This is an optimization exercise on Yosys and OpenROAD, whose aim is small area and a short achievable clock period, not a production implementation.
At most, simulation tests tie the RTL to the original design; equivalence was not proved.
The series may have gaps, and a smaller design here may also do less where the tests do not look.
Only the layout flow was run in run 2; the RTL was not checked for function there.

==> flow/design.v <==
module calc_tile_n #(
    parameter int GLB_BYTES = 64*1024,   
    parameter int BYTES_I   = 1,           
    parameter int BYTES_W   = 1,           
    parameter int BYTES_P   = 2            
)(
    input logic [1:0] layer_type,  
    input logic [7:0] out_C,  
    input  logic [1:0]  kH,           
    input  logic [1:0]  kW,       
    input  logic [7:0]  tile_D,       
    input  logic [7:0]  tile_K,      
    input  logic [7:0]  tile_D_f,     
    input  logic [7:0]  tile_K_f,    
    input   logic [7:0] M1,  
    input   logic [7:0] M2,  
    input   logic [7:0] M3,  
    output logic [31:0]  tile_n  
);
logic [31:0] n_max;
logic [31:0] tmp1, tmp2, tmp3, tmp4;
assign tmp1 = kH * kW * tile_D_f * tile_K_f * BYTES_W;  
assign tmp2 = tile_K * BYTES_P;  
assign tmp3 = M2 * M3 * tile_K * BYTES_P;
assign tmp4 = M1 * tile_D * BYTES_I + M3 * tile_K * BYTES_P;
assign n_max = (GLB_BYTES - tmp1 - tmp2 + tmp3) / tmp4;  
always_comb begin
    if (layer_type == 2'd0)
        tile_n = {n_max[31:2], 2'b0};
    else
        tile_n = n_max;  
end
endmodule
module Layer_Decoder #(
    parameter int GLB_BYTES  = 64*1024,  
    parameter int BYTES_I    = 1,  
    parameter int BYTES_W    = 1,  
    parameter int BYTES_P    = 2   
) (
    input  logic         clk,
    input  logic         rst_n,
    input logic uLD_en_i,  
    input  logic [5:0]   layer_id_i,
    input  logic [1:0]   layer_type_i,      
    input  logic [7:0]   in_R_i, in_C_i,    
    input  logic [10:0]   in_D_i, out_K_i,   
    input  logic [1:0]   stride_i,          
    input  logic [1:0]   pad_T_i, pad_B_i, pad_L_i, pad_R_i,
    input  logic [31:0]  base_ifmap_i,
    input  logic [31:0]  base_weight_i,
    input  logic [31:0]  base_bias_i,
    input  logic [31:0]  base_ofmap_i,
    input  logic [3:0]   flags_i,          
    input  logic [7:0]   quant_scale_i,    
    output logic [5:0]   layer_id_o,
    output logic [1:0]   layer_type_o,
    output logic [7:0]   padded_R_o, padded_C_o,
    output logic [10:0]   in_D_o, out_K_o,
    output logic [1:0]   stride_o,
    output logic [1:0]   pad_T_o, pad_B_o, pad_L_o, pad_R_o,
    output logic [1:0]   kH_o, kW_o,  
    output logic [31:0]  base_ifmap_o,
    output logic [31:0]  base_weight_o,
    output logic [31:0]  base_bias_o,
    output logic [31:0]  base_ofmap_o,
    output logic [3:0]   flags_o,
    output logic [5:0]   quant_scale_o,
    output logic [31:0]  tile_n_o,  
    output logic [7:0]   tile_D_o,
    output logic [7:0]   tile_K_o,
    output logic [7:0]   tile_D_f_o,  
    output logic [7:0]   tile_K_f_o,  
    output logic [7:0]   in_R_o,
    output logic [7:0]   in_C_o,
    output logic [7:0]   out_R_o,
    output logic [7:0]   out_C_o 
);
logic [7:0] padded_R, padded_C;
logic [1:0] kH, kW;
logic [7:0] out_R, out_C;
logic [7:0] tile_D, tile_K;
logic [7:0] tile_D_f, tile_K_f;
logic [31:0] tile_n;  
always_comb begin
    unique case (layer_type_i)
        2'd0: begin kH = 2'd1; kW = 2'd1; end  
        2'd1: begin kH = 2'd3; kW = 2'd3; end  
        2'd2: begin kH = 2'd1; kW = 2'd1; end  
        default: begin kH = 2'd3; kW = 2'd3; end
    endcase
end
always_comb begin
    unique case (layer_type_i)
        2'd0: begin tile_D = 11'd32; tile_K = 11'd32; end   
        2'd1: begin tile_D = 11'd10;  tile_K = 11'd10; end  
        2'd2: begin tile_D = 11'd10; tile_K = 11'd10; end   
        default: begin tile_D = 11'd32; tile_K = 11'd32; end
    endcase
end
always_comb begin
    unique case (layer_type_i)
        2'd0: begin tile_D_f = 11'd32; tile_K_f = 11'd32; end   
        2'd1: begin tile_D_f = 11'd1;  tile_K_f = 11'd10; end   
        2'd2: begin tile_D_f = 11'd10; tile_K_f = 11'd10; end   
        default: begin tile_D_f = 11'd32; tile_K_f = 11'd32; end
    endcase
end
logic [7:0] M1, M2, M3;
always_comb begin
    unique case (layer_type_i)
        2'd0: begin M1 = 8'd1; M2 = 8'd0; M3 = 8'd1; end  
        2'd1: begin M1 = in_C_i; M2 = 8'd2; M3 = out_C; end  
        2'd2: begin M1 = 8'd1; M2 = 8'd0; M3 = 8'd1; end  
        default: begin M1 = 8'd1; M2 = 8'd0; M3 = 8'd1; end  
    endcase
end
assign padded_R = in_R_i + pad_T_i + pad_B_i;  
assign padded_C = in_C_i + pad_L_i + pad_R_i;  
assign out_R = ((padded_R - kH + stride_i - 1)/stride_i ) + 1;
assign out_C =  ((padded_C - kW + stride_i - 1)/stride_i) + 1;
calc_tile_n #(
    .GLB_BYTES(GLB_BYTES),
    .BYTES_I(BYTES_I),
    .BYTES_W(BYTES_W),
    .BYTES_P(BYTES_P)
) calc_n_max_u (
    .layer_type(layer_type_i),
    .out_C(out_C),
    .kH(kH),
    .kW(kW),   
    .tile_D(tile_D), 
    .tile_K(tile_K),
    .tile_D_f(tile_D_f),
    .tile_K_f(tile_K_f),
    .M1(M1),  
    .M2(M2),  
    .M3(M3),  
    .tile_n(tile_n)
);
always_ff @(posedge clk or negedge rst_n) begin
    if (!rst_n) begin
        layer_id_o      <= 6'd0;
        layer_type_o    <= 2'd0;
        padded_R_o      <= 8'd0; 
        padded_C_o      <= 8'd0;
        kH_o           <= 2'd0;
        kW_o           <= 2'd0;
        in_D_o          <= 11'd0; 
        out_K_o         <= 11'd0;
        stride_o        <= 2'd0;
        pad_T_o         <= 2'd0; 
        pad_B_o         <= 2'd0;
        pad_L_o         <= 2'd0; 
        pad_R_o         <= 2'd0;
        base_ifmap_o    <= 32'd0;
        base_weight_o   <= 32'd0;
        base_bias_o     <= 32'd0;
        base_ofmap_o    <= 32'd0;
        flags_o         <= 4'd0;
        quant_scale_o   <= 6'd0;
        tile_n_o         <= 32'd0;
        tile_D_o        <= 8'd0;
        tile_K_o        <= 8'd0;
        tile_D_f_o      <= 8'd0;
        tile_K_f_o      <= 8'd0;
        in_R_o          <= 8'd0;
        in_C_o          <= 8'd0;
        out_R_o         <= 8'd0;
        out_C_o         <= 8'd0;
    end 
    else if(uLD_en_i) begin
        layer_id_o      <= layer_id_i;
        layer_type_o    <= layer_type_i;
        padded_R_o      <= padded_R;   
        padded_C_o      <= padded_C;   
        kH_o           <= kH;
        kW_o           <= kW;
        in_D_o          <= in_D_i;   
        out_K_o         <= out_K_i;
        stride_o        <= stride_i;
        pad_T_o         <= pad_T_i;  
        pad_B_o         <= pad_B_i;
        pad_L_o         <= pad_L_i;  
        pad_R_o         <= pad_R_i;
        base_ifmap_o    <= base_ifmap_i;
        base_weight_o   <= base_weight_i;
        base_bias_o     <= base_bias_i;
        base_ofmap_o    <= base_ofmap_i;
        flags_o         <= flags_i;
        quant_scale_o   <= quant_scale_i;
        tile_n_o         <= tile_n;
        tile_D_o        <= tile_D;
        tile_K_o        <= tile_K;
        tile_D_f_o        <= tile_D_f;
        tile_K_f_o        <= tile_K_f;
        in_R_o          <= in_R_i;
        in_C_o          <= in_C_i;
        out_R_o         <= out_R;
        out_C_o         <= out_C;
    end
end
endmodule
==> flow/run.sh <==
#!/bin/bash
# synth_recipe.tcl (not shown) runs the flow's synth.tcl, then flattens the netlist and writes it again
# the make line also repeats each setting of config.mk as NAME=value (left out here)
make -C /OpenROAD-flow-scripts/flow DESIGN_CONFIG=/design/flow/config.mk WORK_HOME=/design/flow/orfs CLKGATE_MAP_FILE= SYNTH_SCRIPT=/design/flow/synth_recipe.tcl finish
==> flow/config.mk <==
export PLATFORM = sky130hd
export DESIGN_NAME = Layer_Decoder
export DESIGN_NICKNAME = Layer_Decoder
export VERILOG_FILES = /design/flow/design.v
export SDC_FILE = /design/flow/constraint.sdc
export NUM_CORES = 4
export LEC_CHECK = 0
export CAP_MARGIN = 20
export CORE_MARGIN = 2
export CORE_UTILIZATION = 40
export SLEW_MARGIN = 20
==> flow/constraint.sdc <==
create_clock -name core_clock -period 200.0 [get_ports {clk}]
set_input_delay 40.0000 -clock core_clock [delete_from_list [all_inputs] [get_ports {clk}]]
set_output_delay 40.0000 -clock core_clock [all_outputs]
set_load 0.01 [all_outputs]
Figure 1. Met1 routing (run 1).
Bar = 100 µm. Supply wires on this layer in gray.
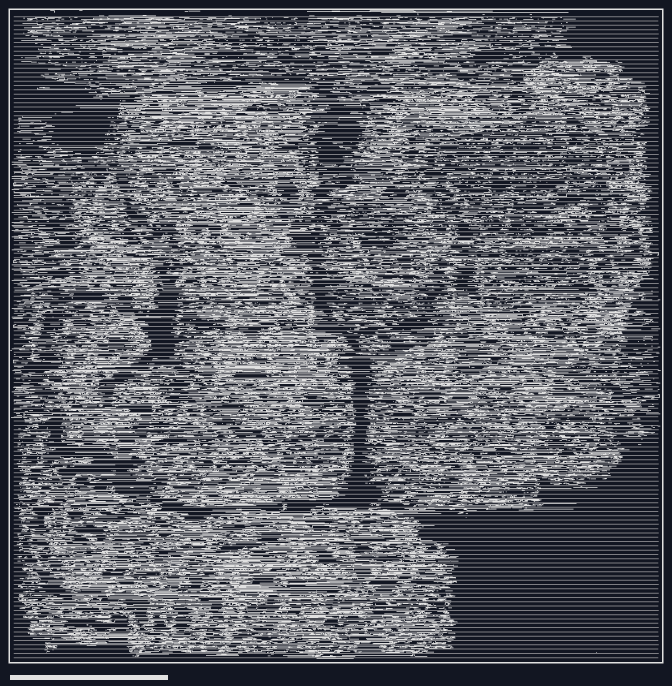
main direction	horizontal
nets with wire on the layer	10570
wire length on this layer	114 mm
share of all routed wire	47%

Figure 2. Met2 routing (run 1).
Bar = 100 µm.
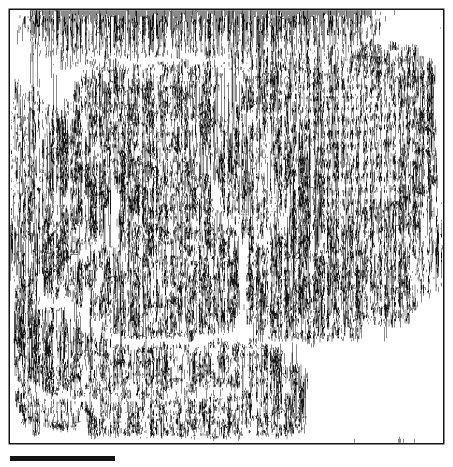
main direction	vertical
longest straight run	105 µm
nets with wire on the layer	9813
wire length on this layer	110 mm
share of all routed wire	46%

==> key figures, run 1 <==
GRT
  • Gr busiest metal: met2
  • Antenna violations before repair: 7
  • Met1 Use GR: 0.384
  • Number of global-route vias before repair: 68300
  • GR Overflow Total: 0
  • GRT Total Usage: 0.266
  • Global-route met2 utilization: 0.430
  • Met3 Usage GRT: 0.0264

Layout
  • Layout net count: approximately 11000
  • Area grow syn2layout: 25.9%
  • Layout cells sized above 1: 0.212

Setup path
  • Reg2Reg Setup Slack: 199.06 ns
  • Max FO, Critical Path: 26
  • Worst setup path startpoint: pad_R_i[1]
  • Worst r2r path cells: 1
  • CP peak stage delay: 0.68 ns
  • Crit path arrival time: ~190 ns
  • Critical Path End: tile_n_o[0]$_DFFE_PN0P_
  • Origin of the critical flop-to-flop path: out_C_o[1]$_DFFE_PN0P_
  • Crit path buf inv count: 205
  • Crit end category: flip-flop
  • Top delay family on crit path: compound AO/OA/AOI/OAI gates
  • Slowest CP cell: or4_4

Synth
  • Synthesized flop and latch total: 264
  • Synth area leaders: ha_1 12%, dfrtp_1 9.9%, mux2_2 5.7%, a21oi_1 5.5%, xnor2_1 5.3%
  • Gate Count Post-Synth: slightly above 9000
  • Primary FF master, synth: dfrtp_1
  • Avg Cell Area, Syn: about 7.3 µm²
  • Netlist cell types: 154
  • Async SR Flop Fraction: 1.00
  • Post-synth top cells: 921 x nor2_1, 737 x a21oi_1, 651 x nand2_1
  • Most common cell in the netlist: nor2_1
  • Cell Area, Synth: between 60000 and 70000 µm²

STA
  • Worst Max-Slew Pin Slew: 1.08 ns
  • Worst slew margin: 0.259
  • Max-slew violations: 0
  • Min Tclk post-route: 191.26 ns
  • Layout Skew: 0 ns
  • Final Hold Fails: 0
  • RSZ-0062 raised after global routing: yes
  • Fmax: about 5.2 MHz
  • # setup viols final: 0

Die
  • Width of the die: 412 µm
  • Top Ports: roughly 490
  • Die height: slightly above 400 µm
  • Core area: between 150000 and 200000 µm²
  • Initial Util: 0.404
  • Die area: 170000 µm²

Placed design
  • Post-DP HPWL: 196000 µm

CTS
  • CTS tree: yes
  • Clock Tree Buf Depth: 3
  • Clk Latency, worst-skew pair: 0.65 ns
  • Total CTS buffers: 30
  • Root Driver: clkbuf_16
  • Clock transition at path regs: 0.06 ns

Detailed routing
  • DRT Pass-1 Iters: 8
  • Total Routed Length: 241000 µm
  • DRT iter0 DRCs: 5348
  • Via Count: 73900
  • Vias per std cell: 5.98
  • Routed Antenna Nets: 0
  • Drt drc: 0

Worst hold path
  • Hold Path Class: flip-flop to flip-flop
  • Hold depth: 2
  • Hold endpoint: tile_n_o[1]$_DFFE_PN0P_
  • Beginning of the worst hold path: tile_n_o[1]$_DFFE_PN0P_

Status
  • Status: timing/DRC/antenna clean

Run
  • Max cap viols: 0
Figure 3. Met3 routing (run 1).
Bar = 100 µm.
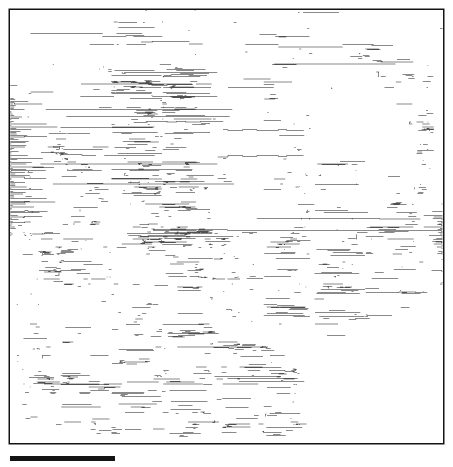
longest straight run	204 µm
wire length on this layer	13400 µm
share of all routed wire	5.6%
nets with wire on the layer	866
main direction	horizontal

Figure 4. The metal 4 layer (run 1).
Supply wires on this layer in gray.
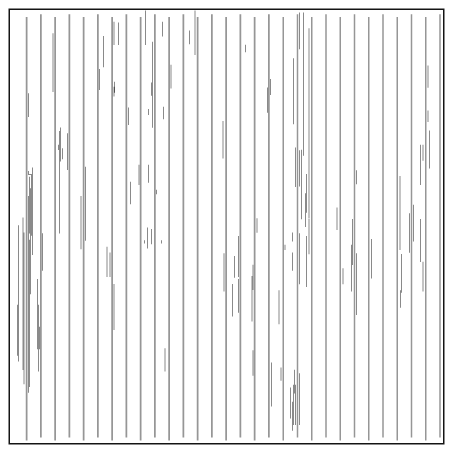
nets with wire on the layer	91
wire length on this layer	4270 µm
longest straight run	187 µm
share of all routed wire	1.8%
main direction	vertical

## run 1: metrics by stage
stage	setup WS (ns)	setup TNS [ns]	area (µm²)	cells
floorplan	0.0125	0	69000	9147
global placement	-1.08	-1.08	78900	12100
detailed placement	-2.33	-2.33	78900	12100
CTS	0.0393	0	80100	12100
global route	-1.72	-1.72	84000	12400
finish	8.74	0	84000	12400
## run 1: state kept, by name, summed over array words and instances, names as in the netlist, 4 cells and up
register       cells
padded_C_o         8
in_C_o             8
in_R_o             8
padded_R_o         8
base_weight_o     32
out_C_o            8
base_bias_o       32
out_R_o            8
layer_id_o         6
base_ofmap_o      32
tile_n_o          32
base_ifmap_o      32
quant_scale_o      6
flags_o            4
out_K_o           11
in_D_o            11
## run 1: cell usage in the layout, fill, tap and decap left out, types with 93 or more instances in the layout
cell and instances:
nand2b_1 97, nand3_1 271, clkdlybuf4s50_1 458, or2_2 116, ha_1 594, nor4_1 104
xnor2_1 392, nor2_1 829, xor2_1 285, o21a_1 231, a21o_1 110, nor2b_1 104
a31oi_1 103, nand2_1 621, and2_1 122, o21ai_0 345, dfrtp_1 264, a21oi_2 197
inv_1 477, a21oi_1 523, and3_1 115, nor3_1 341, mux2i_1 93, nand4_1 135
mux2_2 337, buf_4 771, or3_1 109
## run 1: final cells by class
class	count	area, µm²
Clock inverter	14	200
Timing Repair Buffer	1256	10700
Inverter	499	1880
Fill cell	16400	81200
Multi-Input combinational cell	8098	61000
Sequential cell	264	6610
Clock buffer	39	845
Tap cell	2189	2740
## run 1: kinds of logic (layout without fill, tap and decap cells)
kind of cell	Yosys count	count (layout)	synth area share
other cells	2	41	0.000113
mux	444	444	0.0732
buf+inv	785	1808	0.0473
fa+ha+maj	702	702	0.136
flops	264	264	0.0991
simple gates	3578	3578	0.281
xor+xnor	708	708	0.0948
compound gates	2625	2625	0.268
## run 1: layer usage
metal,wire [µm],part of all wire
met5,0,0
met4,4270,0.018
met3,13400,0.056
met2,110000,0.46
met1,114000,0.47
## run 1: timing repair
item	in CTS	in global routing
hold buffers	0	0
resized for setup	29	423
endpoints found under the setup margin	1	4
pin swaps	7	462
buffers inserted	11	235
Figure 5. CTS result over the die (run 1).
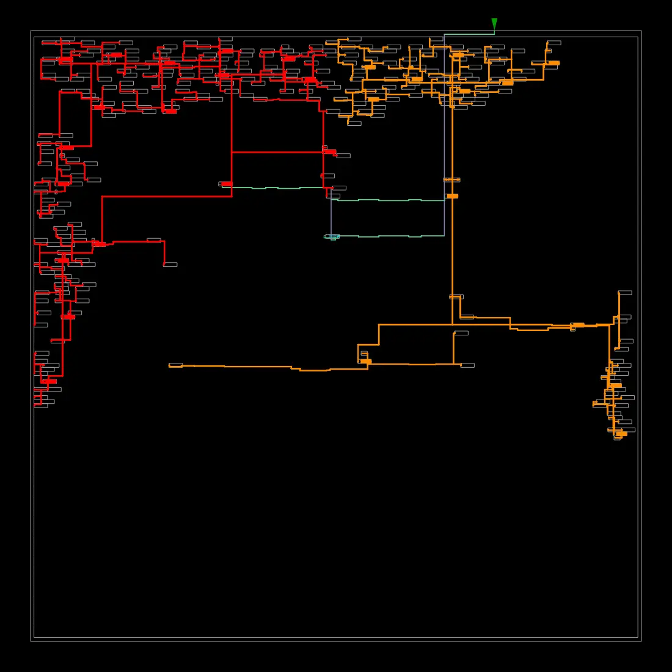

==> run 2: a larger rewrite; changed files in full <==
removed: flow/run.sh
==> flow/design.v <==
module calc_tile_n (
    input  logic [7:0]  in_C,
    input  logic [7:0]  out_C,
    output logic [12:0] tile_n
);
logic [12:0] num;
logic [9:0]  den;
assign num = 13'd6542 + {3'd0, out_C, 2'b00};
assign den = {2'd0, in_C} + {1'b0, out_C, 1'b0};
function automatic logic [11:0] borrows(input logic [10:0] a, input logic [10:0] b);
    logic [10:0] g, t, g2, t2;
    integer j, s;
    g = ~a & b;
    t = ~a | b;
    for (s = 1; s < 11; s = s * 2) begin
        g2 = g; t2 = t;
        for (j = 0; j < 11; j = j + 1)
            if (j >= s) begin
                g2[j] = g[j] | (t[j] & g[j-s]);
                t2[j] = t[j] & t[j-s];
            end
        g = g2; t = t2;
    end
    borrows = {g, 1'b0};
endfunction
logic [12:0] r [0:13];
assign r[13] = num;
genvar i;
generate
    for (i = 12; i >= 0; i--) begin : g_div
        localparam int W  = 13 - i;               
        localparam int WC = (W < 11) ? W : 11;    
        logic [10:0] a, b, nb;
        logic [11:0] bo;
        logic        hi_zero;
        assign a  = 11'(r[i+1] >> i);             
        assign b  = {1'b0, den} & ((11'd1 << WC) - 11'd1);
        if (WC < 10) begin : g_hz
            assign hi_zero = ~|den[9:WC];
        end else begin : g_nhz
            assign hi_zero = 1'b1;
        end
        assign bo = borrows(a & ((11'd1 << WC) - 11'd1), b);
        assign tile_n[i] = hi_zero & ~bo[WC];
        assign nb = (a ^ ({11{tile_n[i]}} & (b ^ bo[10:0]))) & ((11'd1 << WC) - 11'd1);
        if (i > 0) begin : g_lo
            assign r[i] = {13'(nb) << i} | (r[i+1] & ((13'd1 << i) - 13'd1));
        end else begin : g_last
            assign r[i] = 13'(nb);
        end
    end
endgenerate
endmodule
module Layer_Decoder (
    input  logic         clk,
    input  logic         rst_n,
    input logic uLD_en_i,  
    input  logic [5:0]   layer_id_i,
    input  logic [1:0]   layer_type_i,      
    input  logic [7:0]   in_R_i, in_C_i,    
    input  logic [10:0]   in_D_i, out_K_i,   
    input  logic [1:0]   stride_i,          
    input  logic [1:0]   pad_T_i, pad_B_i, pad_L_i, pad_R_i,
    input  logic [31:0]  base_ifmap_i,
    input  logic [31:0]  base_weight_i,
    input  logic [31:0]  base_bias_i,
    input  logic [31:0]  base_ofmap_i,
    input  logic [3:0]   flags_i,          
    input  logic [7:0]   quant_scale_i,    
    output logic [5:0]   layer_id_o,
    output logic [1:0]   layer_type_o,
    output logic [7:0]   padded_R_o, padded_C_o,
    output logic [10:0]   in_D_o, out_K_o,
    output logic [1:0]   stride_o,
    output logic [1:0]   pad_T_o, pad_B_o, pad_L_o, pad_R_o,
    output logic [1:0]   kH_o, kW_o,  
    output logic [31:0]  base_ifmap_o,
    output logic [31:0]  base_weight_o,
    output logic [31:0]  base_bias_o,
    output logic [31:0]  base_ofmap_o,
    output logic [3:0]   flags_o,
    output logic [5:0]   quant_scale_o,
    output logic [31:0]  tile_n_o,
    output logic [7:0]   tile_D_o,
    output logic [7:0]   tile_K_o,
    output logic [7:0]   tile_D_f_o,
    output logic [7:0]   tile_K_f_o,
    output logic [7:0]   in_R_o,
    output logic [7:0]   in_C_o,
    output logic [7:0]   out_R_o,
    output logic [7:0]   out_C_o
);
function automatic logic [7:0] out_size(input logic [7:0] padded,
                                        input logic       k3,
                                        input logic [1:0] stride);
    logic [8:0] z;
    logic [8:0] z3;
    z  = {1'b0, padded} + (k3 ? 9'd0 : 9'd2);
    z3 = z + 9'd2;
    case (stride)
        2'd2:    out_size = z[8:1];
        2'd3:    out_size = (z == 9'd0) ? 8'd86 : 8'(z3 / 9'd3);
        default: out_size = 8'(z - 9'd2);
    endcase
endfunction
logic       k3_i;
logic [7:0] padded_C_i;
logic [7:0] out_C_d;
assign k3_i       = layer_type_i[0];              
assign padded_C_i = in_C_i + pad_L_i + pad_R_i;
assign out_C_d    = out_size(padded_C_i, k3_i, stride_i);
always_ff @(posedge clk or negedge rst_n) begin
    if (!rst_n) begin
        layer_id_o      <= 6'd0;
        layer_type_o    <= 2'd0;
        in_D_o          <= 11'd0;
        out_K_o         <= 11'd0;
        stride_o        <= 2'd0;
        pad_T_o         <= 2'd0;
        pad_B_o         <= 2'd0;
        pad_L_o         <= 2'd0;
        pad_R_o         <= 2'd0;
        base_ifmap_o    <= 32'd0;
        base_weight_o   <= 32'd0;
        base_bias_o     <= 32'd0;
        base_ofmap_o    <= 32'd0;
        flags_o         <= 4'd0;
        quant_scale_o   <= 6'd0;
        in_R_o          <= 8'd0;
        in_C_o          <= 8'd0;
        out_C_o         <= 8'd0;
    end
    else if (uLD_en_i) begin
        layer_id_o      <= layer_id_i;
        layer_type_o    <= layer_type_i;
        in_D_o          <= in_D_i;
        out_K_o         <= out_K_i;
        stride_o        <= stride_i;
        pad_T_o         <= pad_T_i;
        pad_B_o         <= pad_B_i;
        pad_L_o         <= pad_L_i;
        pad_R_o         <= pad_R_i;
        base_ifmap_o    <= base_ifmap_i;
        base_weight_o   <= base_weight_i;
        base_bias_o     <= base_bias_i;
        base_ofmap_o    <= base_ofmap_i;
        flags_o         <= flags_i;
        quant_scale_o   <= quant_scale_i[5:0];
        in_R_o          <= in_R_i;
        in_C_o          <= in_C_i;
        out_C_o         <= out_C_d;
    end
end
logic        loaded;                  
logic        pw, dw, std, lin;
logic [12:0] n_dw;
assign loaded = |stride_o;
assign pw  = loaded & (layer_type_o == 2'd0);
assign dw  = (layer_type_o == 2'd1);
assign std = (layer_type_o == 2'd2);
assign lin = (layer_type_o == 2'd3);
assign padded_R_o = in_R_o + pad_T_o + pad_B_o;
assign padded_C_o = in_C_o + pad_L_o + pad_R_o;
assign out_R_o = out_size(padded_R_o, layer_type_o[0], stride_o);
assign kH_o = {layer_type_o[0], loaded};
assign kW_o = kH_o;
assign tile_D_o   = {2'b00, pw | lin, 1'b0, dw | std, 1'b0, dw | std, 1'b0};
assign tile_K_o   = tile_D_o;
assign tile_K_f_o = tile_D_o;
assign tile_D_f_o = {2'b00, pw | lin, 1'b0, std, 1'b0, std, dw};
calc_tile_n calc_n_max_u (
    .in_C   (in_C_o),
    .out_C  (out_C_o),
    .tile_n (n_dw)
);
always_comb begin
    tile_n_o = 32'd0;
    if (dw)  tile_n_o[12:0] = n_dw;
    if (pw)  tile_n_o[12:0] = 13'd668;
    if (std) tile_n_o[12:0] = 13'd2180;
    if (lin) tile_n_o[12:0] = 13'd586;
end
endmodule
==> flow/flow/run.sh <==
#!/bin/bash
# The standard layout (standard.sh, ORFS synthesis to final), with one
# change: the buffer that global placement puts on every input and output port
# is sky130_fd_sc_hd__buf_1 instead of the cell buffer_ports picks by default.
# make's full output goes to standard.log here; ORFS keeps each step's log
# under orfs/logs.
set -euo pipefail
cd "$(dirname "$0")/.."
bash standard.sh "BUFFER_PORTS_ARGS=-buffer_cell sky130_fd_sc_hd__buf_1" finish > standard.log 2>&1
==> flow/standard.sh <==
#!/bin/bash
# synth_recipe.tcl (not shown) runs the flow's synth.tcl, then flattens the netlist and writes it again
# the make line also repeats each setting of config.mk as NAME=value (left out here)
make -C /OpenROAD-flow-scripts/flow DESIGN_CONFIG=/design/flow/config.mk WORK_HOME=/design/flow/orfs CLKGATE_MAP_FILE= SYNTH_SCRIPT=/design/flow/synth_recipe.tcl "${@:-finish}"
==> flow/config.mk <==
export PLATFORM = sky130hd
export DESIGN_NAME = Layer_Decoder
export DESIGN_NICKNAME = Layer_Decoder
export VERILOG_FILES = /design/flow/design.v
export SDC_FILE = /design/flow/constraint.sdc
export NUM_CORES = 4
export LEC_CHECK = 0
export ABC_AREA = 1
export CAP_MARGIN = 20
export CORE_MARGIN = 2
export CORE_UTILIZATION = 60
export SLEW_MARGIN = 20
Figure 6. CTS result over the die (run 2).
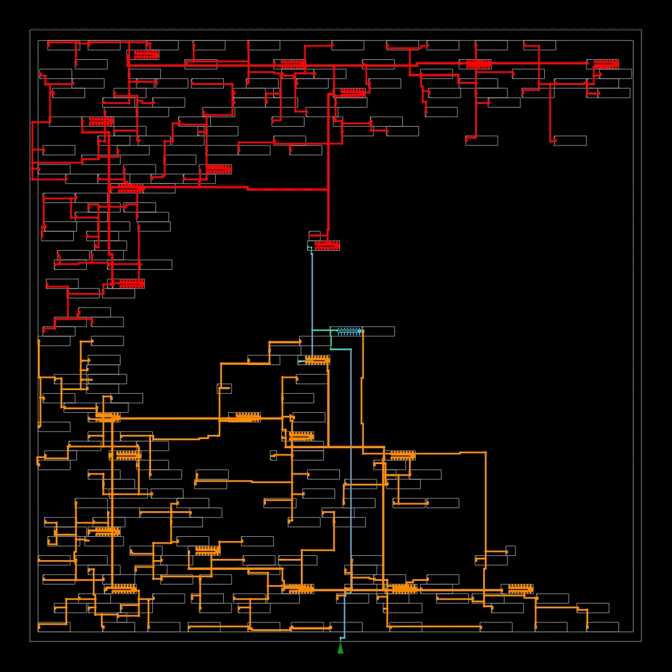
Root Driver: clkbuf_16
Seq cells: 202
H-tree depth: 1

==> key figures, run 2 <==
Synth
  • Cell Area, Synth: 17400 µm²
  • Synthesized flop and latch total: 202
  • Most common cell in the netlist: nand2_1
  • Share of the synthesized area in the top cell type: 0.290
  • Post-synth top cells: 1062 x nand2_1, 268 x inv_1, 202 x dfrtp_1
  • Primary FF master, synth: dfrtp_1
  • Netlist cell types: 71
  • Synth area leaders: dfrtp_1 29%, nand2_1 23%, inv_1 5.8%, nand3_1 5.5%, nand3_2 3.7%
  • Gate Count Post-Synth: 2598
  • Async SR Flop Fraction: 1.00
  • Avg Cell Area, Syn: around 6.7 µm²

Worst hold path
  • Hold endpoint: base_ofmap_o[19]$_DFFE_PN0P_
  • Hold depth: 2
  • Beginning of the worst hold path: base_ofmap_o[19]$_DFFE_PN0P_
  • Hold Path Class: flip-flop to flip-flop

GRT
  • Largest net degree at the start of global routing: 109
  • GR Overflow Total: 0
  • Antenna violations before repair: 0
  • Number of global-route vias before repair: roughly 17000
  • Global-route wire length before repair: about 87000 µm
  • GRT Total Usage: 0.352

Setup path
  • CP peak stage delay: 0.55 ns
  • Crit path buf inv count: 9
  • Reg-to-Reg End: in_C_o[0]$_DFFE_PN0P_
  • Slowest CP cell: dfrtp_1
  • Crit path arrival time: 12.04 ns
  • Max FO, Critical Path: 20
  • Worst r2r path cells: 2
  • Most used cell, CP: nand2_1
  • Startpoint types: flip-flop
  • Worst setup path startpoint: out_C_o[0]$_DFFE_PN0P_
  • Top delay family on crit path: simple AND/OR/NAND/NOR gates
  • Reg2Reg Setup Slack: roughly 200 ns
  • Origin of the critical flop-to-flop path: in_C_o[0]$_DFFE_PN0P_
  • Crit end category: primary output

Layout
  • Commonest non-fill, non-tap cell in the layout: nand2_1
  • Fin cells: 3393
  • Layout cells sized above 1: 0.111
  • Layout net count: about 3200
  • Antenna diodes: 0
  • Area grow syn2layout: 13.1%
  • Commonest cells after routing, fill and taps aside: 1062 x nand2_1, 450 x buf_1, 268 x inv_1
  • Final Util: 0.688

Die
  • Row count: 62
  • Die area: around 30000 µm²
  • Die height: 174 µm
  • Width of the die: 174 µm
  • Initial Util: 0.608
  • Core area: 28600 µm²
  • Top Ports: 493

STA
  • RSZ-0062 raised after global routing: no
  • # setup viols final: 0
  • Final Cycle Share: 0.260
  • Worst slew margin: 0.323
  • Max-slew violations: 0
  • Final Hold Fails: 0
  • Layout Skew: 0 ns
  • Min Tclk post-route: 52.04 ns
  • Fmax: between 15 and 20 MHz
  • Fin Setup TNS: 0 ns
  • Worst Max-Slew Pin Slew: 1.02 ns
  • Final hold slack: about 0.47 ns

CTS
  • Post-CTS Hold Fix Bufs: 0
  • CTS tree: yes
  • TritonCTS Sinks: 202
  • Post-CTS Setup Inserts: 0
  • Total CTS buffers: 23
  • # resized after CTS: 0
  • Clock Tree Buf Depth: 3
  • Clock transition at path regs: 0.07 ns
  • Clk Latency, worst-skew pair: ~0.51 ns

Detailed routing
  • Total Routed Length: 54900 µm
  • Drt drc: 0
  • Routed Antenna Nets: 0
  • DRT Pass-1 Iters: 6
  • DRT iter0 DRCs: 1322
  • Wire per inst: 16.2 µm
  • Vias per std cell: 5.32
  • Via Count: 18100

Run
  • Max cap viols: 0

Status
  • Status: timing/DRC/antenna clean

Placed design
  • Placed Cells incl. Taps: approximately 3400
  • Post-DP HPWL: 42500 µm
  • GPL Wtd Cong: about 0.94
Figure 7. The metal 4 layer (run 2).
Supply wires on this layer in gray.
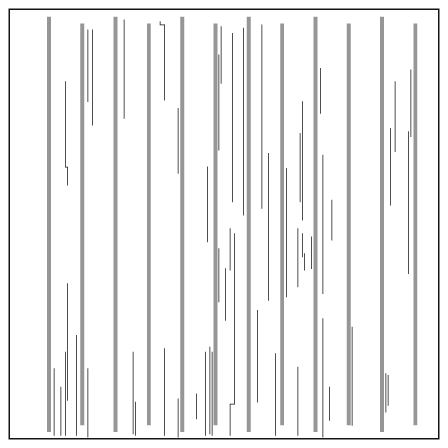
longest straight run	76.2 µm
wire length on this layer	1780 µm

==> run 2: stage by stage <==
stage          instance area (µm²)  setup WS, ns
3_3_place_gp                 18800        148.90
2_1_floorplan                17600        151.44
6_report                     19700        147.96
4_1_cts                      19700        148.11
3_5_place_dp                 18800        148.69
5_1_grt                      19700        146.94
==> run 2: routing by layer <==
| metal | wire length, µm | share of wire | GRT usage |
|---|---|---|---|
| met1 | 23800 | 0.43 | 0.488 |
| met2 | 25200 | 0.46 | 0.569 |
| met3 | 4070 | 0.074 | 0.0545 |
| met4 | 1780 | 0.032 | 0.109 |
| met5 | 0 | 0 | 0 |
==> run 2: logic make-up (layout without fill, tap and decap cells) <==
logic type,Yosys count,in the layout,share of synthesized area
XOR/XNOR,49,49,0.0251
buffers and inverters,440,814,0.128
AND/OR/NAND/NOR,1685,1685,0.458
AO/OA/AOI/OAI,175,175,0.0606
other,1,38,0.000215
flip-flops,202,202,0.290
adder cells (fa/ha/maj),46,46,0.0374
==> run 2: worst max-delay path by stage <==
stage	end	depth (start not counted)	slack, ns
floorplan	tile_n_o[0]	88	151.44
global placement	tile_n_o[0]	80	148.90
detailed placement	tile_n_o[0]	80	148.69
CTS	tile_n_o[0]	80	148.11
global route	tile_n_o[0]	84	146.94
finish	tile_n_o[0]	82	147.96
==> run 2: tightest hold or removal path, cell delays in order, from the launching register on <==
cell and delay, ns:
dfrtp_1 0.34, nand2_1 0.05, nand2_1 0.05
==> run 2: area by class of cell <==
cell class                      count  area (µm²)
Tap cell                          384         480
Timing Repair Buffer              461        1770
Sequential cell                   202        5060
Clock inverter                     17         285
Multi-Input combinational cell   1993       10300
Fill cell                        2601        8920
Inverter                          311        1250
Clock buffer                       25         593
Figure 8. Met1 routing (run 2).
Bar = 50 µm. Supply wires on this layer in gray.
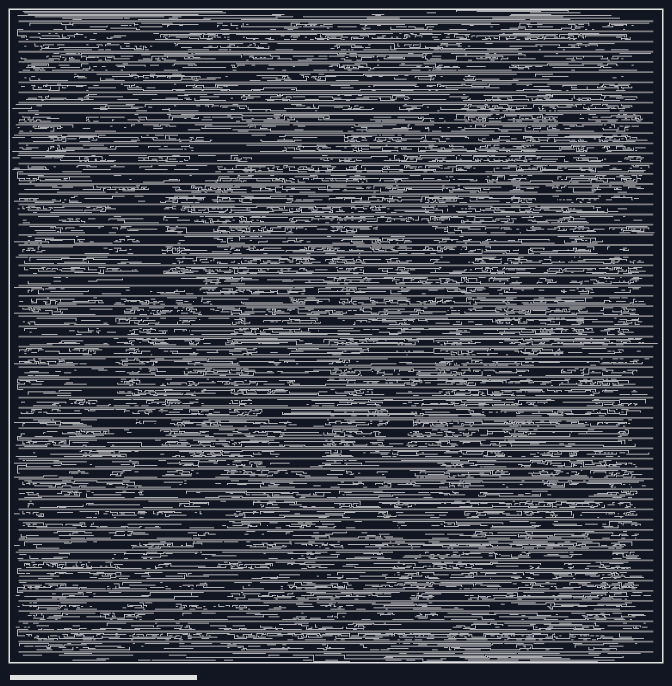

==> inputs of run 3 (changes only) <==
--- a/flow/design.v
+++ b/flow/design.v
@@ -8,12 +8,12 @@
 assign num = 13'd6542 + {3'd0, out_C, 2'b00};
 assign den = {2'd0, in_C} + {1'b0, out_C, 1'b0};
-function automatic logic [11:0] borrows(input logic [10:0] a, input logic [10:0] b);
-    logic [10:0] g, t, g2, t2;
+function automatic logic [13:0] borrows(input logic [12:0] a, input logic [12:0] b);
+    logic [12:0] g, t, g2, t2;
     integer j, s;
-    g = ~a & b;
-    t = ~a | b;
-    for (s = 1; s < 11; s = s * 2) begin
+    g = ~a & b;           
+    t = ~a | b;           
+    for (s = 1; s < 13; s = s * 2) begin
         g2 = g; t2 = t;
-        for (j = 0; j < 11; j = j + 1)
+        for (j = 0; j < 13; j = j + 1)
             if (j >= s) begin
                 g2[j] = g[j] | (t[j] & g[j-s]);
@@ -24,29 +24,18 @@
     borrows = {g, 1'b0};
 endfunction
-logic [12:0] r [0:13];
-assign r[13] = num;
+logic [12:0] dd;
+logic [12:0] rem [0:13];
+assign dd      = {3'd0, den};
+assign rem[13] = num;
 genvar i;
 generate
     for (i = 12; i >= 0; i--) begin : g_div
-        localparam int W  = 13 - i;               
-        localparam int WC = (W < 11) ? W : 11;    
-        logic [10:0] a, b, nb;
-        logic [11:0] bo;
-        logic        hi_zero;
-        assign a  = 11'(r[i+1] >> i);             
-        assign b  = {1'b0, den} & ((11'd1 << WC) - 11'd1);
-        if (WC < 10) begin : g_hz
-            assign hi_zero = ~|den[9:WC];
-        end else begin : g_nhz
-            assign hi_zero = 1'b1;
-        end
-        assign bo = borrows(a & ((11'd1 << WC) - 11'd1), b);
-        assign tile_n[i] = hi_zero & ~bo[WC];
-        assign nb = (a ^ ({11{tile_n[i]}} & (b ^ bo[10:0]))) & ((11'd1 << WC) - 11'd1);
-        if (i > 0) begin : g_lo
-            assign r[i] = {13'(nb) << i} | (r[i+1] & ((13'd1 << i) - 13'd1));
-        end else begin : g_last
-            assign r[i] = 13'(nb);
-        end
+        logic [12:0] a, diff;
+        logic [13:0] bo;
+        assign a  = rem[i+1] >> i;
+        assign bo = borrows(a, dd);
+        assign tile_n[i] = ~bo[13];
+        assign diff = a ^ ({13{tile_n[i]}} & (dd ^ bo[12:0]));
+        assign rem[i] = (diff << i) | (rem[i+1] & ((13'd1 << i) - 1));
     end
 endgenerate
@@ -105,8 +94,10 @@
 endfunction
 logic       k3_i;
-logic [7:0] padded_C_i;
-logic [7:0] out_C_d;
+logic [7:0] padded_R_i, padded_C_i;
+logic [7:0] out_R_d, out_C_d;
 assign k3_i       = layer_type_i[0];              
+assign padded_R_i = in_R_i + pad_T_i + pad_B_i;
 assign padded_C_i = in_C_i + pad_L_i + pad_R_i;
+assign out_R_d    = out_size(padded_R_i, k3_i, stride_i);
 assign out_C_d    = out_size(padded_C_i, k3_i, stride_i);
 always_ff @(posedge clk or negedge rst_n) begin
@@ -129,4 +120,5 @@
         in_R_o          <= 8'd0;
         in_C_o          <= 8'd0;
+        out_R_o         <= 8'd0;
         out_C_o         <= 8'd0;
     end
@@ -149,4 +141,5 @@
         in_R_o          <= in_R_i;
         in_C_o          <= in_C_i;
+        out_R_o         <= out_R_d;
         out_C_o         <= out_C_d;
     end
@@ -162,5 +155,4 @@
 assign padded_R_o = in_R_o + pad_T_o + pad_B_o;
 assign padded_C_o = in_C_o + pad_L_o + pad_R_o;
-assign out_R_o = out_size(padded_R_o, layer_type_o[0], stride_o);
 assign kH_o = {layer_type_o[0], loaded};
 assign kW_o = kH_o;
==> flow/run.sh (new file) <==
#!/bin/bash
# synth_recipe.tcl (not shown) runs the flow's synth.tcl, then flattens the netlist and writes it again
# the make line also repeats each setting of config.mk as NAME=value (left out here)
make -C /OpenROAD-flow-scripts/flow DESIGN_CONFIG=/design/flow/config.mk WORK_HOME=/design/flow/orfs CLKGATE_MAP_FILE= SYNTH_SCRIPT=/design/flow/synth_recipe.tcl finish
--- a/flow/config.mk
+++ b/flow/config.mk
@@ -9,4 +9,4 @@
 export CAP_MARGIN = 20
 export CORE_MARGIN = 2
-export CORE_UTILIZATION = 60
+export CORE_UTILIZATION = 40
 export SLEW_MARGIN = 20
removed: flow/flow/run.sh
removed: flow/standard.sh
Figure 9. Met1 routing (run 3).
Bar = 50 µm. Supply wires on this layer in gray.
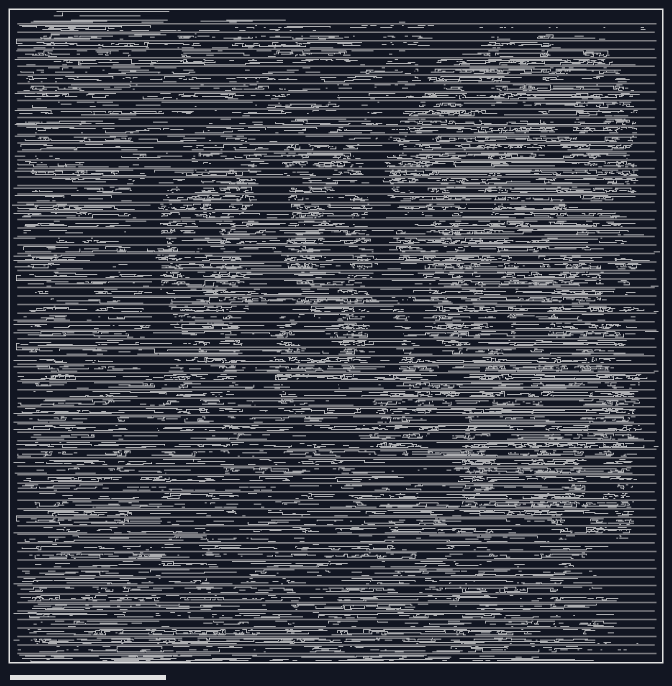
longest straight run	70.1 µm
main direction	horizontal
nets with wire on the layer	2991
wire length on this layer	25.6 mm
share of all routed wire	42%

Figure 10. CTS result over the die (run 3).
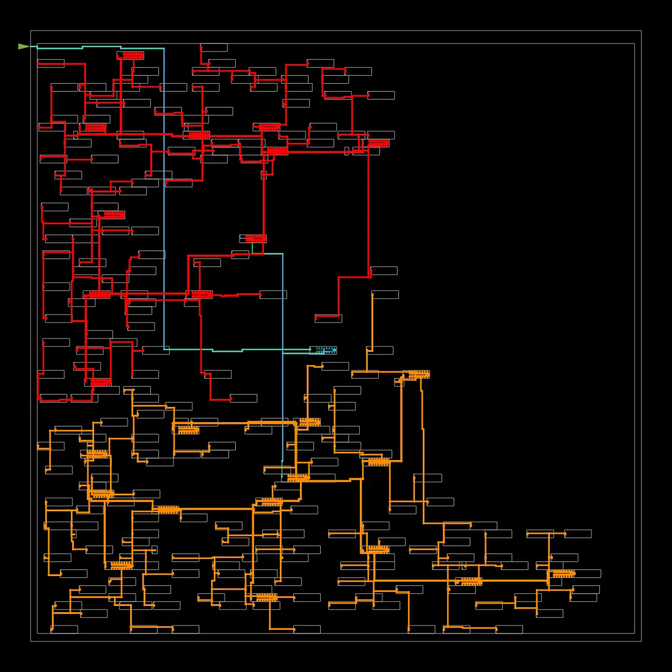
total CTS buffers: 26
Seq cells: 210

==> key figures, run 3 <==
Status
  • Status: timing/DRC/antenna clean

CTS
  • TritonCTS Sinks: 210
  • Clock Tree Buf Depth: 3
  • Clock transition at path regs: around 0.06 ns
  • H-tree depth: 1
  • CTS tree: yes
  • # resized after CTS: 0
  • Root Driver: clkbuf_16
  • Clk Latency, worst-skew pair: around 0.53 ns
  • Post-CTS Setup Inserts: 0

Die
  • Top Ports: 493
  • Die height: 208 µm
  • Initial Util: 0.408
  • Row count: 74
  • Core area: 41000 µm²
  • Width of the die: 208 µm
  • Die area: 43400 µm²

Layout
  • Commonest non-fill, non-tap cell in the layout: nand2_1
  • Area grow syn2layout: 33.3%
  • Final Instance Area: 22300 µm²
  • # fillers: 4052
  • Layout net count: roughly 3300
  • Layout cells sized above 1: 0.0619
  • Commonest cells after routing, fill and taps aside: 1098 x nand2_1, 450 x clkdlybuf4s50_1, 261 x inv_1

GRT
  • Met3 Usage GRT: 0.0568
  • Global-route wire length before repair: 96100 µm
  • Antenna violations before repair: 3
  • Global-route met2 utilization: 0.495
  • Number of global-route vias before repair: 17200
  • Gr busiest metal: met2
  • GRT Total Usage: 0.278
  • GR Overflow Total: 0
  • Met1 Use GR: 0.341

Setup path
  • Startpoint types: flip-flop
  • Max FO, Critical Path: 17
  • Crit end category: primary output
  • Most used cell, CP: nand2_1
  • Crit path arrival time: 14.01 ns
  • Slowest CP cell: inv_1

Detailed routing
  • Total Routed Length: 61300 µm
  • Drt drc: 0
  • Vias per std cell: 5.01
  • DRT Pass-1 Iters: 5
  • Via Count: 17800
  • Routed Antenna Nets: 0
  • Wire per inst: 17.2 µm

Synth
  • Async SR Flop Fraction: 1.00
  • Cell Area, Synth: 16700 µm²
  • Post-synth top cells: 1098 x nand2_1, 262 x inv_1, 214 x nand3_1
  • Avg Cell Area, Syn: 6.41 µm²
  • Synthesized flop and latch total: 210
  • Primary FF master, synth: dfrtp_1
  • Gate Count Post-Synth: 2606
  • Netlist cell types: 61
  • Synth area leaders: dfrtp_1 31%, nand2_1 25%, nand3_1 6.4%, inv_1 5.9%, nor2_1 3.7%
  • Share of the synthesized area in the top cell type: 0.314

STA
  • Final Cycle Share: 0.270
  • Max-slew violations: 0
  • Layout Skew: 0 ns
  • Fmax: 18.5 MHz
  • Final Hold Fails: 0
  • RSZ-0062 raised after global routing: no
  • Worst Max-Slew Pin Slew: 1.12 ns
  • Min Tclk post-route: approximately 54 ns
  • Worst slew margin: 0.256
  • Fin Setup TNS: 0 ns
  • # setup viols final: 0

Placed design
  • GPL Wtd Cong: 0.928
  • Post-DP HPWL: 47400 µm
  • Area after DPL: 21400 µm²

Run
  • Max cap viols: 0

Worst hold path
  • Hold Path Class: flip-flop to flip-flop
-- run 3: critical path, delay by kind of cell (launching register included) --
kind / cells / cell delay, ns
and+or+nand+nor: 68 / 8.52
xor gates and xnor gates: 1 / 0.08
DFF: 1 / 0.47
buffers and inverters: 12 / 2.11
AOI/OAI and AO/OA: 5 / 1.78
adders and majority gates: 1 / 0.44
-- run 3: per-stage QoR --
step,instances,setup slack [ns]
2_1_floorplan,2643,151.12
3_3_place_gp,3509,146.89
3_5_place_dp,3509,146.66
4_1_cts,3553,146.08
5_1_grt,3554,144.45
6_report,3555,145.99
-- run 3: layout make-up --
class,instances,area [µm²],share of cell area
Antenna cell,2,5.00,0.000225
Tap cell,532,666,0.0299
Multi-Input combinational cell,2009,9750,0.438
Sequential cell,210,5260,0.236
Clock buffer,35,734,0.0330
Inverter,293,1110,0.0497
Clock inverter,9,135,0.00606
Timing Repair Buffer,465,4630,0.208
-- run 3: worst paths after layout --
path	startpoint	end	slack [ns]	cells after the start
min in group asynchronous	rst_n	layer_id_o[1]$_DFFE_PN0P_	39.47	1
max in group asynchronous	rst_n	base_weight_o[23]$_DFFE_PN0P_	158.38	3
max	out_C_o[2]$_DFFE_PN0P_	tile_n_o[0]	145.99	87
min	base_ifmap_o[5]$_DFFE_PN0P_	base_ifmap_o[5]$_DFFE_PN0P_	0.47	2
max reg2reg	in_C_o[0]$_DFFE_PN0P_	in_C_o[0]$_DFFE_PN0P_	198.28	2
min reg2reg	base_ifmap_o[5]$_DFFE_PN0P_	base_ifmap_o[5]$_DFFE_PN0P_	0.47	2
-- run 3: per-layer routing --
layer  vias to the layer above  part of all wire
met5                         -           0.00024
met4                         2             0.022
met3                        87             0.064
met2                       507              0.50
met1                      8310              0.42
li1                       8904                 -
-- run 3: cells by family (layout without fill, tap and decap cells) --
kind of cell | count (synthesis) | count (layout) | share of synthesized area
and+or+nand+nor | 1670 | 1670 | 0.431
buffers and inverters | 424 | 802 | 0.111
DFF | 210 | 210 | 0.314
AOI/OAI and AO/OA | 179 | 179 | 0.0624
xor gates and xnor gates | 70 | 70 | 0.0367
adders and majority gates | 51 | 51 | 0.0440
other | 1 | 40 | 0.000224
muxes | 1 | 1 | 0.000674
Figure 11. Met2 routing (run 3).
Bar = 50 µm.
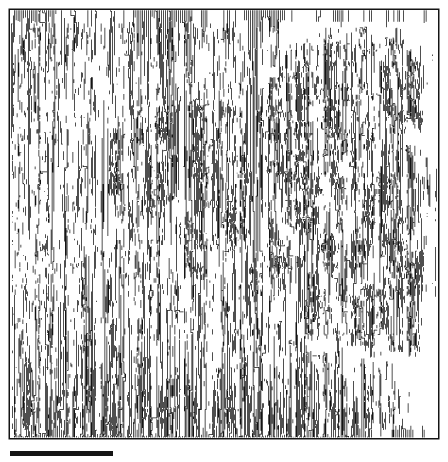

==> run 4: a larger rewrite; changed files in full <==
removed: flow/run.sh
==> flow/design.v <==
module calc_tile_n #(
    parameter int HI = 12,
    parameter int LO = 0
) (
    input  logic [12:0]  rem_i,    
    input  logic [9:0]   den,
    output logic [HI:LO] quo,
    output logic [12:0]  rem_o     
);
function automatic logic [11:0] borrows(input logic [10:0] a, input logic [10:0] b);
    logic [11:0] bo;
    integer j;
    bo[0] = 1'b0;
    for (j = 0; j < 11; j = j + 1)
        bo[j+1] = (~a[j] & b[j]) | ((~a[j] | b[j]) & bo[j]);
    borrows = bo;
endfunction
logic [12:0] r [LO:HI+1];
assign r[HI+1] = rem_i;
assign rem_o   = r[LO];
genvar i;
generate
    for (i = HI; i >= LO; i--) begin : g_row
        localparam int W  = 13 - i;               
        localparam int WC = (W < 11) ? W : 11;    
        logic [10:0] a, b, nb;
        logic [11:0] bo;
        logic        hi_zero;
        assign a  = 11'(r[i+1] >> i) & ((11'd1 << WC) - 11'd1);
        assign b  = {1'b0, den} & ((11'd1 << WC) - 11'd1);
        if (WC < 10) begin : g_hz
            assign hi_zero = ~|den[9:WC];
        end else begin : g_nhz
            assign hi_zero = 1'b1;
        end
        assign bo     = borrows(a, b);
        assign quo[i] = hi_zero & ~bo[WC];
        assign nb     = (a ^ ({11{quo[i]}} & (b ^ bo[10:0]))) & ((11'd1 << WC) - 11'd1);
        if (i > 0) begin : g_lo
            assign r[i] = (13'(nb) << i) | (r[i+1] & ((13'd1 << i) - 13'd1));
        end else begin : g_last
            assign r[i] = 13'(nb);
        end
    end
endgenerate
endmodule
module Layer_Decoder (
    input  logic         clk,
    input  logic         rst_n,
    input logic uLD_en_i,  
    input  logic [5:0]   layer_id_i,
    input  logic [1:0]   layer_type_i,      
    input  logic [7:0]   in_R_i, in_C_i,    
    input  logic [10:0]   in_D_i, out_K_i,   
    input  logic [1:0]   stride_i,          
    input  logic [1:0]   pad_T_i, pad_B_i, pad_L_i, pad_R_i,
    input  logic [31:0]  base_ifmap_i,
    input  logic [31:0]  base_weight_i,
    input  logic [31:0]  base_bias_i,
    input  logic [31:0]  base_ofmap_i,
    input  logic [3:0]   flags_i,          
    input  logic [7:0]   quant_scale_i,    
    output logic [5:0]   layer_id_o,
    output logic [1:0]   layer_type_o,
    output logic [7:0]   padded_R_o, padded_C_o,
    output logic [10:0]   in_D_o, out_K_o,
    output logic [1:0]   stride_o,
    output logic [1:0]   pad_T_o, pad_B_o, pad_L_o, pad_R_o,
    output logic [1:0]   kH_o, kW_o,  
    output logic [31:0]  base_ifmap_o,
    output logic [31:0]  base_weight_o,
    output logic [31:0]  base_bias_o,
    output logic [31:0]  base_ofmap_o,
    output logic [3:0]   flags_o,
    output logic [5:0]   quant_scale_o,
    output logic [31:0]  tile_n_o,
    output logic [7:0]   tile_D_o,
    output logic [7:0]   tile_K_o,
    output logic [7:0]   tile_D_f_o,
    output logic [7:0]   tile_K_f_o,
    output logic [7:0]   in_R_o,
    output logic [7:0]   in_C_o,
    output logic [7:0]   out_R_o,
    output logic [7:0]   out_C_o
);
function automatic logic [7:0] div3(input logic [8:0] x);
    logic [1:0] r;
    logic [8:0] q;
    r = 2'd0;
    for (int i = 8; i >= 0; i--) begin
        q[i] = (r == 2'd2) | ((r == 2'd1) & x[i]);
        case ({r, x[i]})
            3'b001:  r = 2'd1;
            3'b010:  r = 2'd2;
            3'b100:  r = 2'd1;
            3'b101:  r = 2'd2;
            default: r = 2'd0;
        endcase
    end
    div3 = q[7:0];    
endfunction
function automatic logic [7:0] out_size(input logic [7:0] padded,
                                        input logic       k3,
                                        input logic [1:0] stride);
    logic [8:0] z;
    z = {1'b0, padded} + (k3 ? 9'd0 : 9'd2);
    case (stride)
        2'd2:    out_size = z[8:1];
        2'd3:    out_size = (z == 9'd0) ? 8'd86 : div3(z + 9'd2);
        default: out_size = 8'(z - 9'd2);
    endcase
endfunction
logic       k3_i;
logic [7:0] padded_C_i;
logic [7:0] out_C_d;
assign k3_i       = layer_type_i[0];              
assign padded_C_i = in_C_i + pad_L_i + pad_R_i;
assign out_C_d    = out_size(padded_C_i, k3_i, stride_i);
localparam int SPLIT = 8;
function automatic logic [12:0] tile_n_const(input logic [1:0] t);
    case (t)
        2'd0: tile_n_const = 13'd668;
        2'd2:  tile_n_const = 13'd2180;
        2'd3:    tile_n_const = 13'd586;
        default:    tile_n_const = 13'd0;
    endcase
endfunction
logic [9:0]        den_d;
logic [12:0]       num_d, rem_d;
logic [12:SPLIT]   quo_hi, tile_n_hi_d;
assign num_d = 13'd6542 + {3'd0, out_C_d, 2'b00};
assign den_d = {2'd0, in_C_i} + {1'b0, out_C_d, 1'b0};
calc_tile_n #(.HI(12), .LO(SPLIT)) calc_n_hi_u (
    .rem_i (num_d),
    .den   (den_d),
    .quo   (quo_hi),
    .rem_o (rem_d)
);
logic [12:0]       const_d;
assign const_d     = tile_n_const(layer_type_i);
assign tile_n_hi_d = (layer_type_i == 2'd1) ? quo_hi : const_d[12:SPLIT];
logic [12:SPLIT]   tile_n_hi;
logic [9:0]        den_q;
logic [12:0]       rem_q;
always_ff @(posedge clk or negedge rst_n) begin
    if (!rst_n) begin
        layer_id_o      <= 6'd0;
        layer_type_o    <= 2'd0;
        in_D_o          <= 11'd0;
        out_K_o         <= 11'd0;
        stride_o        <= 2'd0;
        pad_T_o         <= 2'd0;
        pad_B_o         <= 2'd0;
        pad_L_o         <= 2'd0;
        pad_R_o         <= 2'd0;
        base_ifmap_o    <= 32'd0;
        base_weight_o   <= 32'd0;
        base_bias_o     <= 32'd0;
        base_ofmap_o    <= 32'd0;
        flags_o         <= 4'd0;
        quant_scale_o   <= 6'd0;
        in_R_o          <= 8'd0;
        in_C_o          <= 8'd0;
        out_C_o         <= 8'd0;
        tile_n_hi       <= '0;
        den_q           <= 10'd0;
        rem_q           <= 13'd0;
    end
    else if (uLD_en_i) begin
        layer_id_o      <= layer_id_i;
        layer_type_o    <= layer_type_i;
        in_D_o          <= in_D_i;
        out_K_o         <= out_K_i;
        stride_o        <= stride_i;
        pad_T_o         <= pad_T_i;
        pad_B_o         <= pad_B_i;
        pad_L_o         <= pad_L_i;
        pad_R_o         <= pad_R_i;
        base_ifmap_o    <= base_ifmap_i;
        base_weight_o   <= base_weight_i;
        base_bias_o     <= base_bias_i;
        base_ofmap_o    <= base_ofmap_i;
        flags_o         <= flags_i;
        quant_scale_o   <= quant_scale_i[5:0];
        in_R_o          <= in_R_i;
        in_C_o          <= in_C_i;
        out_C_o         <= out_C_d;
        tile_n_hi       <= tile_n_hi_d;
        den_q           <= den_d;
        rem_q           <= rem_d;
    end
end
logic        loaded;                  
logic        pw, dw, std, lin;
assign loaded = |stride_o;
assign pw  = loaded & (layer_type_o == 2'd0);
assign dw  = (layer_type_o == 2'd1);
assign std = (layer_type_o == 2'd2);
assign lin = (layer_type_o == 2'd3);
assign padded_R_o = in_R_o + pad_T_o + pad_B_o;
assign padded_C_o = in_C_o + pad_L_o + pad_R_o;
assign out_R_o = out_size(padded_R_o, layer_type_o[0], stride_o);
assign kH_o = {layer_type_o[0], loaded};
assign kW_o = kH_o;
assign tile_D_o   = {2'b00, pw | lin, 1'b0, dw | std, 1'b0, dw | std, 1'b0};
assign tile_K_o   = tile_D_o;
assign tile_K_f_o = tile_D_o;
assign tile_D_f_o = {2'b00, pw | lin, 1'b0, std, 1'b0, std, dw};
logic [SPLIT-1:0] quo_lo;
logic [12:0]      rem_unused;
calc_tile_n #(.HI(SPLIT-1), .LO(0)) calc_n_lo_u (
    .rem_i (rem_q),
    .den   (den_q),
    .quo   (quo_lo),
    .rem_o (rem_unused)
);
logic [12:0]      const_q;
assign const_q = tile_n_const(layer_type_o);
always_comb begin
    tile_n_o = 32'd0;
    tile_n_o[12:SPLIT] = tile_n_hi;
    if (dw)
        tile_n_o[SPLIT-1:0] = quo_lo;
    else if (loaded)
        tile_n_o[SPLIT-1:0] = const_q[SPLIT-1:0];
end
endmodule
==> flow/flow/run.sh <==
#!/bin/bash
# The standard layout (standard.sh, ORFS synthesis to final), with one
# change: the buffer that global placement puts on every input and output port
# is sky130_fd_sc_hd__buf_1 instead of the cell buffer_ports picks by default.
# make's full output goes to standard.log here; ORFS keeps each step's log
# under orfs/logs.
set -euo pipefail
cd "$(dirname "$0")/.."
bash standard.sh "BUFFER_PORTS_ARGS=-buffer_cell sky130_fd_sc_hd__buf_1" finish > standard.log 2>&1
==> flow/standard.sh <==
#!/bin/bash
# synth_recipe.tcl (not shown) runs the flow's synth.tcl, then flattens the netlist and writes it again
# the make line also repeats each setting of config.mk as NAME=value (left out here)
make -C /OpenROAD-flow-scripts/flow DESIGN_CONFIG=/design/flow/config.mk WORK_HOME=/design/flow/orfs CLKGATE_MAP_FILE= SYNTH_SCRIPT=/design/flow/synth_recipe.tcl "${@:-finish}"
==> flow/config.mk <==
export PLATFORM = sky130hd
export DESIGN_NAME = Layer_Decoder
export DESIGN_NICKNAME = Layer_Decoder
export VERILOG_FILES = /design/flow/design.v
export SDC_FILE = /design/flow/constraint.sdc
export NUM_CORES = 4
export LEC_CHECK = 0
export ABC_AREA = 1
export CAP_MARGIN = 20
export CORE_MARGIN = 2
export CORE_UTILIZATION = 70
export CTS_BUF_LIST = sky130_fd_sc_hd__clkbuf_4 sky130_fd_sc_hd__clkbuf_8
export SLEW_MARGIN = 20
Figure 12. Met2 routing (run 4).
Bar = 50 µm.
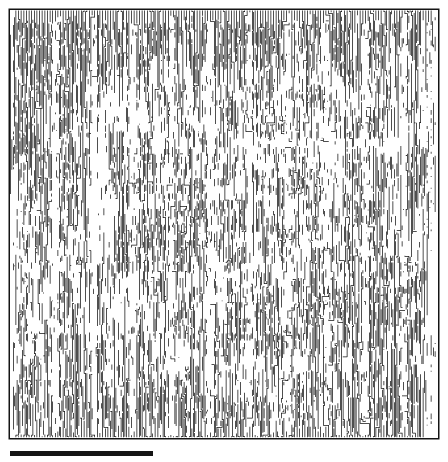
Via Count: 15100
Total Routed Length: 45700 µm

==> key figures, run 4 <==
Placed design
  • Placed Cells incl. Taps: roughly 2700
  • GPL Wtd Cong: slightly above 0.9
  • Post-DP HPWL: 34800 µm

Synth
  • Share of the synthesized area in the top cell type: 0.383
  • EDFF count, synth: 0
  • Post-synth top cells: 905 x nand2_1, 228 x dfrtp_1, 210 x inv_1
  • Avg Cell Area, Syn: 7.12 µm²
  • Async SR Flop Fraction: 1.00
  • Largest family of logic cells by synthesized area: simple AND/OR/NAND/NOR gates
  • Synthesized flop and latch total: 228
  • Synth area leaders: dfrtp_1 38%, nand2_1 23%, inv_1 5.3%, xor2_1 4.1%, nand3_1 3.8%
  • Post-synthesis xor/xnor area fraction: 0.0584
  • Netlist cell types: between 50 and 60
  • Gate Count Post-Synth: roughly 2100
  • Adder-Cell Fraction of Synth Area: 0.0385
  • Primary FF master, synth: dfrtp_1
  • Post-synthesis mux area share: 0
  • Cell Area, Synth: 14900 µm²
  • Compound-gate portion of the synthesized area: 0.0594

Setup path
  • Crit end category: primary output
  • Reg2Reg Setup Slack: 198.48 ns
  • Reg-to-Reg End: den_q[3]$_DFFE_PN0P_
  • Worst setup path startpoint: den_q[2]$_DFFE_PN0P_
  • Max FO, Critical Path: 16
  • Worst r2r path cells: 2
  • Crit path arrival time: 11.09 ns
  • CP peak stage delay: just under 0.8 ns
  • Origin of the critical flop-to-flop path: den_q[3]$_DFFE_PN0P_
  • Startpoint types: flip-flop
  • Slowest CP cell: dfrtp_1
  • Most used cell, CP: nand3_2

Layout
  • Fin cells: 2802
  • Area grow syn2layout: 15.2%
  • Layout net count: 2736
  • Commonest non-fill, non-tap cell in the layout: nand2_1
  • Layout cells sized above 1: 0.0681
  • Commonest cells after routing, fill and taps aside: 905 x nand2_1, 450 x buf_1, 228 x dfrtp_1

CTS
  • CTS tree: yes
  • Clk Latency, worst-skew pair: roughly 0.54 ns
  • Root Driver: clkbuf_8
  • # resized after CTS: 0
  • Post-CTS Hold Fix Bufs: 0
  • Post-CTS Setup Inserts: 0
  • H-tree depth: 2
  • Clock Tree Buf Depth: 3
  • TritonCTS Sinks: 228

STA
  • Worst slew margin: 0.348
  • Worst Max-Slew Pin Slew: 0.978 ns
  • Fin Setup TNS: 0 ns
  • Fmax: 19.6 MHz
  • Min Tclk post-route: 51.09 ns
  • # setup viols final: 0
  • Layout Skew: 0 ns

Worst hold path
  • Hold Path Class: flip-flop to flip-flop
  • Beginning of the worst hold path: base_ifmap_o[25]$_DFFE_PN0P_
  • Hold depth: 2
  • Hold endpoint: base_ifmap_o[25]$_DFFE_PN0P_

GRT
  • GR Overflow Total: 0
  • Antenna violations before repair: 5
  • Global-route wire length before repair: 70500 µm
  • Number of global-route vias before repair: 13900
  • GRT Total Usage: 0.400
  • Largest net degree at the start of global routing: 124

Detailed routing
  • Vias per std cell: ~5.4
  • Wire per inst: 16.3 µm
  • DRT Pass-1 Iters: 5
  • Drt drc: 0
  • DRT iter0 DRCs: 1333
  • Routed Antenna Nets: 0

Die
  • Width of the die: around 150 µm
  • Die area: roughly 22000 µm²
  • Die height: 150 µm
  • Core area: 21000 µm²
  • Initial Util: 0.711
  • Row count: between 50 and 60
  • Top Ports: 493

Status
  • Status: timing/DRC/antenna clean

Run
  • Max cap viols: 0
Figure 13. Met3 routing (run 4).
Bar = 50 µm.
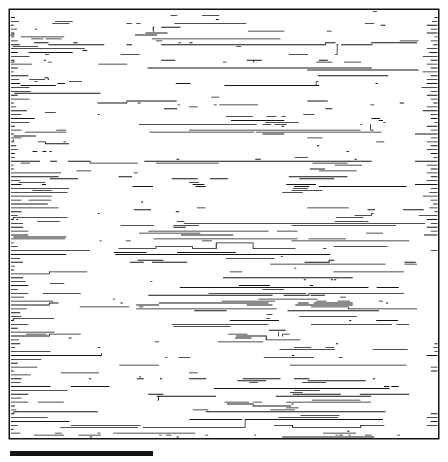
wire length on this layer	4690 µm
nets with wire on the layer	377
share of all routed wire	10%
main direction	horizontal

## run 4: how the worst max path moves through the flow
stage,endpoint,slack [ns],depth (start not counted)
floorplan,rem_q[10]$_DFFE_PN0P_,151.14,68
global placement,rem_q[11]$_DFFE_PN0P_,149.57,66
detailed placement,rem_q[11]$_DFFE_PN0P_,149.12,66
CTS,tile_n_o[0],149.14,81
global route,tile_n_o[0],147.94,81
finish,tile_n_o[0],148.91,81
## run 4: cell type report
cell class	instances	area [µm²]
well taps	275	344
fillers	1518	3800
multi-input cells	1550	7760
repair buffers	458	1750
diodes	3	7.51
clock buffers	56	683
flip-flops and latches	228	5710
inverters	222	843
clock inverters	10	63.8
## run 4: kinds of logic after synthesis
| logic type | count (synthesis) |
|---|---|
| and+or+nand+nor | 1224 |
| other | 1 |
| adders and majority gates | 40 |
| xor gates and xnor gates | 95 |
| DFF | 228 |
| buffers and inverters | 350 |
| AOI/OAI and AO/OA | 153 |
## run 4: metrics by stage
step                area, µm²  hold slack, ns  setup WS (ns)   util
CTS                     17100           0.471         149.14  0.818
global placement        16400           0.452         149.57  0.783
finish                  17200           0.467         148.91  0.819
global route            17200           0.490         147.94  0.819
floorplan               15000           0.464         151.14      -
detailed placement      16400           0.456         149.12  0.783
## run 4: worst max-delay path, delay by kind of cell (launching register included)
kind | cells | cell delay [ns]
compound gates | 2 | 0.19
xor+xnor | 3 | 0.69
flops | 1 | 0.79
buf+inv | 5 | 0.91
simple gates | 71 | 7.90
## run 4: routing by layer
layer  GRT usage  routed length [µm]  vias up
li1            -                   -     7204
met1       0.538               18300     6992
met2       0.591               20000      712
met3       0.114                4690      160
met4       0.209                2620        2
met5           0                   7        -
Figure 14. The metal 4 layer (run 4).
Supply wires on this layer in gray.
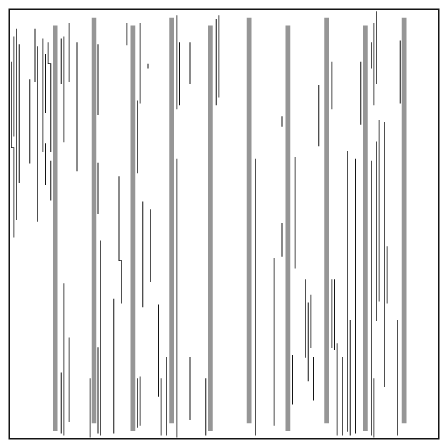

==> inputs of run 5 (changes only) <==
--- a/flow/config.mk
+++ b/flow/config.mk
@@ -9,5 +9,4 @@
 export CAP_MARGIN = 20
 export CORE_MARGIN = 2
-export CORE_UTILIZATION = 70
-export CTS_BUF_LIST = sky130_fd_sc_hd__clkbuf_4 sky130_fd_sc_hd__clkbuf_8
+export CORE_UTILIZATION = 60
 export SLEW_MARGIN = 20
Figure 15. The metal 4 layer (run 5).
Supply wires on this layer in gray.
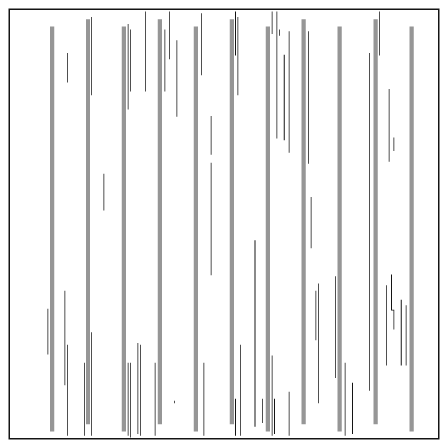
wire length on this layer	1470 µm
longest straight run	127 µm
share of all routed wire	3.3%
nets with wire on the layer	46
main direction	vertical

==> key figures, run 5 <==
Worst hold path
  • Hold Path Class: flip-flop to flip-flop

CTS
  • Total CTS buffers: 26
  • CTS tree: yes
  • Post-CTS Hold Fix Bufs: 0
  • TritonCTS Sinks: 228
  • Clk Latency, worst-skew pair: roughly 0.53 ns
  • Clock transition at path regs: 0.06 ns
  • Post-CTS Setup Inserts: 0
  • # resized after CTS: 0
  • Clock Tree Buf Depth: 3
  • H-tree depth: 1
  • Root Driver: clkbuf_16

STA
  • Fin Setup TNS: 0 ns
  • Final Hold Fails: 0
  • Fmax: 19.7 MHz
  • # setup viols final: 0
  • Final Cycle Share: 0.254
  • Min Tclk post-route: 50.86 ns
  • Worst slew margin: 0.356
  • Layout Skew: 0 ns
  • RSZ-0062 raised after global routing: no
  • Max-slew violations: 0
  • Worst Max-Slew Pin Slew: 0.967 ns

Detailed routing
  • Routed Antenna Nets: 0
  • DRT Pass-1 Iters: 5
  • Vias per std cell: ~5.2
  • Total Routed Length: between 40000 and 50000 µm
  • DRT iter0 DRCs: 1168
  • Via Count: 14700
  • Drt drc: 0
  • Wire per inst: 15.9 µm

Placed design
  • GPL Wtd Cong: 0.927
  • Post-DP HPWL: 34800 µm
  • Input/output buffers: 452
  • Placed Cells incl. Taps: 2783

GRT
  • Largest net degree at the start of global routing: 133
  • Global-route wire length before repair: 72600 µm
  • Antenna violations before repair: 0
  • GR Overflow Total: 0
  • GRT Total Usage: 0.344
  • Number of global-route vias before repair: 13900

Synth
  • Synthesized flop and latch total: ~230
  • Cell taking the most area after synthesis: dfrtp_1
  • Cell Area, Synth: between 10000 and 15000 µm²
  • Syn. warnings: 5
  • Synth area leaders: dfrtp_1 38%, nand2_1 23%, inv_1 5.3%, xor2_1 4.1%, nand3_1 3.8%
  • Primary FF master, synth: dfrtp_1
  • Post-synth top cells: 905 x nand2_1, 228 x dfrtp_1, 210 x inv_1
  • Async SR Flop Fraction: 1.00
  • Most common cell in the netlist: nand2_1
  • Netlist cell types: 56
  • Share of the synthesized area in the top cell type: 0.383
  • Seq/Total Area, Yosys: 0.383
  • Avg Cell Area, Syn: 7.12 µm²
  • Gate Count Post-Synth: 2091
  • EDFF count, synth: 0

Setup path
  • CP peak stage delay: 0.74 ns
  • Most used cell, CP: nand3_2
  • Crit path buf inv count: 6
  • Worst EP required: approximately 160 ns
  • Startpoint types: flip-flop
  • Crit end category: primary output
  • Max FO, Critical Path: 16
  • Slowest CP cell: dfrtp_1
  • CP Class: flip-flop to primary output
  • Top delay family on crit path: simple AND/OR/NAND/NOR gates
  • Crit path arrival time: around 11 ns

Die
  • Width of the die: ~160 µm
  • Die area: between 20000 and 30000 µm²
  • Die height: ~160 µm
  • Top Ports: 493
  • Row count: 57
  • Core area: 24300 µm²
  • Initial Util: 0.612

Layout
  • Area grow syn2layout: 16.5%
  • Multi-input combinational cell area: 7760 µm²
  • Commonest non-fill, non-tap cell in the layout: nand2_1
  • # fillers: 2138
  • Fin cells: approximately 2800
  • Register Area: 5710 µm²
  • Antenna diodes: 0
  • Commonest cells after routing, fill and taps aside: 905 x nand2_1, 450 x buf_1, 228 x dfrtp_1
  • Layout cells sized above 1: 0.0587
  • Layout net count: 2725

Run
  • Max cap viols: 0

Status
  • Status: timing/DRC/antenna clean
Figure 16. Met1 routing (run 5).
Bar = 50 µm. Supply wires on this layer in gray.
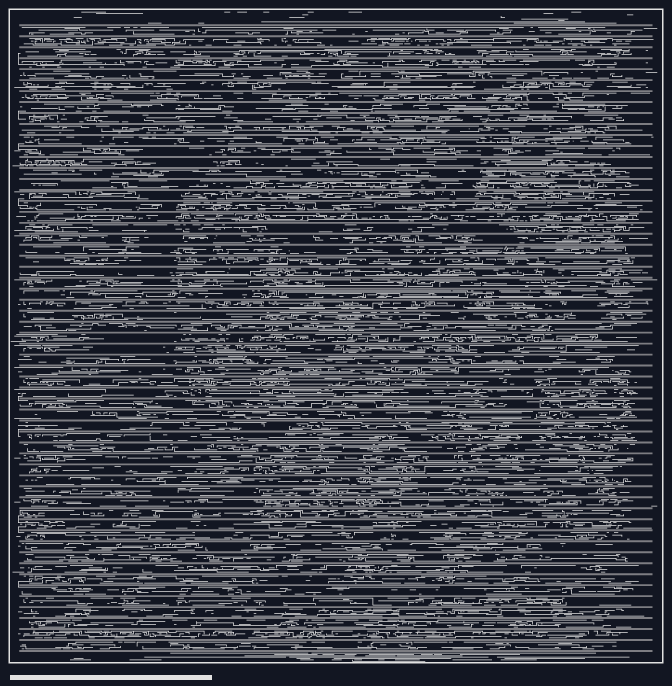
share of all routed wire	43%
longest straight run	80.0 µm
nets with wire on the layer	2436
wire length on this layer	19400 µm
main direction	horizontal

[run 5: cell counts after synthesis]
Identical to the previous run, type by type.
[run 5: worst paths after layout]
kind	startpoint	slack [ns]	to	cells past startpoint
min in group asynchronous	rst_n	39.51	base_bias_o[1]$_DFFE_PN0P_	1
max in group asynchronous	rst_n	158.48	base_ifmap_o[29]$_DFFE_PN0P_	3
worst max-delay path	den_q[2]$_DFFE_PN0P_	149.14	tile_n_o[0]	81
worst max register to register	den_q[3]$_DFFE_PN0P_	198.52	den_q[3]$_DFFE_PN0P_	2
worst min-delay path	base_ofmap_o[9]$_DFFE_PN0P_	0.47	base_ofmap_o[9]$_DFFE_PN0P_	2
worst min register to register	base_ofmap_o[9]$_DFFE_PN0P_	0.47	base_ofmap_o[9]$_DFFE_PN0P_	2
[run 5: cell type report]
cell class	count	area share
multi-input combinational	1550	0.447
sequential	228	0.329
timing repair buffer	459	0.101
inverter	222	0.0486
clock buffer	37	0.0440
tap	324	0.0234
clock inverter	8	0.00699
[run 5: kinds of logic after synthesis]
group           after synthesis  synth area share
flops                       228             0.383
fa+ha+maj                    40            0.0385
other cells                   1          0.000252
simple gates               1224             0.355
buf+inv                     350             0.105
compound gates              153            0.0594
xor+xnor                     95            0.0584
[run 5: through the flow]
stage	hold slack (ns)	util	setup WS [ns]	cell area, µm²
finish	0.468	0.713	149.14	17400
global route	0.489	0.713	147.96	17400
CTS	0.471	0.713	149.28	17400
detailed placement	0.456	0.677	149.25	16500
global placement	0.452	0.677	149.59	16500
floorplan	0.464	-	151.14	15000
[run 5: metal layers]
layer,GRT usage,vias up,part of all wire
li1,-,7167,-
met1,0.479,6850,0.43
met2,0.540,566,0.46
met3,0.0747,117,0.080
met4,0.108,0,0.033
met5,0,-,0
[run 5: tightest hold or removal path: stages (launching register included)]
cell     delay (ns)
dfrtp_1        0.34
nand2_1        0.05
nand2_1        0.05
Figure 17. Met2 routing (run 5).
Bar = 50 µm.
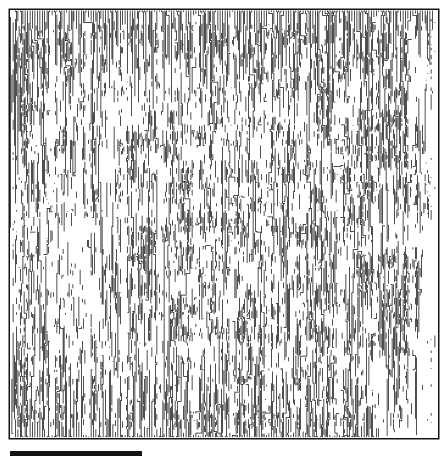

==> inputs of run 6 (changes only) <==
--- a/flow/design.v
+++ b/flow/design.v
@@ -84,4 +84,21 @@
     output logic [7:0]   out_C_o
 );
+function automatic logic [10:0] add11(input logic [10:0] x, input logic [10:0] y);
+    logic [10:0] g, t, g2, t2, c;
+    integer j, s;
+    g = x & y;
+    t = x | y;
+    for (s = 1; s < 11; s = s * 2) begin
+        g2 = g; t2 = t;
+        for (j = 0; j < 11; j = j + 1)
+            if (j >= s) begin
+                g2[j] = g[j] | (t[j] & g[j-s]);
+                t2[j] = t[j] & t[j-s];
+            end
+        g = g2; t = t2;
+    end
+    c = {g[9:0], 1'b0};
+    add11 = x ^ (y ^ c);
+endfunction
 function automatic logic [7:0] div3(input logic [8:0] x);
     logic [1:0] r;
@@ -115,5 +132,5 @@
 logic [7:0] out_C_d;
 assign k3_i       = layer_type_i[0];              
-assign padded_C_i = in_C_i + pad_L_i + pad_R_i;
+assign padded_C_i = 8'(add11({3'b000, in_C_i}, {8'd0, 3'({1'b0, pad_L_i} + {1'b0, pad_R_i})}));
 assign out_C_d    = out_size(padded_C_i, k3_i, stride_i);
 localparam int SPLIT = 8;
@@ -129,6 +146,6 @@
 logic [12:0]       num_d, rem_d;
 logic [12:SPLIT]   quo_hi, tile_n_hi_d;
-assign num_d = 13'd6542 + {3'd0, out_C_d, 2'b00};
-assign den_d = {2'd0, in_C_i} + {1'b0, out_C_d, 1'b0};
+assign num_d = {add11({3'd0, out_C_d}, 11'd1635), 2'b10};
+assign den_d = 10'(add11({3'd0, in_C_i}, {2'b00, out_C_d, 1'b0}));
 calc_tile_n #(.HI(12), .LO(SPLIT)) calc_n_hi_u (
     .rem_i (num_d),
@@ -164,6 +181,4 @@
         out_C_o         <= 8'd0;
         tile_n_hi       <= '0;
-        den_q           <= 10'd0;
-        rem_q           <= 13'd0;
     end
     else if (uLD_en_i) begin
@@ -187,4 +202,8 @@
         out_C_o         <= out_C_d;
         tile_n_hi       <= tile_n_hi_d;
+    end
+end
+always_ff @(posedge clk) begin
+    if (uLD_en_i) begin
         den_q           <= den_d;
         rem_q           <= rem_d;
--- a/flow/config.mk
+++ b/flow/config.mk
@@ -9,4 +9,7 @@
 export CAP_MARGIN = 20
 export CORE_MARGIN = 2
-export CORE_UTILIZATION = 60
+export CORE_UTILIZATION = 70
+export CTS_BUF_LIST = sky130_fd_sc_hd__clkbuf_8 sky130_fd_sc_hd__clkbuf_16
+export CTS_CLUSTER_DIAMETER = 80
+export CTS_CLUSTER_SIZE = 24
 export SLEW_MARGIN = 20
Figure 18. Met2 routing (run 6).
Bar = 50 µm.
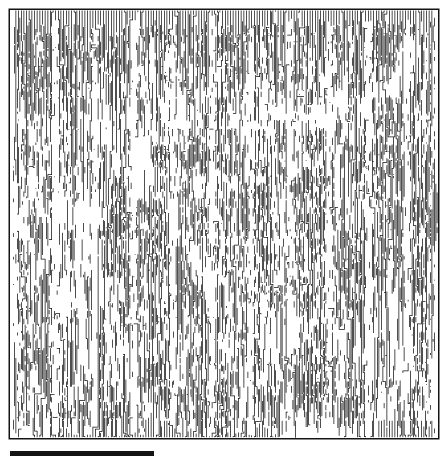
longest straight run	60.5 µm
nets with wire on the layer	2166
share of all routed wire	49%
main direction	vertical

==> key figures, run 6 <==
Run
  • Max cap viols: 0

Layout
  • Antenna diodes: 0
  • Commonest non-fill, non-tap cell in the layout: nand2_1
  • Final Util: 0.814
  • Commonest cells after routing, fill and taps aside: 873 x nand2_1, 450 x buf_1, 207 x dfrtp_1
  • Final Instance Area: 16600 µm²
  • Area grow syn2layout: 13.2%
  • Layout net count: 2662
  • Layout cells sized above 1: 0.0472
  • # fillers: 1449

Synth
  • Gate Count Post-Synth: 2039
  • Synthesized flop and latch total: 228
  • Share of the synthesized area in the top cell type: 0.354
  • Netlist cell types: 57
  • EDFF count, synth: 21
  • Cell taking the most area after synthesis: dfrtp_1
  • Primary FF master, synth: dfrtp_1
  • Seq/Total Area, Yosys: 0.397
  • Most common cell in the netlist: nand2_1
  • Cell Area, Synth: 14600 µm²
  • Async SR Flop Fraction: 0.908
  • Avg Cell Area, Syn: 7.18 µm²
  • Syn. warnings: 5
  • Synth area leaders: dfrtp_1 35%, nand2_1 22%, inv_1 5.1%, edfxtp_1 4.3%, xor2_1 4.3%
  • Post-synth top cells: 873 x nand2_1, 207 x dfrtp_1, 199 x inv_1

CTS
  • Total CTS buffers: 13
  • CTS tree: yes
  • Root Driver: clkbuf_16
  • # resized after CTS: 0
  • TritonCTS Sinks: 228
  • Post-CTS Setup Inserts: 0
  • Clock transition at path regs: 0.10 ns
  • Clk Latency, worst-skew pair: 0.47 ns
  • H-tree depth: 1
  • Post-CTS Hold Fix Bufs: 0
  • Clock Tree Buf Depth: 3

Setup path
  • Origin of the critical flop-to-flop path: stride_o[1]$_DFFE_PN0P_
  • Startpoint types: flip-flop
  • Crit path arrival time: 10.23 ns
  • Worst setup path startpoint: den_q[2]$_DFFE_PP_
  • Most used cell, CP: nand3_2
  • Max FO, Critical Path: 14
  • CP Class: flip-flop to primary output
  • CP peak stage delay: 0.64 ns
  • Slowest CP cell: edfxtp_1
  • Crit end category: primary output
  • Worst EP required: roughly 160 ns

STA
  • Fin Setup TNS: 0 ns
  • Setup WS post-layout: 149.77 ns
  • Worst slew margin: 0.353
  • Fmax: 19.9 MHz
  • Final Cycle Share: 0.251
  • Layout Skew: 0 ns
  • RSZ-0062 raised after global routing: no
  • Final hold slack: ~0.48 ns
  • Final Hold Fails: 0
  • Max-slew violations: 0
  • Worst Max-Slew Pin Slew: 0.970 ns
  • Min Tclk post-route: approximately 50 ns
  • # setup viols final: 0

GRT
  • Number of global-route vias before repair: ~14000
  • GR Overflow Total: 0
  • Met1 Use GR: 0.463
  • Global-route met2 utilization: 0.641
  • GRT Total Usage: 0.376
  • Met3 Usage GRT: 0.0696
  • Gr busiest metal: met2
  • Global-route wire length before repair: about 67000 µm
  • Largest net degree at the start of global routing: ~110
  • Antenna violations before repair: 0

Placed design
  • Pre-CTS worst setup slack: 149.75 ns
  • GPL Wtd Cong: 0.962
  • Post-DP HPWL: approximately 33000 µm
  • Area after DPL: 16200 µm²
  • Input/output buffers: 452

Die
  • Die height: ~150 µm
  • Top Ports: 493
  • Row count: 52
  • Die area: 22100 µm²
  • Core area: 20400 µm²
  • Initial Util: 0.719
  • Width of the die: 149 µm

Status
  • Status: timing/DRC/antenna clean

Detailed routing
  • Total Routed Length: 42400 µm
  • DRT iter0 DRCs: 1096
  • DRT Pass-1 Iters: 6
  • Via Count: 14500
  • Drt drc: 0
  • Routed Antenna Nets: 0
  • Wire per inst: 15.7 µm
  • Vias per std cell: 5.35

Worst hold path
  • Hold Path Class: flip-flop to flip-flop
  • Beginning of the worst hold path: base_ofmap_o[8]$_DFFE_PN0P_
Figure 19. Met1 routing (run 6).
Bar = 50 µm. Supply wires on this layer in gray.
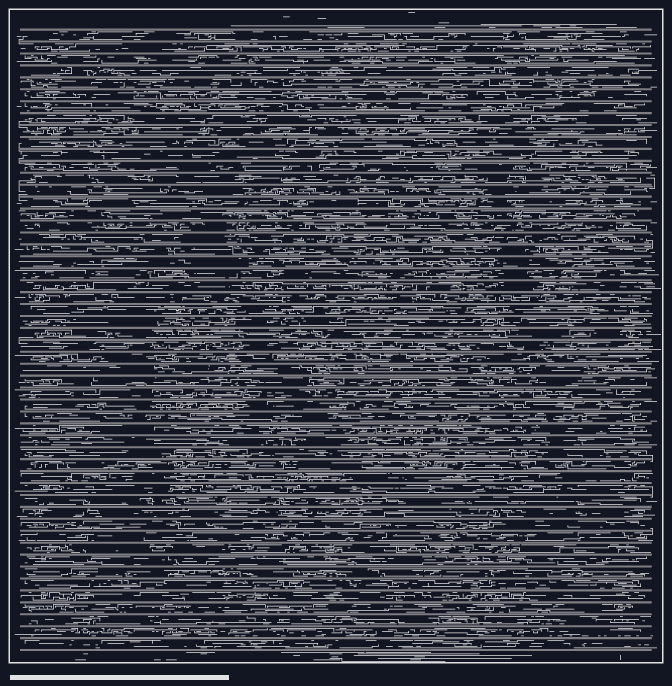
longest straight run	66.2 µm
main direction	horizontal
wire length on this layer	16300 µm
share of all routed wire	38%
nets with wire on the layer	2340

==> run 6: cell count changes in the layout (fill, tap and decap cells not counted), moves of 6 or more <==
cell       before  now
edfxtp_1        0   21
nand2_1       905  873
inv_1         210  203
o21ai_0        92   72
clkbuf_16      27   13
ha_1           29   23
inv_2           7   16
or2_1           2   11
o21ai_1         3   13
dfrtp_1       228  207
nor2_1         88   95
==> run 6: stage by stage <==
stage | instances
5_1_grt | 2705
3_5_place_dp | 2686
6_report | 2705
2_1_floorplan | 2076
4_1_cts | 2705
3_3_place_gp | 2686
==> run 6: layer usage <==
metal | wire length, µm | vias up | share of wire
met2 | 20700 | 645 | 0.49
met5 | 0 | - | 0
met4 | 2160 | 0 | 0.051
li1 | - | 7011 | -
met1 | 16300 | 6708 | 0.38
met3 | 3290 | 120 | 0.078
==> run 6: kinds of logic after synthesis <==
logic type | share of synthesized area
other | 0.000256
DFF | 0.397
adders and majority gates | 0.0326
xor gates and xnor gates | 0.0595
AOI/OAI and AO/OA | 0.0614
buffers and inverters | 0.103
and+or+nand+nor | 0.346
==> run 6: worst paths after layout <==
path | to | slack [ns] | depth (start not counted)
worst min register to register | base_ofmap_o[8]$_DFFE_PN0P_ | 0.48 | 2
worst max register to register | stride_o[1]$_DFFE_PN0P_ | 199.03 | 2
worst max-delay path | tile_n_o[0] | 149.77 | 80
max in group asynchronous | base_ofmap_o[22]$_DFFE_PN0P_ | 158.81 | 2
worst min-delay path | base_ofmap_o[8]$_DFFE_PN0P_ | 0.48 | 2
min in group asynchronous | base_ifmap_o[23]$_DFFE_PN0P_ | 39.63 | 1
==> run 6: critical path, delay by kind of cell (launching register included) <==
family | cells | cell delay (ns)
AOI/OAI and AO/OA | 1 | 0.12
xor gates and xnor gates | 4 | 0.78
buffers and inverters | 6 | 1.01
DFF | 1 | 0.64
and+or+nand+nor | 69 | 7.14
==> run 6: cell type report <==
cell class,instances,area [µm²],share of cell area
repair buffers,460,1760,0.106
inverters,218,823,0.0497
flip-flops and latches,228,5810,0.351
multi-input cells,1510,7460,0.450
clock inverters,6,53.8,0.00325
well taps,270,338,0.0204
clock buffers,13,325,0.0196
Figure 20. The metal 4 layer (run 6).
Supply wires on this layer in gray.
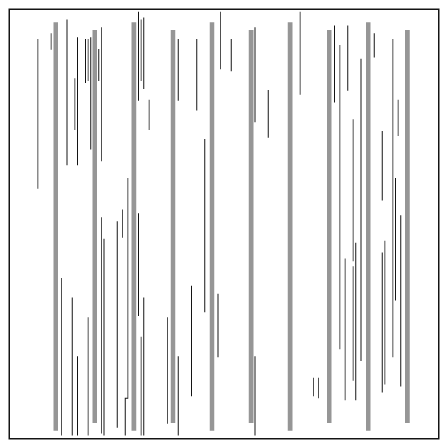

==> inputs of run 7 (changes only) <==
--- a/flow/config.mk
+++ b/flow/config.mk
@@ -9,5 +9,5 @@
 export CAP_MARGIN = 20
 export CORE_MARGIN = 2
-export CORE_UTILIZATION = 70
+export CORE_UTILIZATION = 75
 export CTS_BUF_LIST = sky130_fd_sc_hd__clkbuf_8 sky130_fd_sc_hd__clkbuf_16
 export CTS_CLUSTER_DIAMETER = 80
Figure 21. The metal 4 layer (run 7).
Supply wires on this layer in gray.
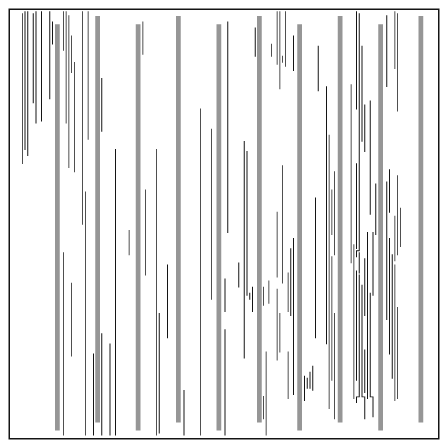
longest straight run	110 µm
share of all routed wire	7.4%

Figure 22. Met2 routing (run 7).
Bar = 50 µm.
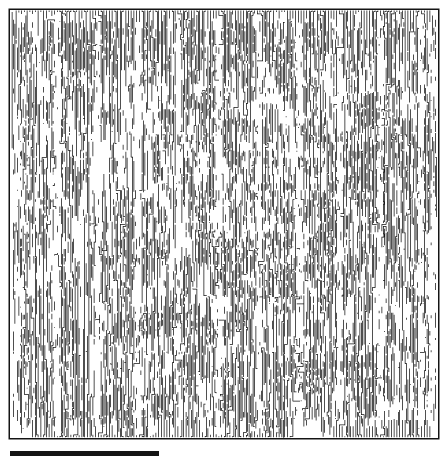
share of all routed wire	48%
nets with wire on the layer	2243

==> key figures, run 7 <==
Status
  • Status: timing/DRC/antenna clean

Layout
  • Layout cells sized above 1: 0.0464
  • Commonest cells after routing, fill and taps aside: 873 x nand2_1, 450 x buf_1, 207 x dfrtp_1
  • Layout net count: around 2700
  • Final Instance Area: around 17000 µm²
  • Antenna diodes: 0
  • Commonest non-fill, non-tap cell in the layout: nand2_1
  • Area grow syn2layout: 12.9%

CTS
  • Total CTS buffers: 13
  • Clk Latency, worst-skew pair: 0.48 ns
  • Clock Tree Buf Depth: 3
  • Post-CTS Setup Inserts: 0
  • Post-CTS Hold Fix Bufs: 0
  • H-tree depth: 1
  • CTS tree: yes
  • Clock transition at path regs: approximately 0.10 ns
  • TritonCTS Sinks: 228
  • # resized after CTS: 0
  • Root Driver: clkbuf_16

Synth
  • Seq/Total Area, Yosys: 0.397
  • Async SR Flop Fraction: 0.908
  • Synthesized flop and latch total: 228
  • Synth area leaders: dfrtp_1 35%, nand2_1 22%, inv_1 5.1%, edfxtp_1 4.3%, xor2_1 4.3%
  • Cell Area, Synth: 14600 µm²
  • Gate Count Post-Synth: around 2000
  • Primary FF master, synth: dfrtp_1
  • Cell taking the most area after synthesis: dfrtp_1
  • Most common cell in the netlist: nand2_1
  • Netlist cell types: 57
  • Post-synth top cells: 873 x nand2_1, 207 x dfrtp_1, 199 x inv_1
  • Syn. warnings: 5
  • EDFF count, synth: 21
  • Share of the synthesized area in the top cell type: 0.354
  • Avg Cell Area, Syn: 7.18 µm²

STA
  • Max-slew violations: 0
  • RSZ-0062 raised after global routing: no
  • Worst Max-Slew Pin Slew: between 1 and 1.5 ns
  • Fmax: 19.8 MHz
  • Final Cycle Share: 0.253
  • Layout Skew: 0 ns
  • # setup viols final: 0
  • Final Hold Fails: 0
  • Fin Setup TNS: 0 ns
  • Min Tclk post-route: just over 50 ns
  • Worst slew margin: 0.262

Detailed routing
  • Total Routed Length: roughly 45000 µm
  • Routed Antenna Nets: 0
  • Vias per std cell: 5.55
  • Via Count: 15000
  • Drt drc: 0
  • DRT Pass-1 Iters: 6
  • Wire per inst: between 15 and 20 µm
  • DRT iter0 DRCs: 1292

Setup path
  • Crit path arrival time: 10.59 ns
  • Worst r2r path cells: 2
  • Startpoint types: flip-flop
  • Worst EP required: between 150 and 200 ns
  • CP Class: flip-flop to primary output
  • Slowest CP cell: edfxtp_1
  • Crit end category: primary output
  • CP peak stage delay: 0.64 ns
  • Max FO, Critical Path: 14
  • Reg2Reg Setup Slack: 199.05 ns
  • Most used cell, CP: nand3_2
  • Origin of the critical flop-to-flop path: in_C_o[6]$_DFFE_PN0P_
  • Reg-to-Reg End: in_C_o[6]$_DFFE_PN0P_

Placed design
  • GPL Wtd Cong: about 0.94
  • Post-DP HPWL: 34200 µm
  • Input/output buffers: 452
  • Area after DPL: 16200 µm²

GRT
  • Antenna violations before repair: 0
  • Number of global-route vias before repair: between 10000 and 15000
  • GRT Total Usage: 0.418
  • Global-route wire length before repair: 67600 µm
  • Largest net degree at the start of global routing: between 100 and 150
  • GR Overflow Total: 0

Run
  • Max cap viols: 0

Die
  • Initial Util: 0.757
  • Row count: 51
  • Width of the die: 144 µm
  • Top Ports: 493
  • Die height: 144 µm
  • Die area: roughly 21000 µm²
  • Core area: a little under 20000 µm²

Worst hold path
  • Beginning of the worst hold path: in_D_o[1]$_DFFE_PN0P_
  • Hold depth: 2
  • Hold Path Class: flip-flop to flip-flop
  • Hold endpoint: in_D_o[1]$_DFFE_PN0P_
[run 7: layout make-up]
| class | count | area [µm²] |
|---|---|---|
| clock buffers | 13 | 325 |
| well taps | 265 | 332 |
| repair buffers | 458 | 1750 |
| flip-flops and latches | 228 | 5810 |
| clock inverters | 6 | 31.3 |
| inverters | 218 | 823 |
| multi-input cells | 1510 | 7460 |
| fillers | 1234 | 2800 |
[run 7: critical path: cells and delay by family (launching register included)]
family / cells / cell delay [ns]
buffers and inverters: 6 / 1.03
xor gates and xnor gates: 3 / 0.62
and+or+nand+nor: 72 / 7.47
DFF: 1 / 0.64
AOI/OAI and AO/OA: 1 / 0.31
[run 7: kinds of logic after synthesis]
kind of cell / count (synthesis) / share of synthesized area
xor+xnor: 96 / 0.0595
buf+inv: 338 / 0.103
fa+ha+maj: 33 / 0.0326
other cells: 1 / 0.000256
flops: 228 / 0.397
simple gates: 1190 / 0.346
compound gates: 153 / 0.0614
[run 7: how the worst max path moves through the flow]
stage | from | cells past startpoint | slack (ns) | to
global route | den_q[1]$_DFFE_PP_ | 85 | 148.39 | tile_n_o[0]
global placement | pad_R_i[0] | 63 | 150.16 | rem_q[9]$_DFFE_PP_
finish | den_q[2]$_DFFE_PP_ | 82 | 149.41 | tile_n_o[0]
floorplan | pad_L_i[0] | 62 | 151.34 | rem_q[9]$_DFFE_PP_
CTS | den_q[2]$_DFFE_PP_ | 80 | 149.59 | tile_n_o[0]
detailed placement | pad_R_i[0] | 64 | 149.75 | rem_q[9]$_DFFE_PP_
[run 7: metal layers]
| layer | GRT usage | up-vias | share of wire |
|---|---|---|---|
| met5 | 0 | - | 0 |
| met4 | 0.268 | 0 | 0.074 |
| met3 | 0.103 | 207 | 0.096 |
| met2 | 0.700 | 821 | 0.48 |
| met1 | 0.479 | 6947 | 0.35 |
| li1 | - | 7012 | - |
[run 7: per-stage QoR]
stage / hold WS (ns) / setup WS, ns / utilization / instances
finish: 0.477 / 149.41 / 0.855 / 2698
global route: 0.494 / 148.39 / 0.855 / 2698
CTS: 0.478 / 149.59 / 0.855 / 2698
detailed placement: 0.456 / 149.75 / 0.837 / 2679
global placement: 0.452 / 150.16 / 0.837 / 2679
floorplan: 0.509 / 151.34 / - / 2076
Figure 23. Met3 routing (run 7).
Bar = 50 µm.
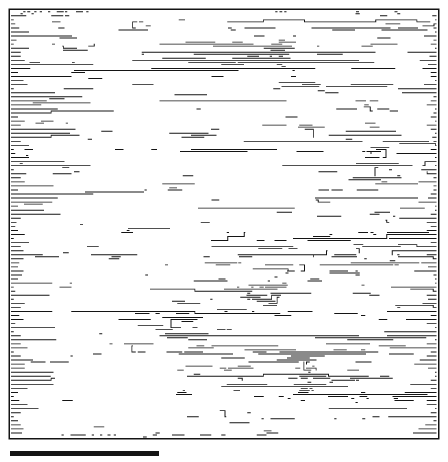

==> inputs of run 8 (changes only) <==
--- a/flow/config.mk
+++ b/flow/config.mk
@@ -9,7 +9,8 @@
 export CAP_MARGIN = 20
 export CORE_MARGIN = 2
-export CORE_UTILIZATION = 75
-export CTS_BUF_LIST = sky130_fd_sc_hd__clkbuf_8 sky130_fd_sc_hd__clkbuf_16
+export CORE_UTILIZATION = 70
+export CTS_BUF_LIST = sky130_fd_sc_hd__clkbuf_16
 export CTS_CLUSTER_DIAMETER = 80
 export CTS_CLUSTER_SIZE = 24
+export PLACE_DENSITY = 0.8
 export SLEW_MARGIN = 20
Figure 24. Met3 routing (run 8).
Bar = 50 µm.
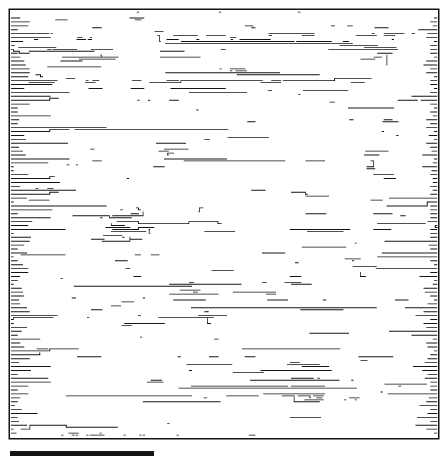
wire length on this layer	3290 µm
longest straight run	64.9 µm

==> key figures, run 8 <==
Worst hold path
  • Hold Path Class: flip-flop to flip-flop
  • Beginning of the worst hold path: base_ofmap_o[8]$_DFFE_PN0P_

STA
  • Min Tclk post-route: 50.24 ns
  • Max-slew violations: 0
  • Layout Skew: 0 ns
  • Fmax: approximately 20 MHz
  • Final Hold Fails: 0
  • Final Cycle Share: 0.251
  • RSZ-0062 raised after global routing: no
  • Worst Max-Slew Pin Slew: 0.970 ns
  • Worst slew margin: 0.353
  • Setup WS post-layout: 149.77 ns
  • Fin Setup TNS: 0 ns
  • # setup viols final: 0

GRT
  • GRT Total Usage: 0.376
  • Global-route wire length before repair: between 60000 and 70000 µm
  • Number of global-route vias before repair: 13600
  • Largest net degree at the start of global routing: about 110
  • GR Overflow Total: 0
  • Antenna violations before repair: 0

Layout
  • Multi-input combinational cell area: between 7000 and 8000 µm²
  • Commonest cells after routing, fill and taps aside: 873 x nand2_1, 450 x buf_1, 207 x dfrtp_1
  • Layout cells sized above 1: 0.0472
  • # fillers: 1449
  • Layout net count: between 2000 and 3000
  • Area grow syn2layout: 13.2%
  • Commonest non-fill, non-tap cell in the layout: nand2_1
  • Antenna diodes: 0
  • Register Area: between 5000 and 6000 µm²

CTS
  • H-tree depth: 1
  • Post-CTS Setup Inserts: 0
  • Clock Tree Buf Depth: 3
  • Clk Latency, worst-skew pair: 0.47 ns
  • Clock transition at path regs: 0.10 ns
  • Root Driver: clkbuf_16
  • CTS tree: yes
  • # resized after CTS: 0
  • Post-CTS Hold Fix Bufs: 0

Synth
  • Avg Cell Area, Syn: a little over 7 µm²
  • Share of the synthesized area in the top cell type: 0.354
  • Cell taking the most area after synthesis: dfrtp_1
  • Primary FF master, synth: dfrtp_1
  • Gate Count Post-Synth: around 2000
  • Synth area leaders: dfrtp_1 35%, nand2_1 22%, inv_1 5.1%, edfxtp_1 4.3%, xor2_1 4.3%
  • Post-synth top cells: 873 x nand2_1, 207 x dfrtp_1, 199 x inv_1
  • Most common cell in the netlist: nand2_1
  • Netlist cell types: 57
  • Cell Area, Synth: 14600 µm²
  • Async SR Flop Fraction: 0.908
  • Seq/Total Area, Yosys: 0.397
  • Syn. warnings: 5
  • Synthesized flop and latch total: about 230
  • EDFF count, synth: 21

Die
  • Core area: around 20000 µm²
  • Initial Util: 0.719
  • Die area: 22100 µm²
  • Top Ports: between 400 and 500
  • Width of the die: 149 µm
  • Row count: 52
  • Die height: 149 µm

Detailed routing
  • Wire per inst: 15.7 µm
  • DRT Pass-1 Iters: 6
  • Vias per std cell: 5.35
  • Drt drc: 0
  • DRT iter0 DRCs: 1096
  • Via Count: around 14000
  • Routed Antenna Nets: 0
  • Total Routed Length: 42400 µm

Placed design
  • Input/output buffers: 452
  • Pre-CTS worst setup slack: 149.75 ns
  • Post-DP HPWL: roughly 33000 µm
  • GPL Wtd Cong: 0.962

Setup path
  • CP Class: flip-flop to primary output
  • Crit end category: primary output
  • Top delay family on crit path: simple AND/OR/NAND/NOR gates
  • Startpoint types: flip-flop
  • Worst setup path startpoint: den_q[2]$_DFFE_PP_
  • Crit path buf inv count: 6
  • Crit path arrival time: 10.23 ns
  • CP peak stage delay: approximately 0.64 ns
  • Slowest CP cell: edfxtp_1
  • Most used cell, CP: nand3_2
  • Origin of the critical flop-to-flop path: stride_o[1]$_DFFE_PN0P_
  • Max FO, Critical Path: 14
  • Worst EP required: 160.00 ns

Status
  • Status: timing/DRC/antenna clean

Run
  • Max cap viols: 0
Figure 25. CTS result over the die (run 8).
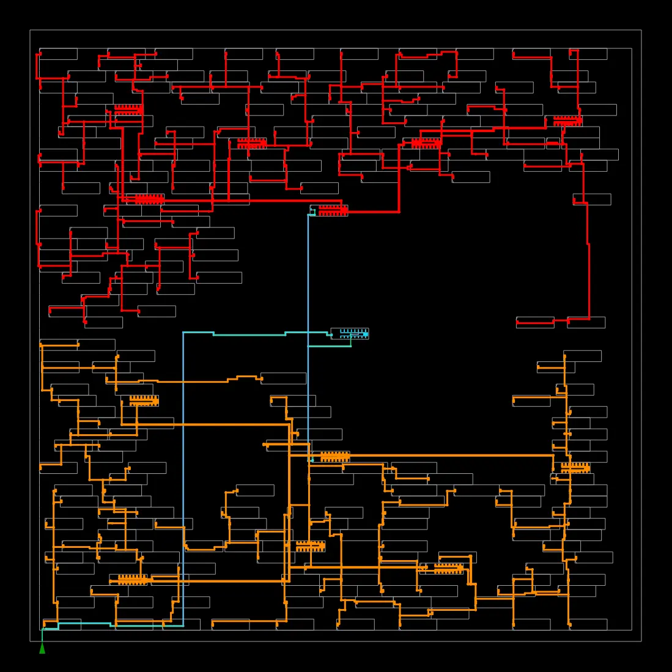
Seq cells: 228
TritonCTS Sinks: 228
total CTS buffers: 13

==> run 8: changes by cell type in the layout (fill, tap and decap cells not counted) <==
cell,delta
bufinv_16,+1
buf_4,+3
clkinvlp_4,-1
buf_6,-1
==> run 8: layout make-up <==
type                       instances  share of cell area
clock buffer                      13              0.0196
sequential                       228               0.351
multi-input combinational       1510               0.450
inverter                         218              0.0497
tap                              270              0.0204
clock inverter                     6             0.00325
timing repair buffer             460               0.106
==> run 8: kinds of logic after synthesis <==
group	count (synthesis)	share of synthesized area
AO/OA/AOI/OAI	153	0.0614
buffers and inverters	338	0.103
XOR/XNOR	96	0.0595
flip-flops	228	0.397
other	1	0.000256
adder cells (fa/ha/maj)	33	0.0326
AND/OR/NAND/NOR	1190	0.346
==> run 8: through the flow <==
| step | util | std cells | area (µm²) | hold slack (ns) |
|---|---|---|---|---|
| finish | 0.814 | 2705 | 16600 | 0.477 |
| CTS | 0.814 | 2705 | 16600 | 0.479 |
| global placement | 0.795 | 2686 | 16200 | 0.451 |
| detailed placement | 0.795 | 2686 | 16200 | 0.457 |
| floorplan | - | 2076 | 14800 | 0.509 |
| global route | 0.814 | 2705 | 16600 | 0.496 |
==> run 8: layer usage <==
metal	global-route usage	vias up	share of wire
li1	-	7011	-
met4	0.183	0	0.051
met3	0.0696	120	0.078
met1	0.463	6708	0.38
met2	0.641	645	0.49
met5	0	-	0
==> run 8: tightest hold or removal path, cell delays in order (launching register included) <==
cell     delay [ns]
dfrtp_1        0.35
nand2_1        0.05
nand2_1        0.05
==> run 8: path summary, 6_finish.rpt <==
kind,slack (ns),cells past startpoint,endpoint
min in group asynchronous,39.63,1,base_ifmap_o[23]$_DFFE_PN0P_
worst min register to register,0.48,2,base_ofmap_o[8]$_DFFE_PN0P_
max in group asynchronous,158.81,2,base_ofmap_o[22]$_DFFE_PN0P_
worst max register to register,199.03,2,stride_o[1]$_DFFE_PN0P_
worst max-delay path,149.77,80,tile_n_o[0]
worst min-delay path,0.48,2,base_ofmap_o[8]$_DFFE_PN0P_
==> inputs of run 9 (changes only) <==
--- a/flow/config.mk
+++ b/flow/config.mk
@@ -10,7 +10,6 @@
 export CORE_MARGIN = 2
 export CORE_UTILIZATION = 70
-export CTS_BUF_LIST = sky130_fd_sc_hd__clkbuf_16
-export CTS_CLUSTER_DIAMETER = 80
-export CTS_CLUSTER_SIZE = 24
-export PLACE_DENSITY = 0.8
+export CTS_BUF_LIST = sky130_fd_sc_hd__clkbuf_8 sky130_fd_sc_hd__clkbuf_16
+export CTS_CLUSTER_DIAMETER = 100
+export CTS_CLUSTER_SIZE = 30
 export SLEW_MARGIN = 20
Figure 26. Met1 routing (run 9).
Bar = 50 µm. Supply wires on this layer in gray.
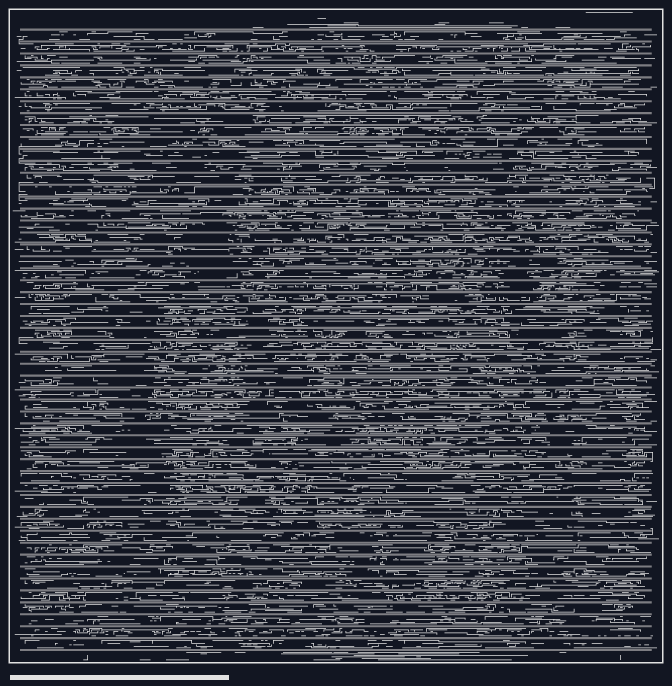
share of all routed wire	39%
main direction	horizontal
nets with wire on the layer	2345

==> key figures, run 9 <==
Status
  • Status: timing/DRC/antenna clean

Synth
  • Post-synth top cells: 873 x nand2_1, 207 x dfrtp_1, 199 x inv_1
  • Most common cell in the netlist: nand2_1
  • Gate Count Post-Synth: 2039
  • Netlist cell types: 57
  • Syn. warnings: 5
  • Cell Area, Synth: roughly 15000 µm²
  • Cell taking the most area after synthesis: dfrtp_1
  • Primary FF master, synth: dfrtp_1
  • Async SR Flop Fraction: 0.908
  • Share of the synthesized area in the top cell type: 0.354

Detailed routing
  • Via Count: 14400
  • Drt drc: 0
  • Wire per inst: 15.5 µm
  • Vias per std cell: 5.33
  • Total Routed Length: 41800 µm

Setup path
  • Origin of the critical flop-to-flop path: stride_o[1]$_DFFE_PN0P_
  • Max FO, Critical Path: 14
  • Reg2Reg Setup Slack: 199.02 ns
  • Worst EP required: approximately 160 ns
  • Worst r2r path cells: 2
  • CP peak stage delay: between 0.6 and 0.7 ns
  • Startpoint types: flip-flop
  • Crit end category: primary output

GRT
  • Number of global-route vias before repair: approximately 13000
  • GRT Total Usage: 0.367

Die
  • Row count: 52
  • Top Ports: 493
  • Core area: 20400 µm²
  • Die area: 22100 µm²
  • Width of the die: 149 µm

Worst hold path
  • Beginning of the worst hold path: out_K_o[6]$_DFFE_PN0P_
  • Hold endpoint: out_K_o[6]$_DFFE_PN0P_
  • Hold depth: 2
  • Hold Path Class: flip-flop to flip-flop

Layout
  • Commonest cells after routing, fill and taps aside: 873 x nand2_1, 450 x buf_1, 207 x dfrtp_1
  • Area grow syn2layout: 12.8%
  • Layout cells sized above 1: 0.0473
  • Layout net count: 2660
  • Final Instance Area: about 17000 µm²

Placed design
  • GPL Wtd Cong: 0.962
  • Post-DP HPWL: 32800 µm
  • Placed Cells incl. Taps: 2686
  • Area after DPL: approximately 16000 µm²
  • Input/output buffers: between 400 and 500

CTS
  • Clock Tree Buf Depth: 3
  • Post-CTS Setup Inserts: 0
  • Clk Latency, worst-skew pair: 0.47 ns
  • CTS tree: yes
  • Root Driver: clkbuf_16
  • # resized after CTS: 0
  • TritonCTS Sinks: ~230
  • H-tree depth: 1

STA
  • Fmax: roughly 20 MHz
  • Layout Skew: 0 ns
  • # setup viols final: 0
  • RSZ-0062 raised after global routing: no
  • Min Tclk post-route: 50.16 ns
  • Max-slew violations: 0
  • Final Hold Fails: 0
  • Worst Max-Slew Pin Slew: 0.963 ns
  • Final Cycle Share: 0.251
Figure 27. Met2 routing (run 9).
Bar = 50 µm.
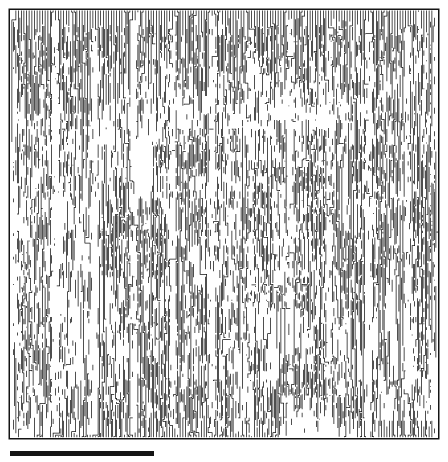
wire length on this layer	20.5 mm
main direction	vertical

## run 9: layer usage
layer	part of all wire	vias up	routed length (µm)	GRT usage
li1	-	7006	-	-
met1	0.39	6689	16100	0.454
met2	0.49	612	20500	0.633
met3	0.076	108	3170	0.0653
met4	0.048	0	2010	0.166
met5	0	-	0	0
## run 9: critical path: cells and delay by family (launching register included)
| family | cells | cell delay, ns |
|---|---|---|
| DFF | 1 | 0.64 |
| and+or+nand+nor | 69 | 7.08 |
| AOI/OAI and AO/OA | 1 | 0.12 |
| xor gates and xnor gates | 4 | 0.76 |
| buffers and inverters | 6 | 1.01 |
## run 9: final cells by class
type / count / area (µm²)
well taps: 270 / 338
multi-input cells: 1510 / 7460
flip-flops and latches: 228 / 5810
diodes: 1 / 2.50
repair buffers: 460 / 1760
clock buffers: 13 / 303
clock inverters: 4 / 18.8
fillers: 1459 / 3840
inverters: 218 / 823
## run 9: worst max path at each step
| stage | start | end | depth (start not counted) |
|---|---|---|---|
| floorplan | pad_L_i[0] | rem_q[9]$_DFFE_PP_ | 62 |
| global placement | pad_L_i[0] | rem_q[9]$_DFFE_PP_ | 63 |
| detailed placement | pad_L_i[0] | rem_q[9]$_DFFE_PP_ | 63 |
| CTS | den_q[2]$_DFFE_PP_ | tile_n_o[0] | 79 |
| global route | den_q[2]$_DFFE_PP_ | tile_n_o[0] | 82 |
| finish | den_q[2]$_DFFE_PP_ | tile_n_o[0] | 80 |
## run 9: through the flow
stage,util,hold slack (ns)
6_report,0.811,0.480
3_3_place_gp,0.795,0.451
3_5_place_dp,0.795,0.457
5_1_grt,0.811,0.501
2_1_floorplan,-,0.509
4_1_cts,0.811,0.483
## run 9: kinds of logic after synthesis
kind of cell,Yosys count,share of synthesized area
AO/OA/AOI/OAI,153,0.0614
AND/OR/NAND/NOR,1190,0.346
other,1,0.000256
adder cells (fa/ha/maj),33,0.0326
XOR/XNOR,96,0.0595
flip-flops,228,0.397
buffers and inverters,338,0.103
Figure 28. Met3 routing (run 9).
Bar = 50 µm.
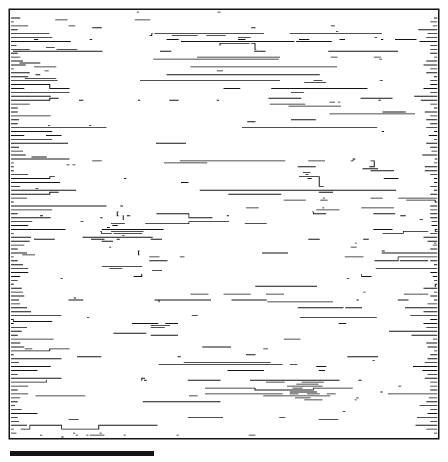

==> inputs of run 10 (changes only) <==
--- a/flow/design.v
+++ b/flow/design.v
@@ -128,4 +128,16 @@
     endcase
 endfunction
+function automatic logic [7:0] out_size_fast(input logic [7:0] padded,
+                                             input logic       k3,
+                                             input logic [1:0] stride);
+    logic [10:0] p11;
+    p11 = {3'b000, padded};
+    case (stride)
+        2'd2:    out_size_fast = 8'(add11(p11, k3 ? 11'd0 : 11'd2) >> 1);
+        2'd3:    out_size_fast = (k3 && padded == 8'd0) ? 8'd86
+                                 : div3(9'(add11(p11, k3 ? 11'd2 : 11'd4)));
+        default: out_size_fast = 8'(add11(p11, k3 ? 11'h7fe : 11'd0));
+    endcase
+endfunction
 logic       k3_i;
 logic [7:0] padded_C_i;
@@ -133,5 +145,5 @@
 assign k3_i       = layer_type_i[0];              
 assign padded_C_i = 8'(add11({3'b000, in_C_i}, {8'd0, 3'({1'b0, pad_L_i} + {1'b0, pad_R_i})}));
-assign out_C_d    = out_size(padded_C_i, k3_i, stride_i);
+assign out_C_d    = out_size_fast(padded_C_i, k3_i, stride_i);
 localparam int SPLIT = 8;
 function automatic logic [12:0] tile_n_const(input logic [1:0] t);
--- a/flow/config.mk
+++ b/flow/config.mk
@@ -11,5 +11,5 @@
 export CORE_UTILIZATION = 70
 export CTS_BUF_LIST = sky130_fd_sc_hd__clkbuf_8 sky130_fd_sc_hd__clkbuf_16
-export CTS_CLUSTER_DIAMETER = 100
-export CTS_CLUSTER_SIZE = 30
+export CTS_CLUSTER_DIAMETER = 80
+export CTS_CLUSTER_SIZE = 24
 export SLEW_MARGIN = 20
Figure 29. Met3 routing (run 10).
Bar = 50 µm.
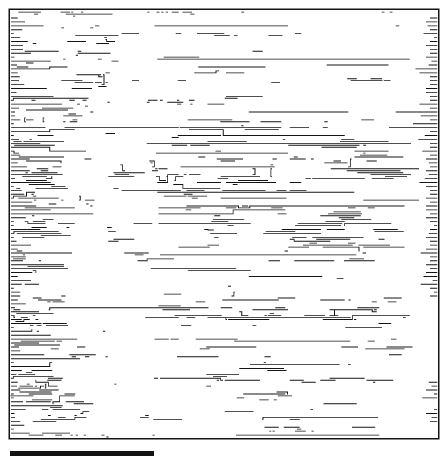
Via Count: 15200
met3 Usage GRT: 0.0730

Figure 30. Met1 routing (run 10).
Bar = 50 µm. Supply wires on this layer in gray.
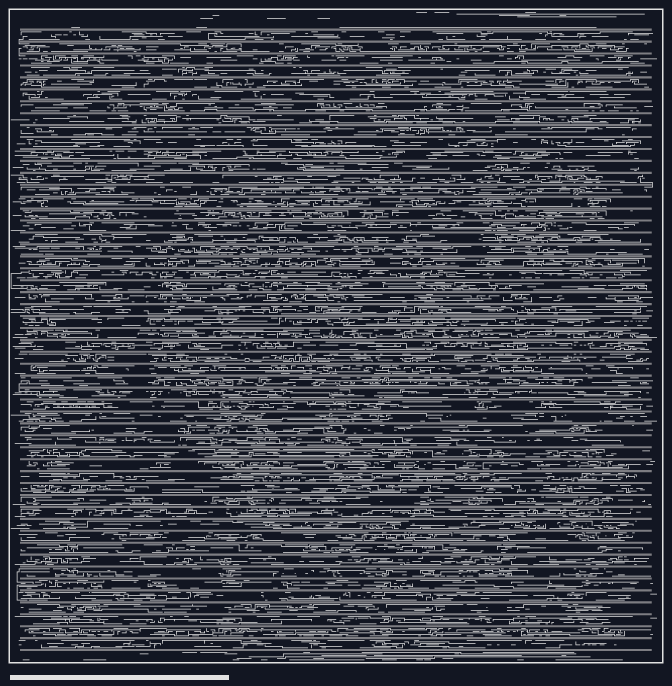
met1 Use GR: 0.531
Total Routed Length: 47200 µm

==> key figures, run 10 <==
CTS
  • CTS tree: yes
  • Clock transition at path regs: 0.10 ns
  • H-tree depth: 1
  • Post-CTS Hold Fix Bufs: 0
  • Clk Latency, worst-skew pair: approximately 0.49 ns
  • Clock Tree Buf Depth: 3
  • Root Driver: clkbuf_16
  • Total CTS buffers: 14
  • Post-CTS Setup Inserts: 0
  • TritonCTS Sinks: 228
  • # resized after CTS: 0

Synth
  • Primary FF master, synth: dfrtp_1
  • Most common cell in the netlist: nand2_1
  • Cell taking the most area after synthesis: dfrtp_1
  • Syn. warnings: 5
  • Gate Count Post-Synth: 2055
  • Seq/Total Area, Yosys: 0.397
  • Share of the synthesized area in the top cell type: 0.354
  • Avg Cell Area, Syn: 7.13 µm²
  • Synthesized flop and latch total: 228
  • Netlist cell types: 57
  • Async SR Flop Fraction: 0.908
  • Synth area leaders: dfrtp_1 35%, nand2_1 23%, inv_1 5.3%, xor2_1 4.5%, edfxtp_1 4.3%
  • EDFF count, synth: 21
  • Post-synth top cells: 882 x nand2_1, 207 x dfrtp_1, 207 x inv_1
  • Cell Area, Synth: 14600 µm²

Die
  • Die area: 22100 µm²
  • Row count: 52
  • Initial Util: 0.719
  • Die height: 149 µm
  • Width of the die: ~150 µm
  • Core area: ~20000 µm²
  • Top Ports: 493

STA
  • Fin Setup TNS: 0 ns
  • Final hold slack: 0.475 ns
  • RSZ-0062 raised after global routing: no
  • Fmax: 19.8 MHz
  • Layout Skew: 0 ns
  • Final Cycle Share: 0.253
  • Final Hold Fails: 0
  • Max-slew violations: 0
  • Worst Max-Slew Pin Slew: between 1 and 1.5 ns
  • Setup WS post-layout: 149.38 ns
  • # setup viols final: 0
  • Min Tclk post-route: just over 50 ns
  • Worst slew margin: 0.303

Detailed routing
  • Routed Antenna Nets: 0
  • Vias per std cell: 5.58
  • DRT Pass-1 Iters: 8
  • Wire per inst: 17.3 µm
  • DRT iter0 DRCs: 1358
  • Drt drc: 0

Setup path
  • CP peak stage delay: 0.56 ns
  • Crit end category: primary output
  • Most used cell, CP: nand3_2
  • Crit path arrival time: 10.62 ns
  • Max FO, Critical Path: 14
  • Worst EP required: 160.00 ns
  • Slowest CP cell: edfxtp_1
  • CP Class: flip-flop to primary output
  • Startpoint types: flip-flop
  • Reg2Reg Setup Slack: approximately 200 ns

Layout
  • Commonest cells after routing, fill and taps aside: 882 x nand2_1, 450 x buf_1, 209 x inv_1
  • Layout cells sized above 1: 0.0432
  • Commonest non-fill, non-tap cell in the layout: nand2_1
  • Layout net count: 2682
  • Area grow syn2layout: 13.6%

Placed design
  • GPL Wtd Cong: 0.985
  • Post-DP HPWL: 34900 µm
  • Input/output buffers: 452
  • Pre-CTS worst setup slack: 150.10 ns

GRT
  • GR Overflow Total: 0
  • Global-route wire length before repair: between 70000 and 80000 µm
  • Largest net degree at the start of global routing: around 110
  • Antenna violations before repair: 1
  • Number of global-route vias before repair: roughly 14000
  • GRT Total Usage: 0.421

Status
  • Status: timing/DRC/antenna clean

Worst hold path
  • Hold Path Class: flip-flop to flip-flop

Run
  • Max cap viols: 0
## run 10: path summary, 6_finish.rpt
check	startpoint	end	cells after the start
worst max-delay path	den_q[1]$_DFFE_PP_	tile_n_o[0]	77
max in group asynchronous	rst_n	flags_o[0]$_DFFE_PN0P_	2
worst min-delay path	out_K_o[2]$_DFFE_PN0P_	out_K_o[2]$_DFFE_PN0P_	2
worst min register to register	out_K_o[2]$_DFFE_PN0P_	out_K_o[2]$_DFFE_PN0P_	2
worst max register to register	stride_o[1]$_DFFE_PN0P_	stride_o[1]$_DFFE_PN0P_	2
min in group asynchronous	rst_n	tile_n_hi[8]$_DFFE_PN0P_	1
## run 10: metal layers
metal  vias to the layer above  routed length [µm]  part of all wire  track usage
met4                         0                3200             0.068        0.237
li1                       7066                   -                 -            -
met5                         -                   0                 0            0
met1                      6984               17000              0.36        0.531
met3                       209                4590             0.097       0.0730
met2                       954               22400              0.47        0.692
## run 10: critical path, delay by kind of cell (launching register included)
kind                   cells  cell delay [ns]
AO/OA/AOI/OAI              2             0.32
XOR/XNOR                   5             1.27
buffers and inverters      8             1.33
flip-flops                 1             0.56
AND/OR/NAND/NOR           62             6.68
## run 10: cells by family after synthesis
| family | Yosys count | share of synthesized area |
|---|---|---|
| AND/OR/NAND/NOR | 1202 | 0.347 |
| buffers and inverters | 343 | 0.104 |
| flip-flops | 228 | 0.397 |
| AO/OA/AOI/OAI | 150 | 0.0586 |
| XOR/XNOR | 97 | 0.0590 |
| adder cells (fa/ha/maj) | 34 | 0.0335 |
| other | 1 | 0.000256 |
## run 10: through the flow
| stage | instance area, µm² | instances | utilization |
|---|---|---|---|
| floorplan | 14800 | 2092 | - |
| global placement | 16200 | 2704 | 0.796 |
| detailed placement | 16200 | 2704 | 0.796 |
| CTS | 16600 | 2725 | 0.817 |
| global route | 16600 | 2726 | 0.817 |
| finish | 16600 | 2726 | 0.817 |
## run 10: area by class of cell
class / instances / area (µm²)
Clock buffer: 15 / 375
Inverter: 223 / 845
Timing Repair Buffer: 462 / 1780
Clock inverter: 6 / 50.0
Fill cell: 1398 / 3720
Sequential cell: 228 / 5810
Tap cell: 270 / 338
Antenna cell: 1 / 2.50
Multi-Input combinational cell: 1521 / 7440

==> layout pictures side by side <==
CTS result over the die.
picture 1
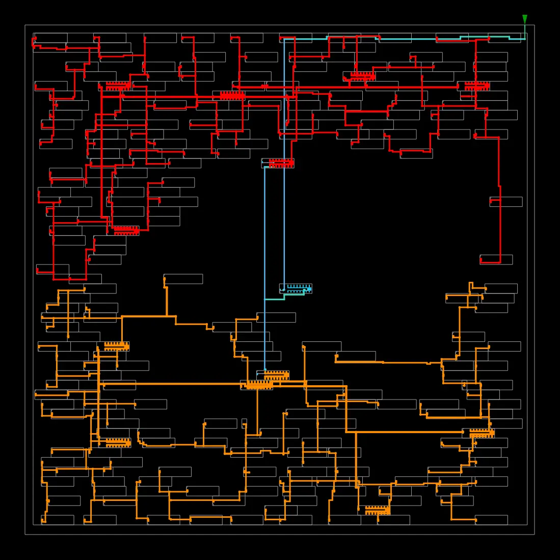
picture 2
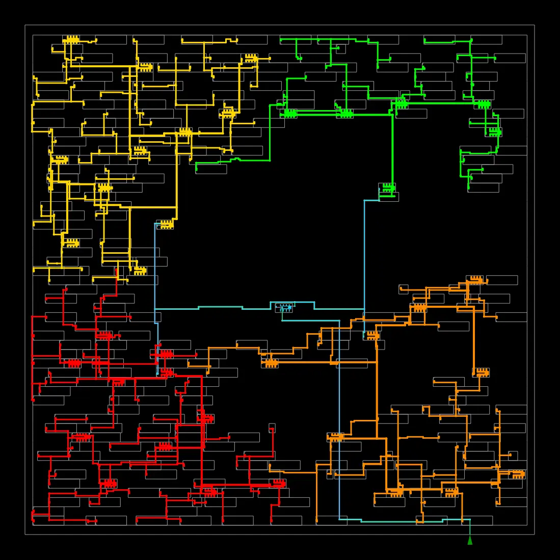
picture 3
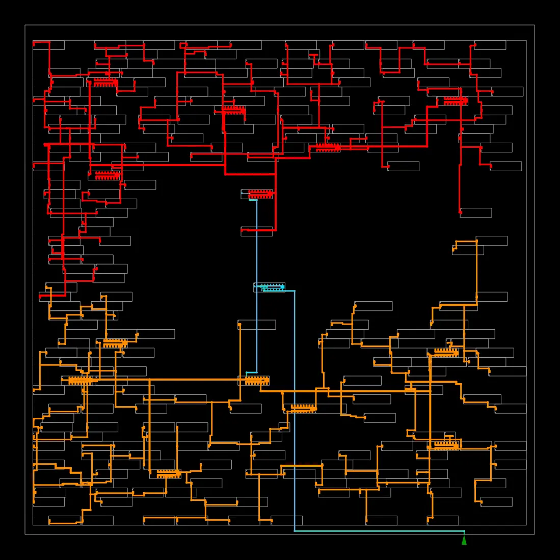
picture 4
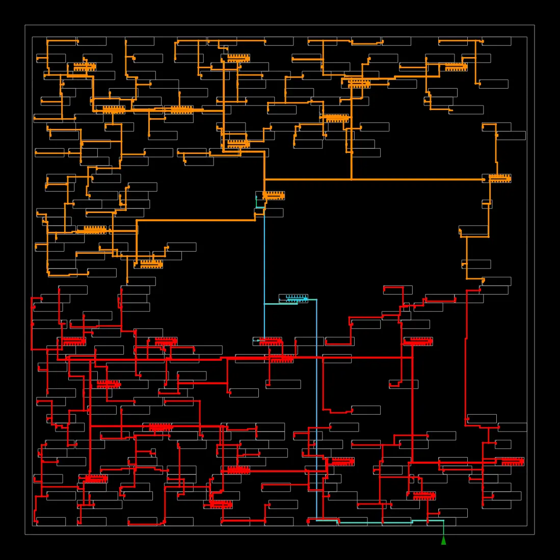
picture 5
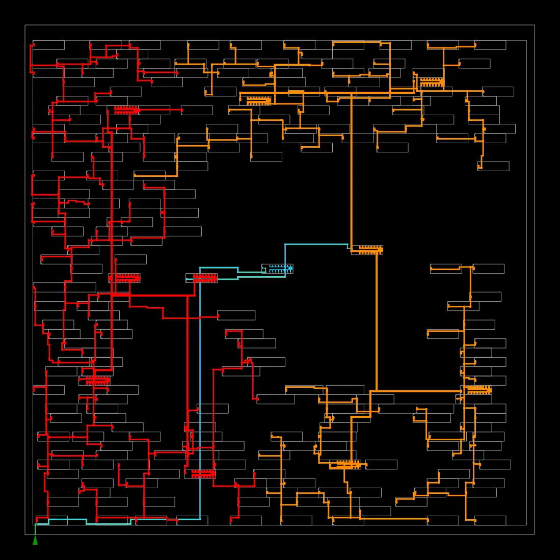
run 4 -> picture 2
run 9 -> picture 5
run 5 -> picture 4
run 10 -> picture 3
run 7 -> picture 1

port drivers added, routing unchanged:
In the flow no input, the clock included, has a driving cell. The finished layouts below were timed again as built, in two steps.
Step 1 (the two cells are an assumption about what drives the block):
set clk [get_ports {clk}]
set_driving_cell -lib_cell sky130_fd_sc_hd__clkbuf_16 $clk
set_driving_cell -lib_cell sky130_fd_sc_hd__buf_2 [delete_from_list [all_inputs] $clk]
Step 2 also shifts input and output timing later by t, the mid clock arrival at the registers, as if the neighbouring blocks saw the same clock.
Three values: ideal, step 1, step 2; two values: the first two.
run	t, ns	setup WS [ns]	hold slack, ns	worst slew at a driven data input, ns	cell pins on the clock port's net
run 1	0.702	8.741 / 8.769 / 8.067	0.480 / 0.480 / 0.480	0.12	1
run 2	0.562	147.958 / 147.917 / 148.480	0.468 / 0.468 / 0.468	0.13	1
run 3	0.597	145.986 / 145.927 / 146.524	0.466 / 0.466 / 0.466	0.16	1
run 4	0.575	148.907 / 148.865 / 148.843	0.467 / 0.467 / 0.467	0.10	1
run 5	0.575	149.139 / 149.093 / 148.948	0.468 / 0.468 / 0.468	0.09	1
run 6	0.533	149.765 / 149.716 / 149.467	0.477 / 0.477 / 0.477	0.07	1
run 7	0.530	149.410 / 149.358 / 149.494	0.477 / 0.477 / 0.477	0.07	1
run 8	0.533	149.765 / 149.716 / 149.467	0.477 / 0.477 / 0.477	0.07	1
run 9	0.528	149.837 / 149.786 / 149.501	0.480 / 0.480 / 0.480	0.07	1
run 10	0.530	149.380 / 149.331 / 149.860	0.475 / 0.475 / 0.475	0.11	1
After both steps setup and hold are still met in every run listed. The setup slack of run 1, which loses most, moves by +0.028 ns with the drivers and by -0.674 ns with both steps.
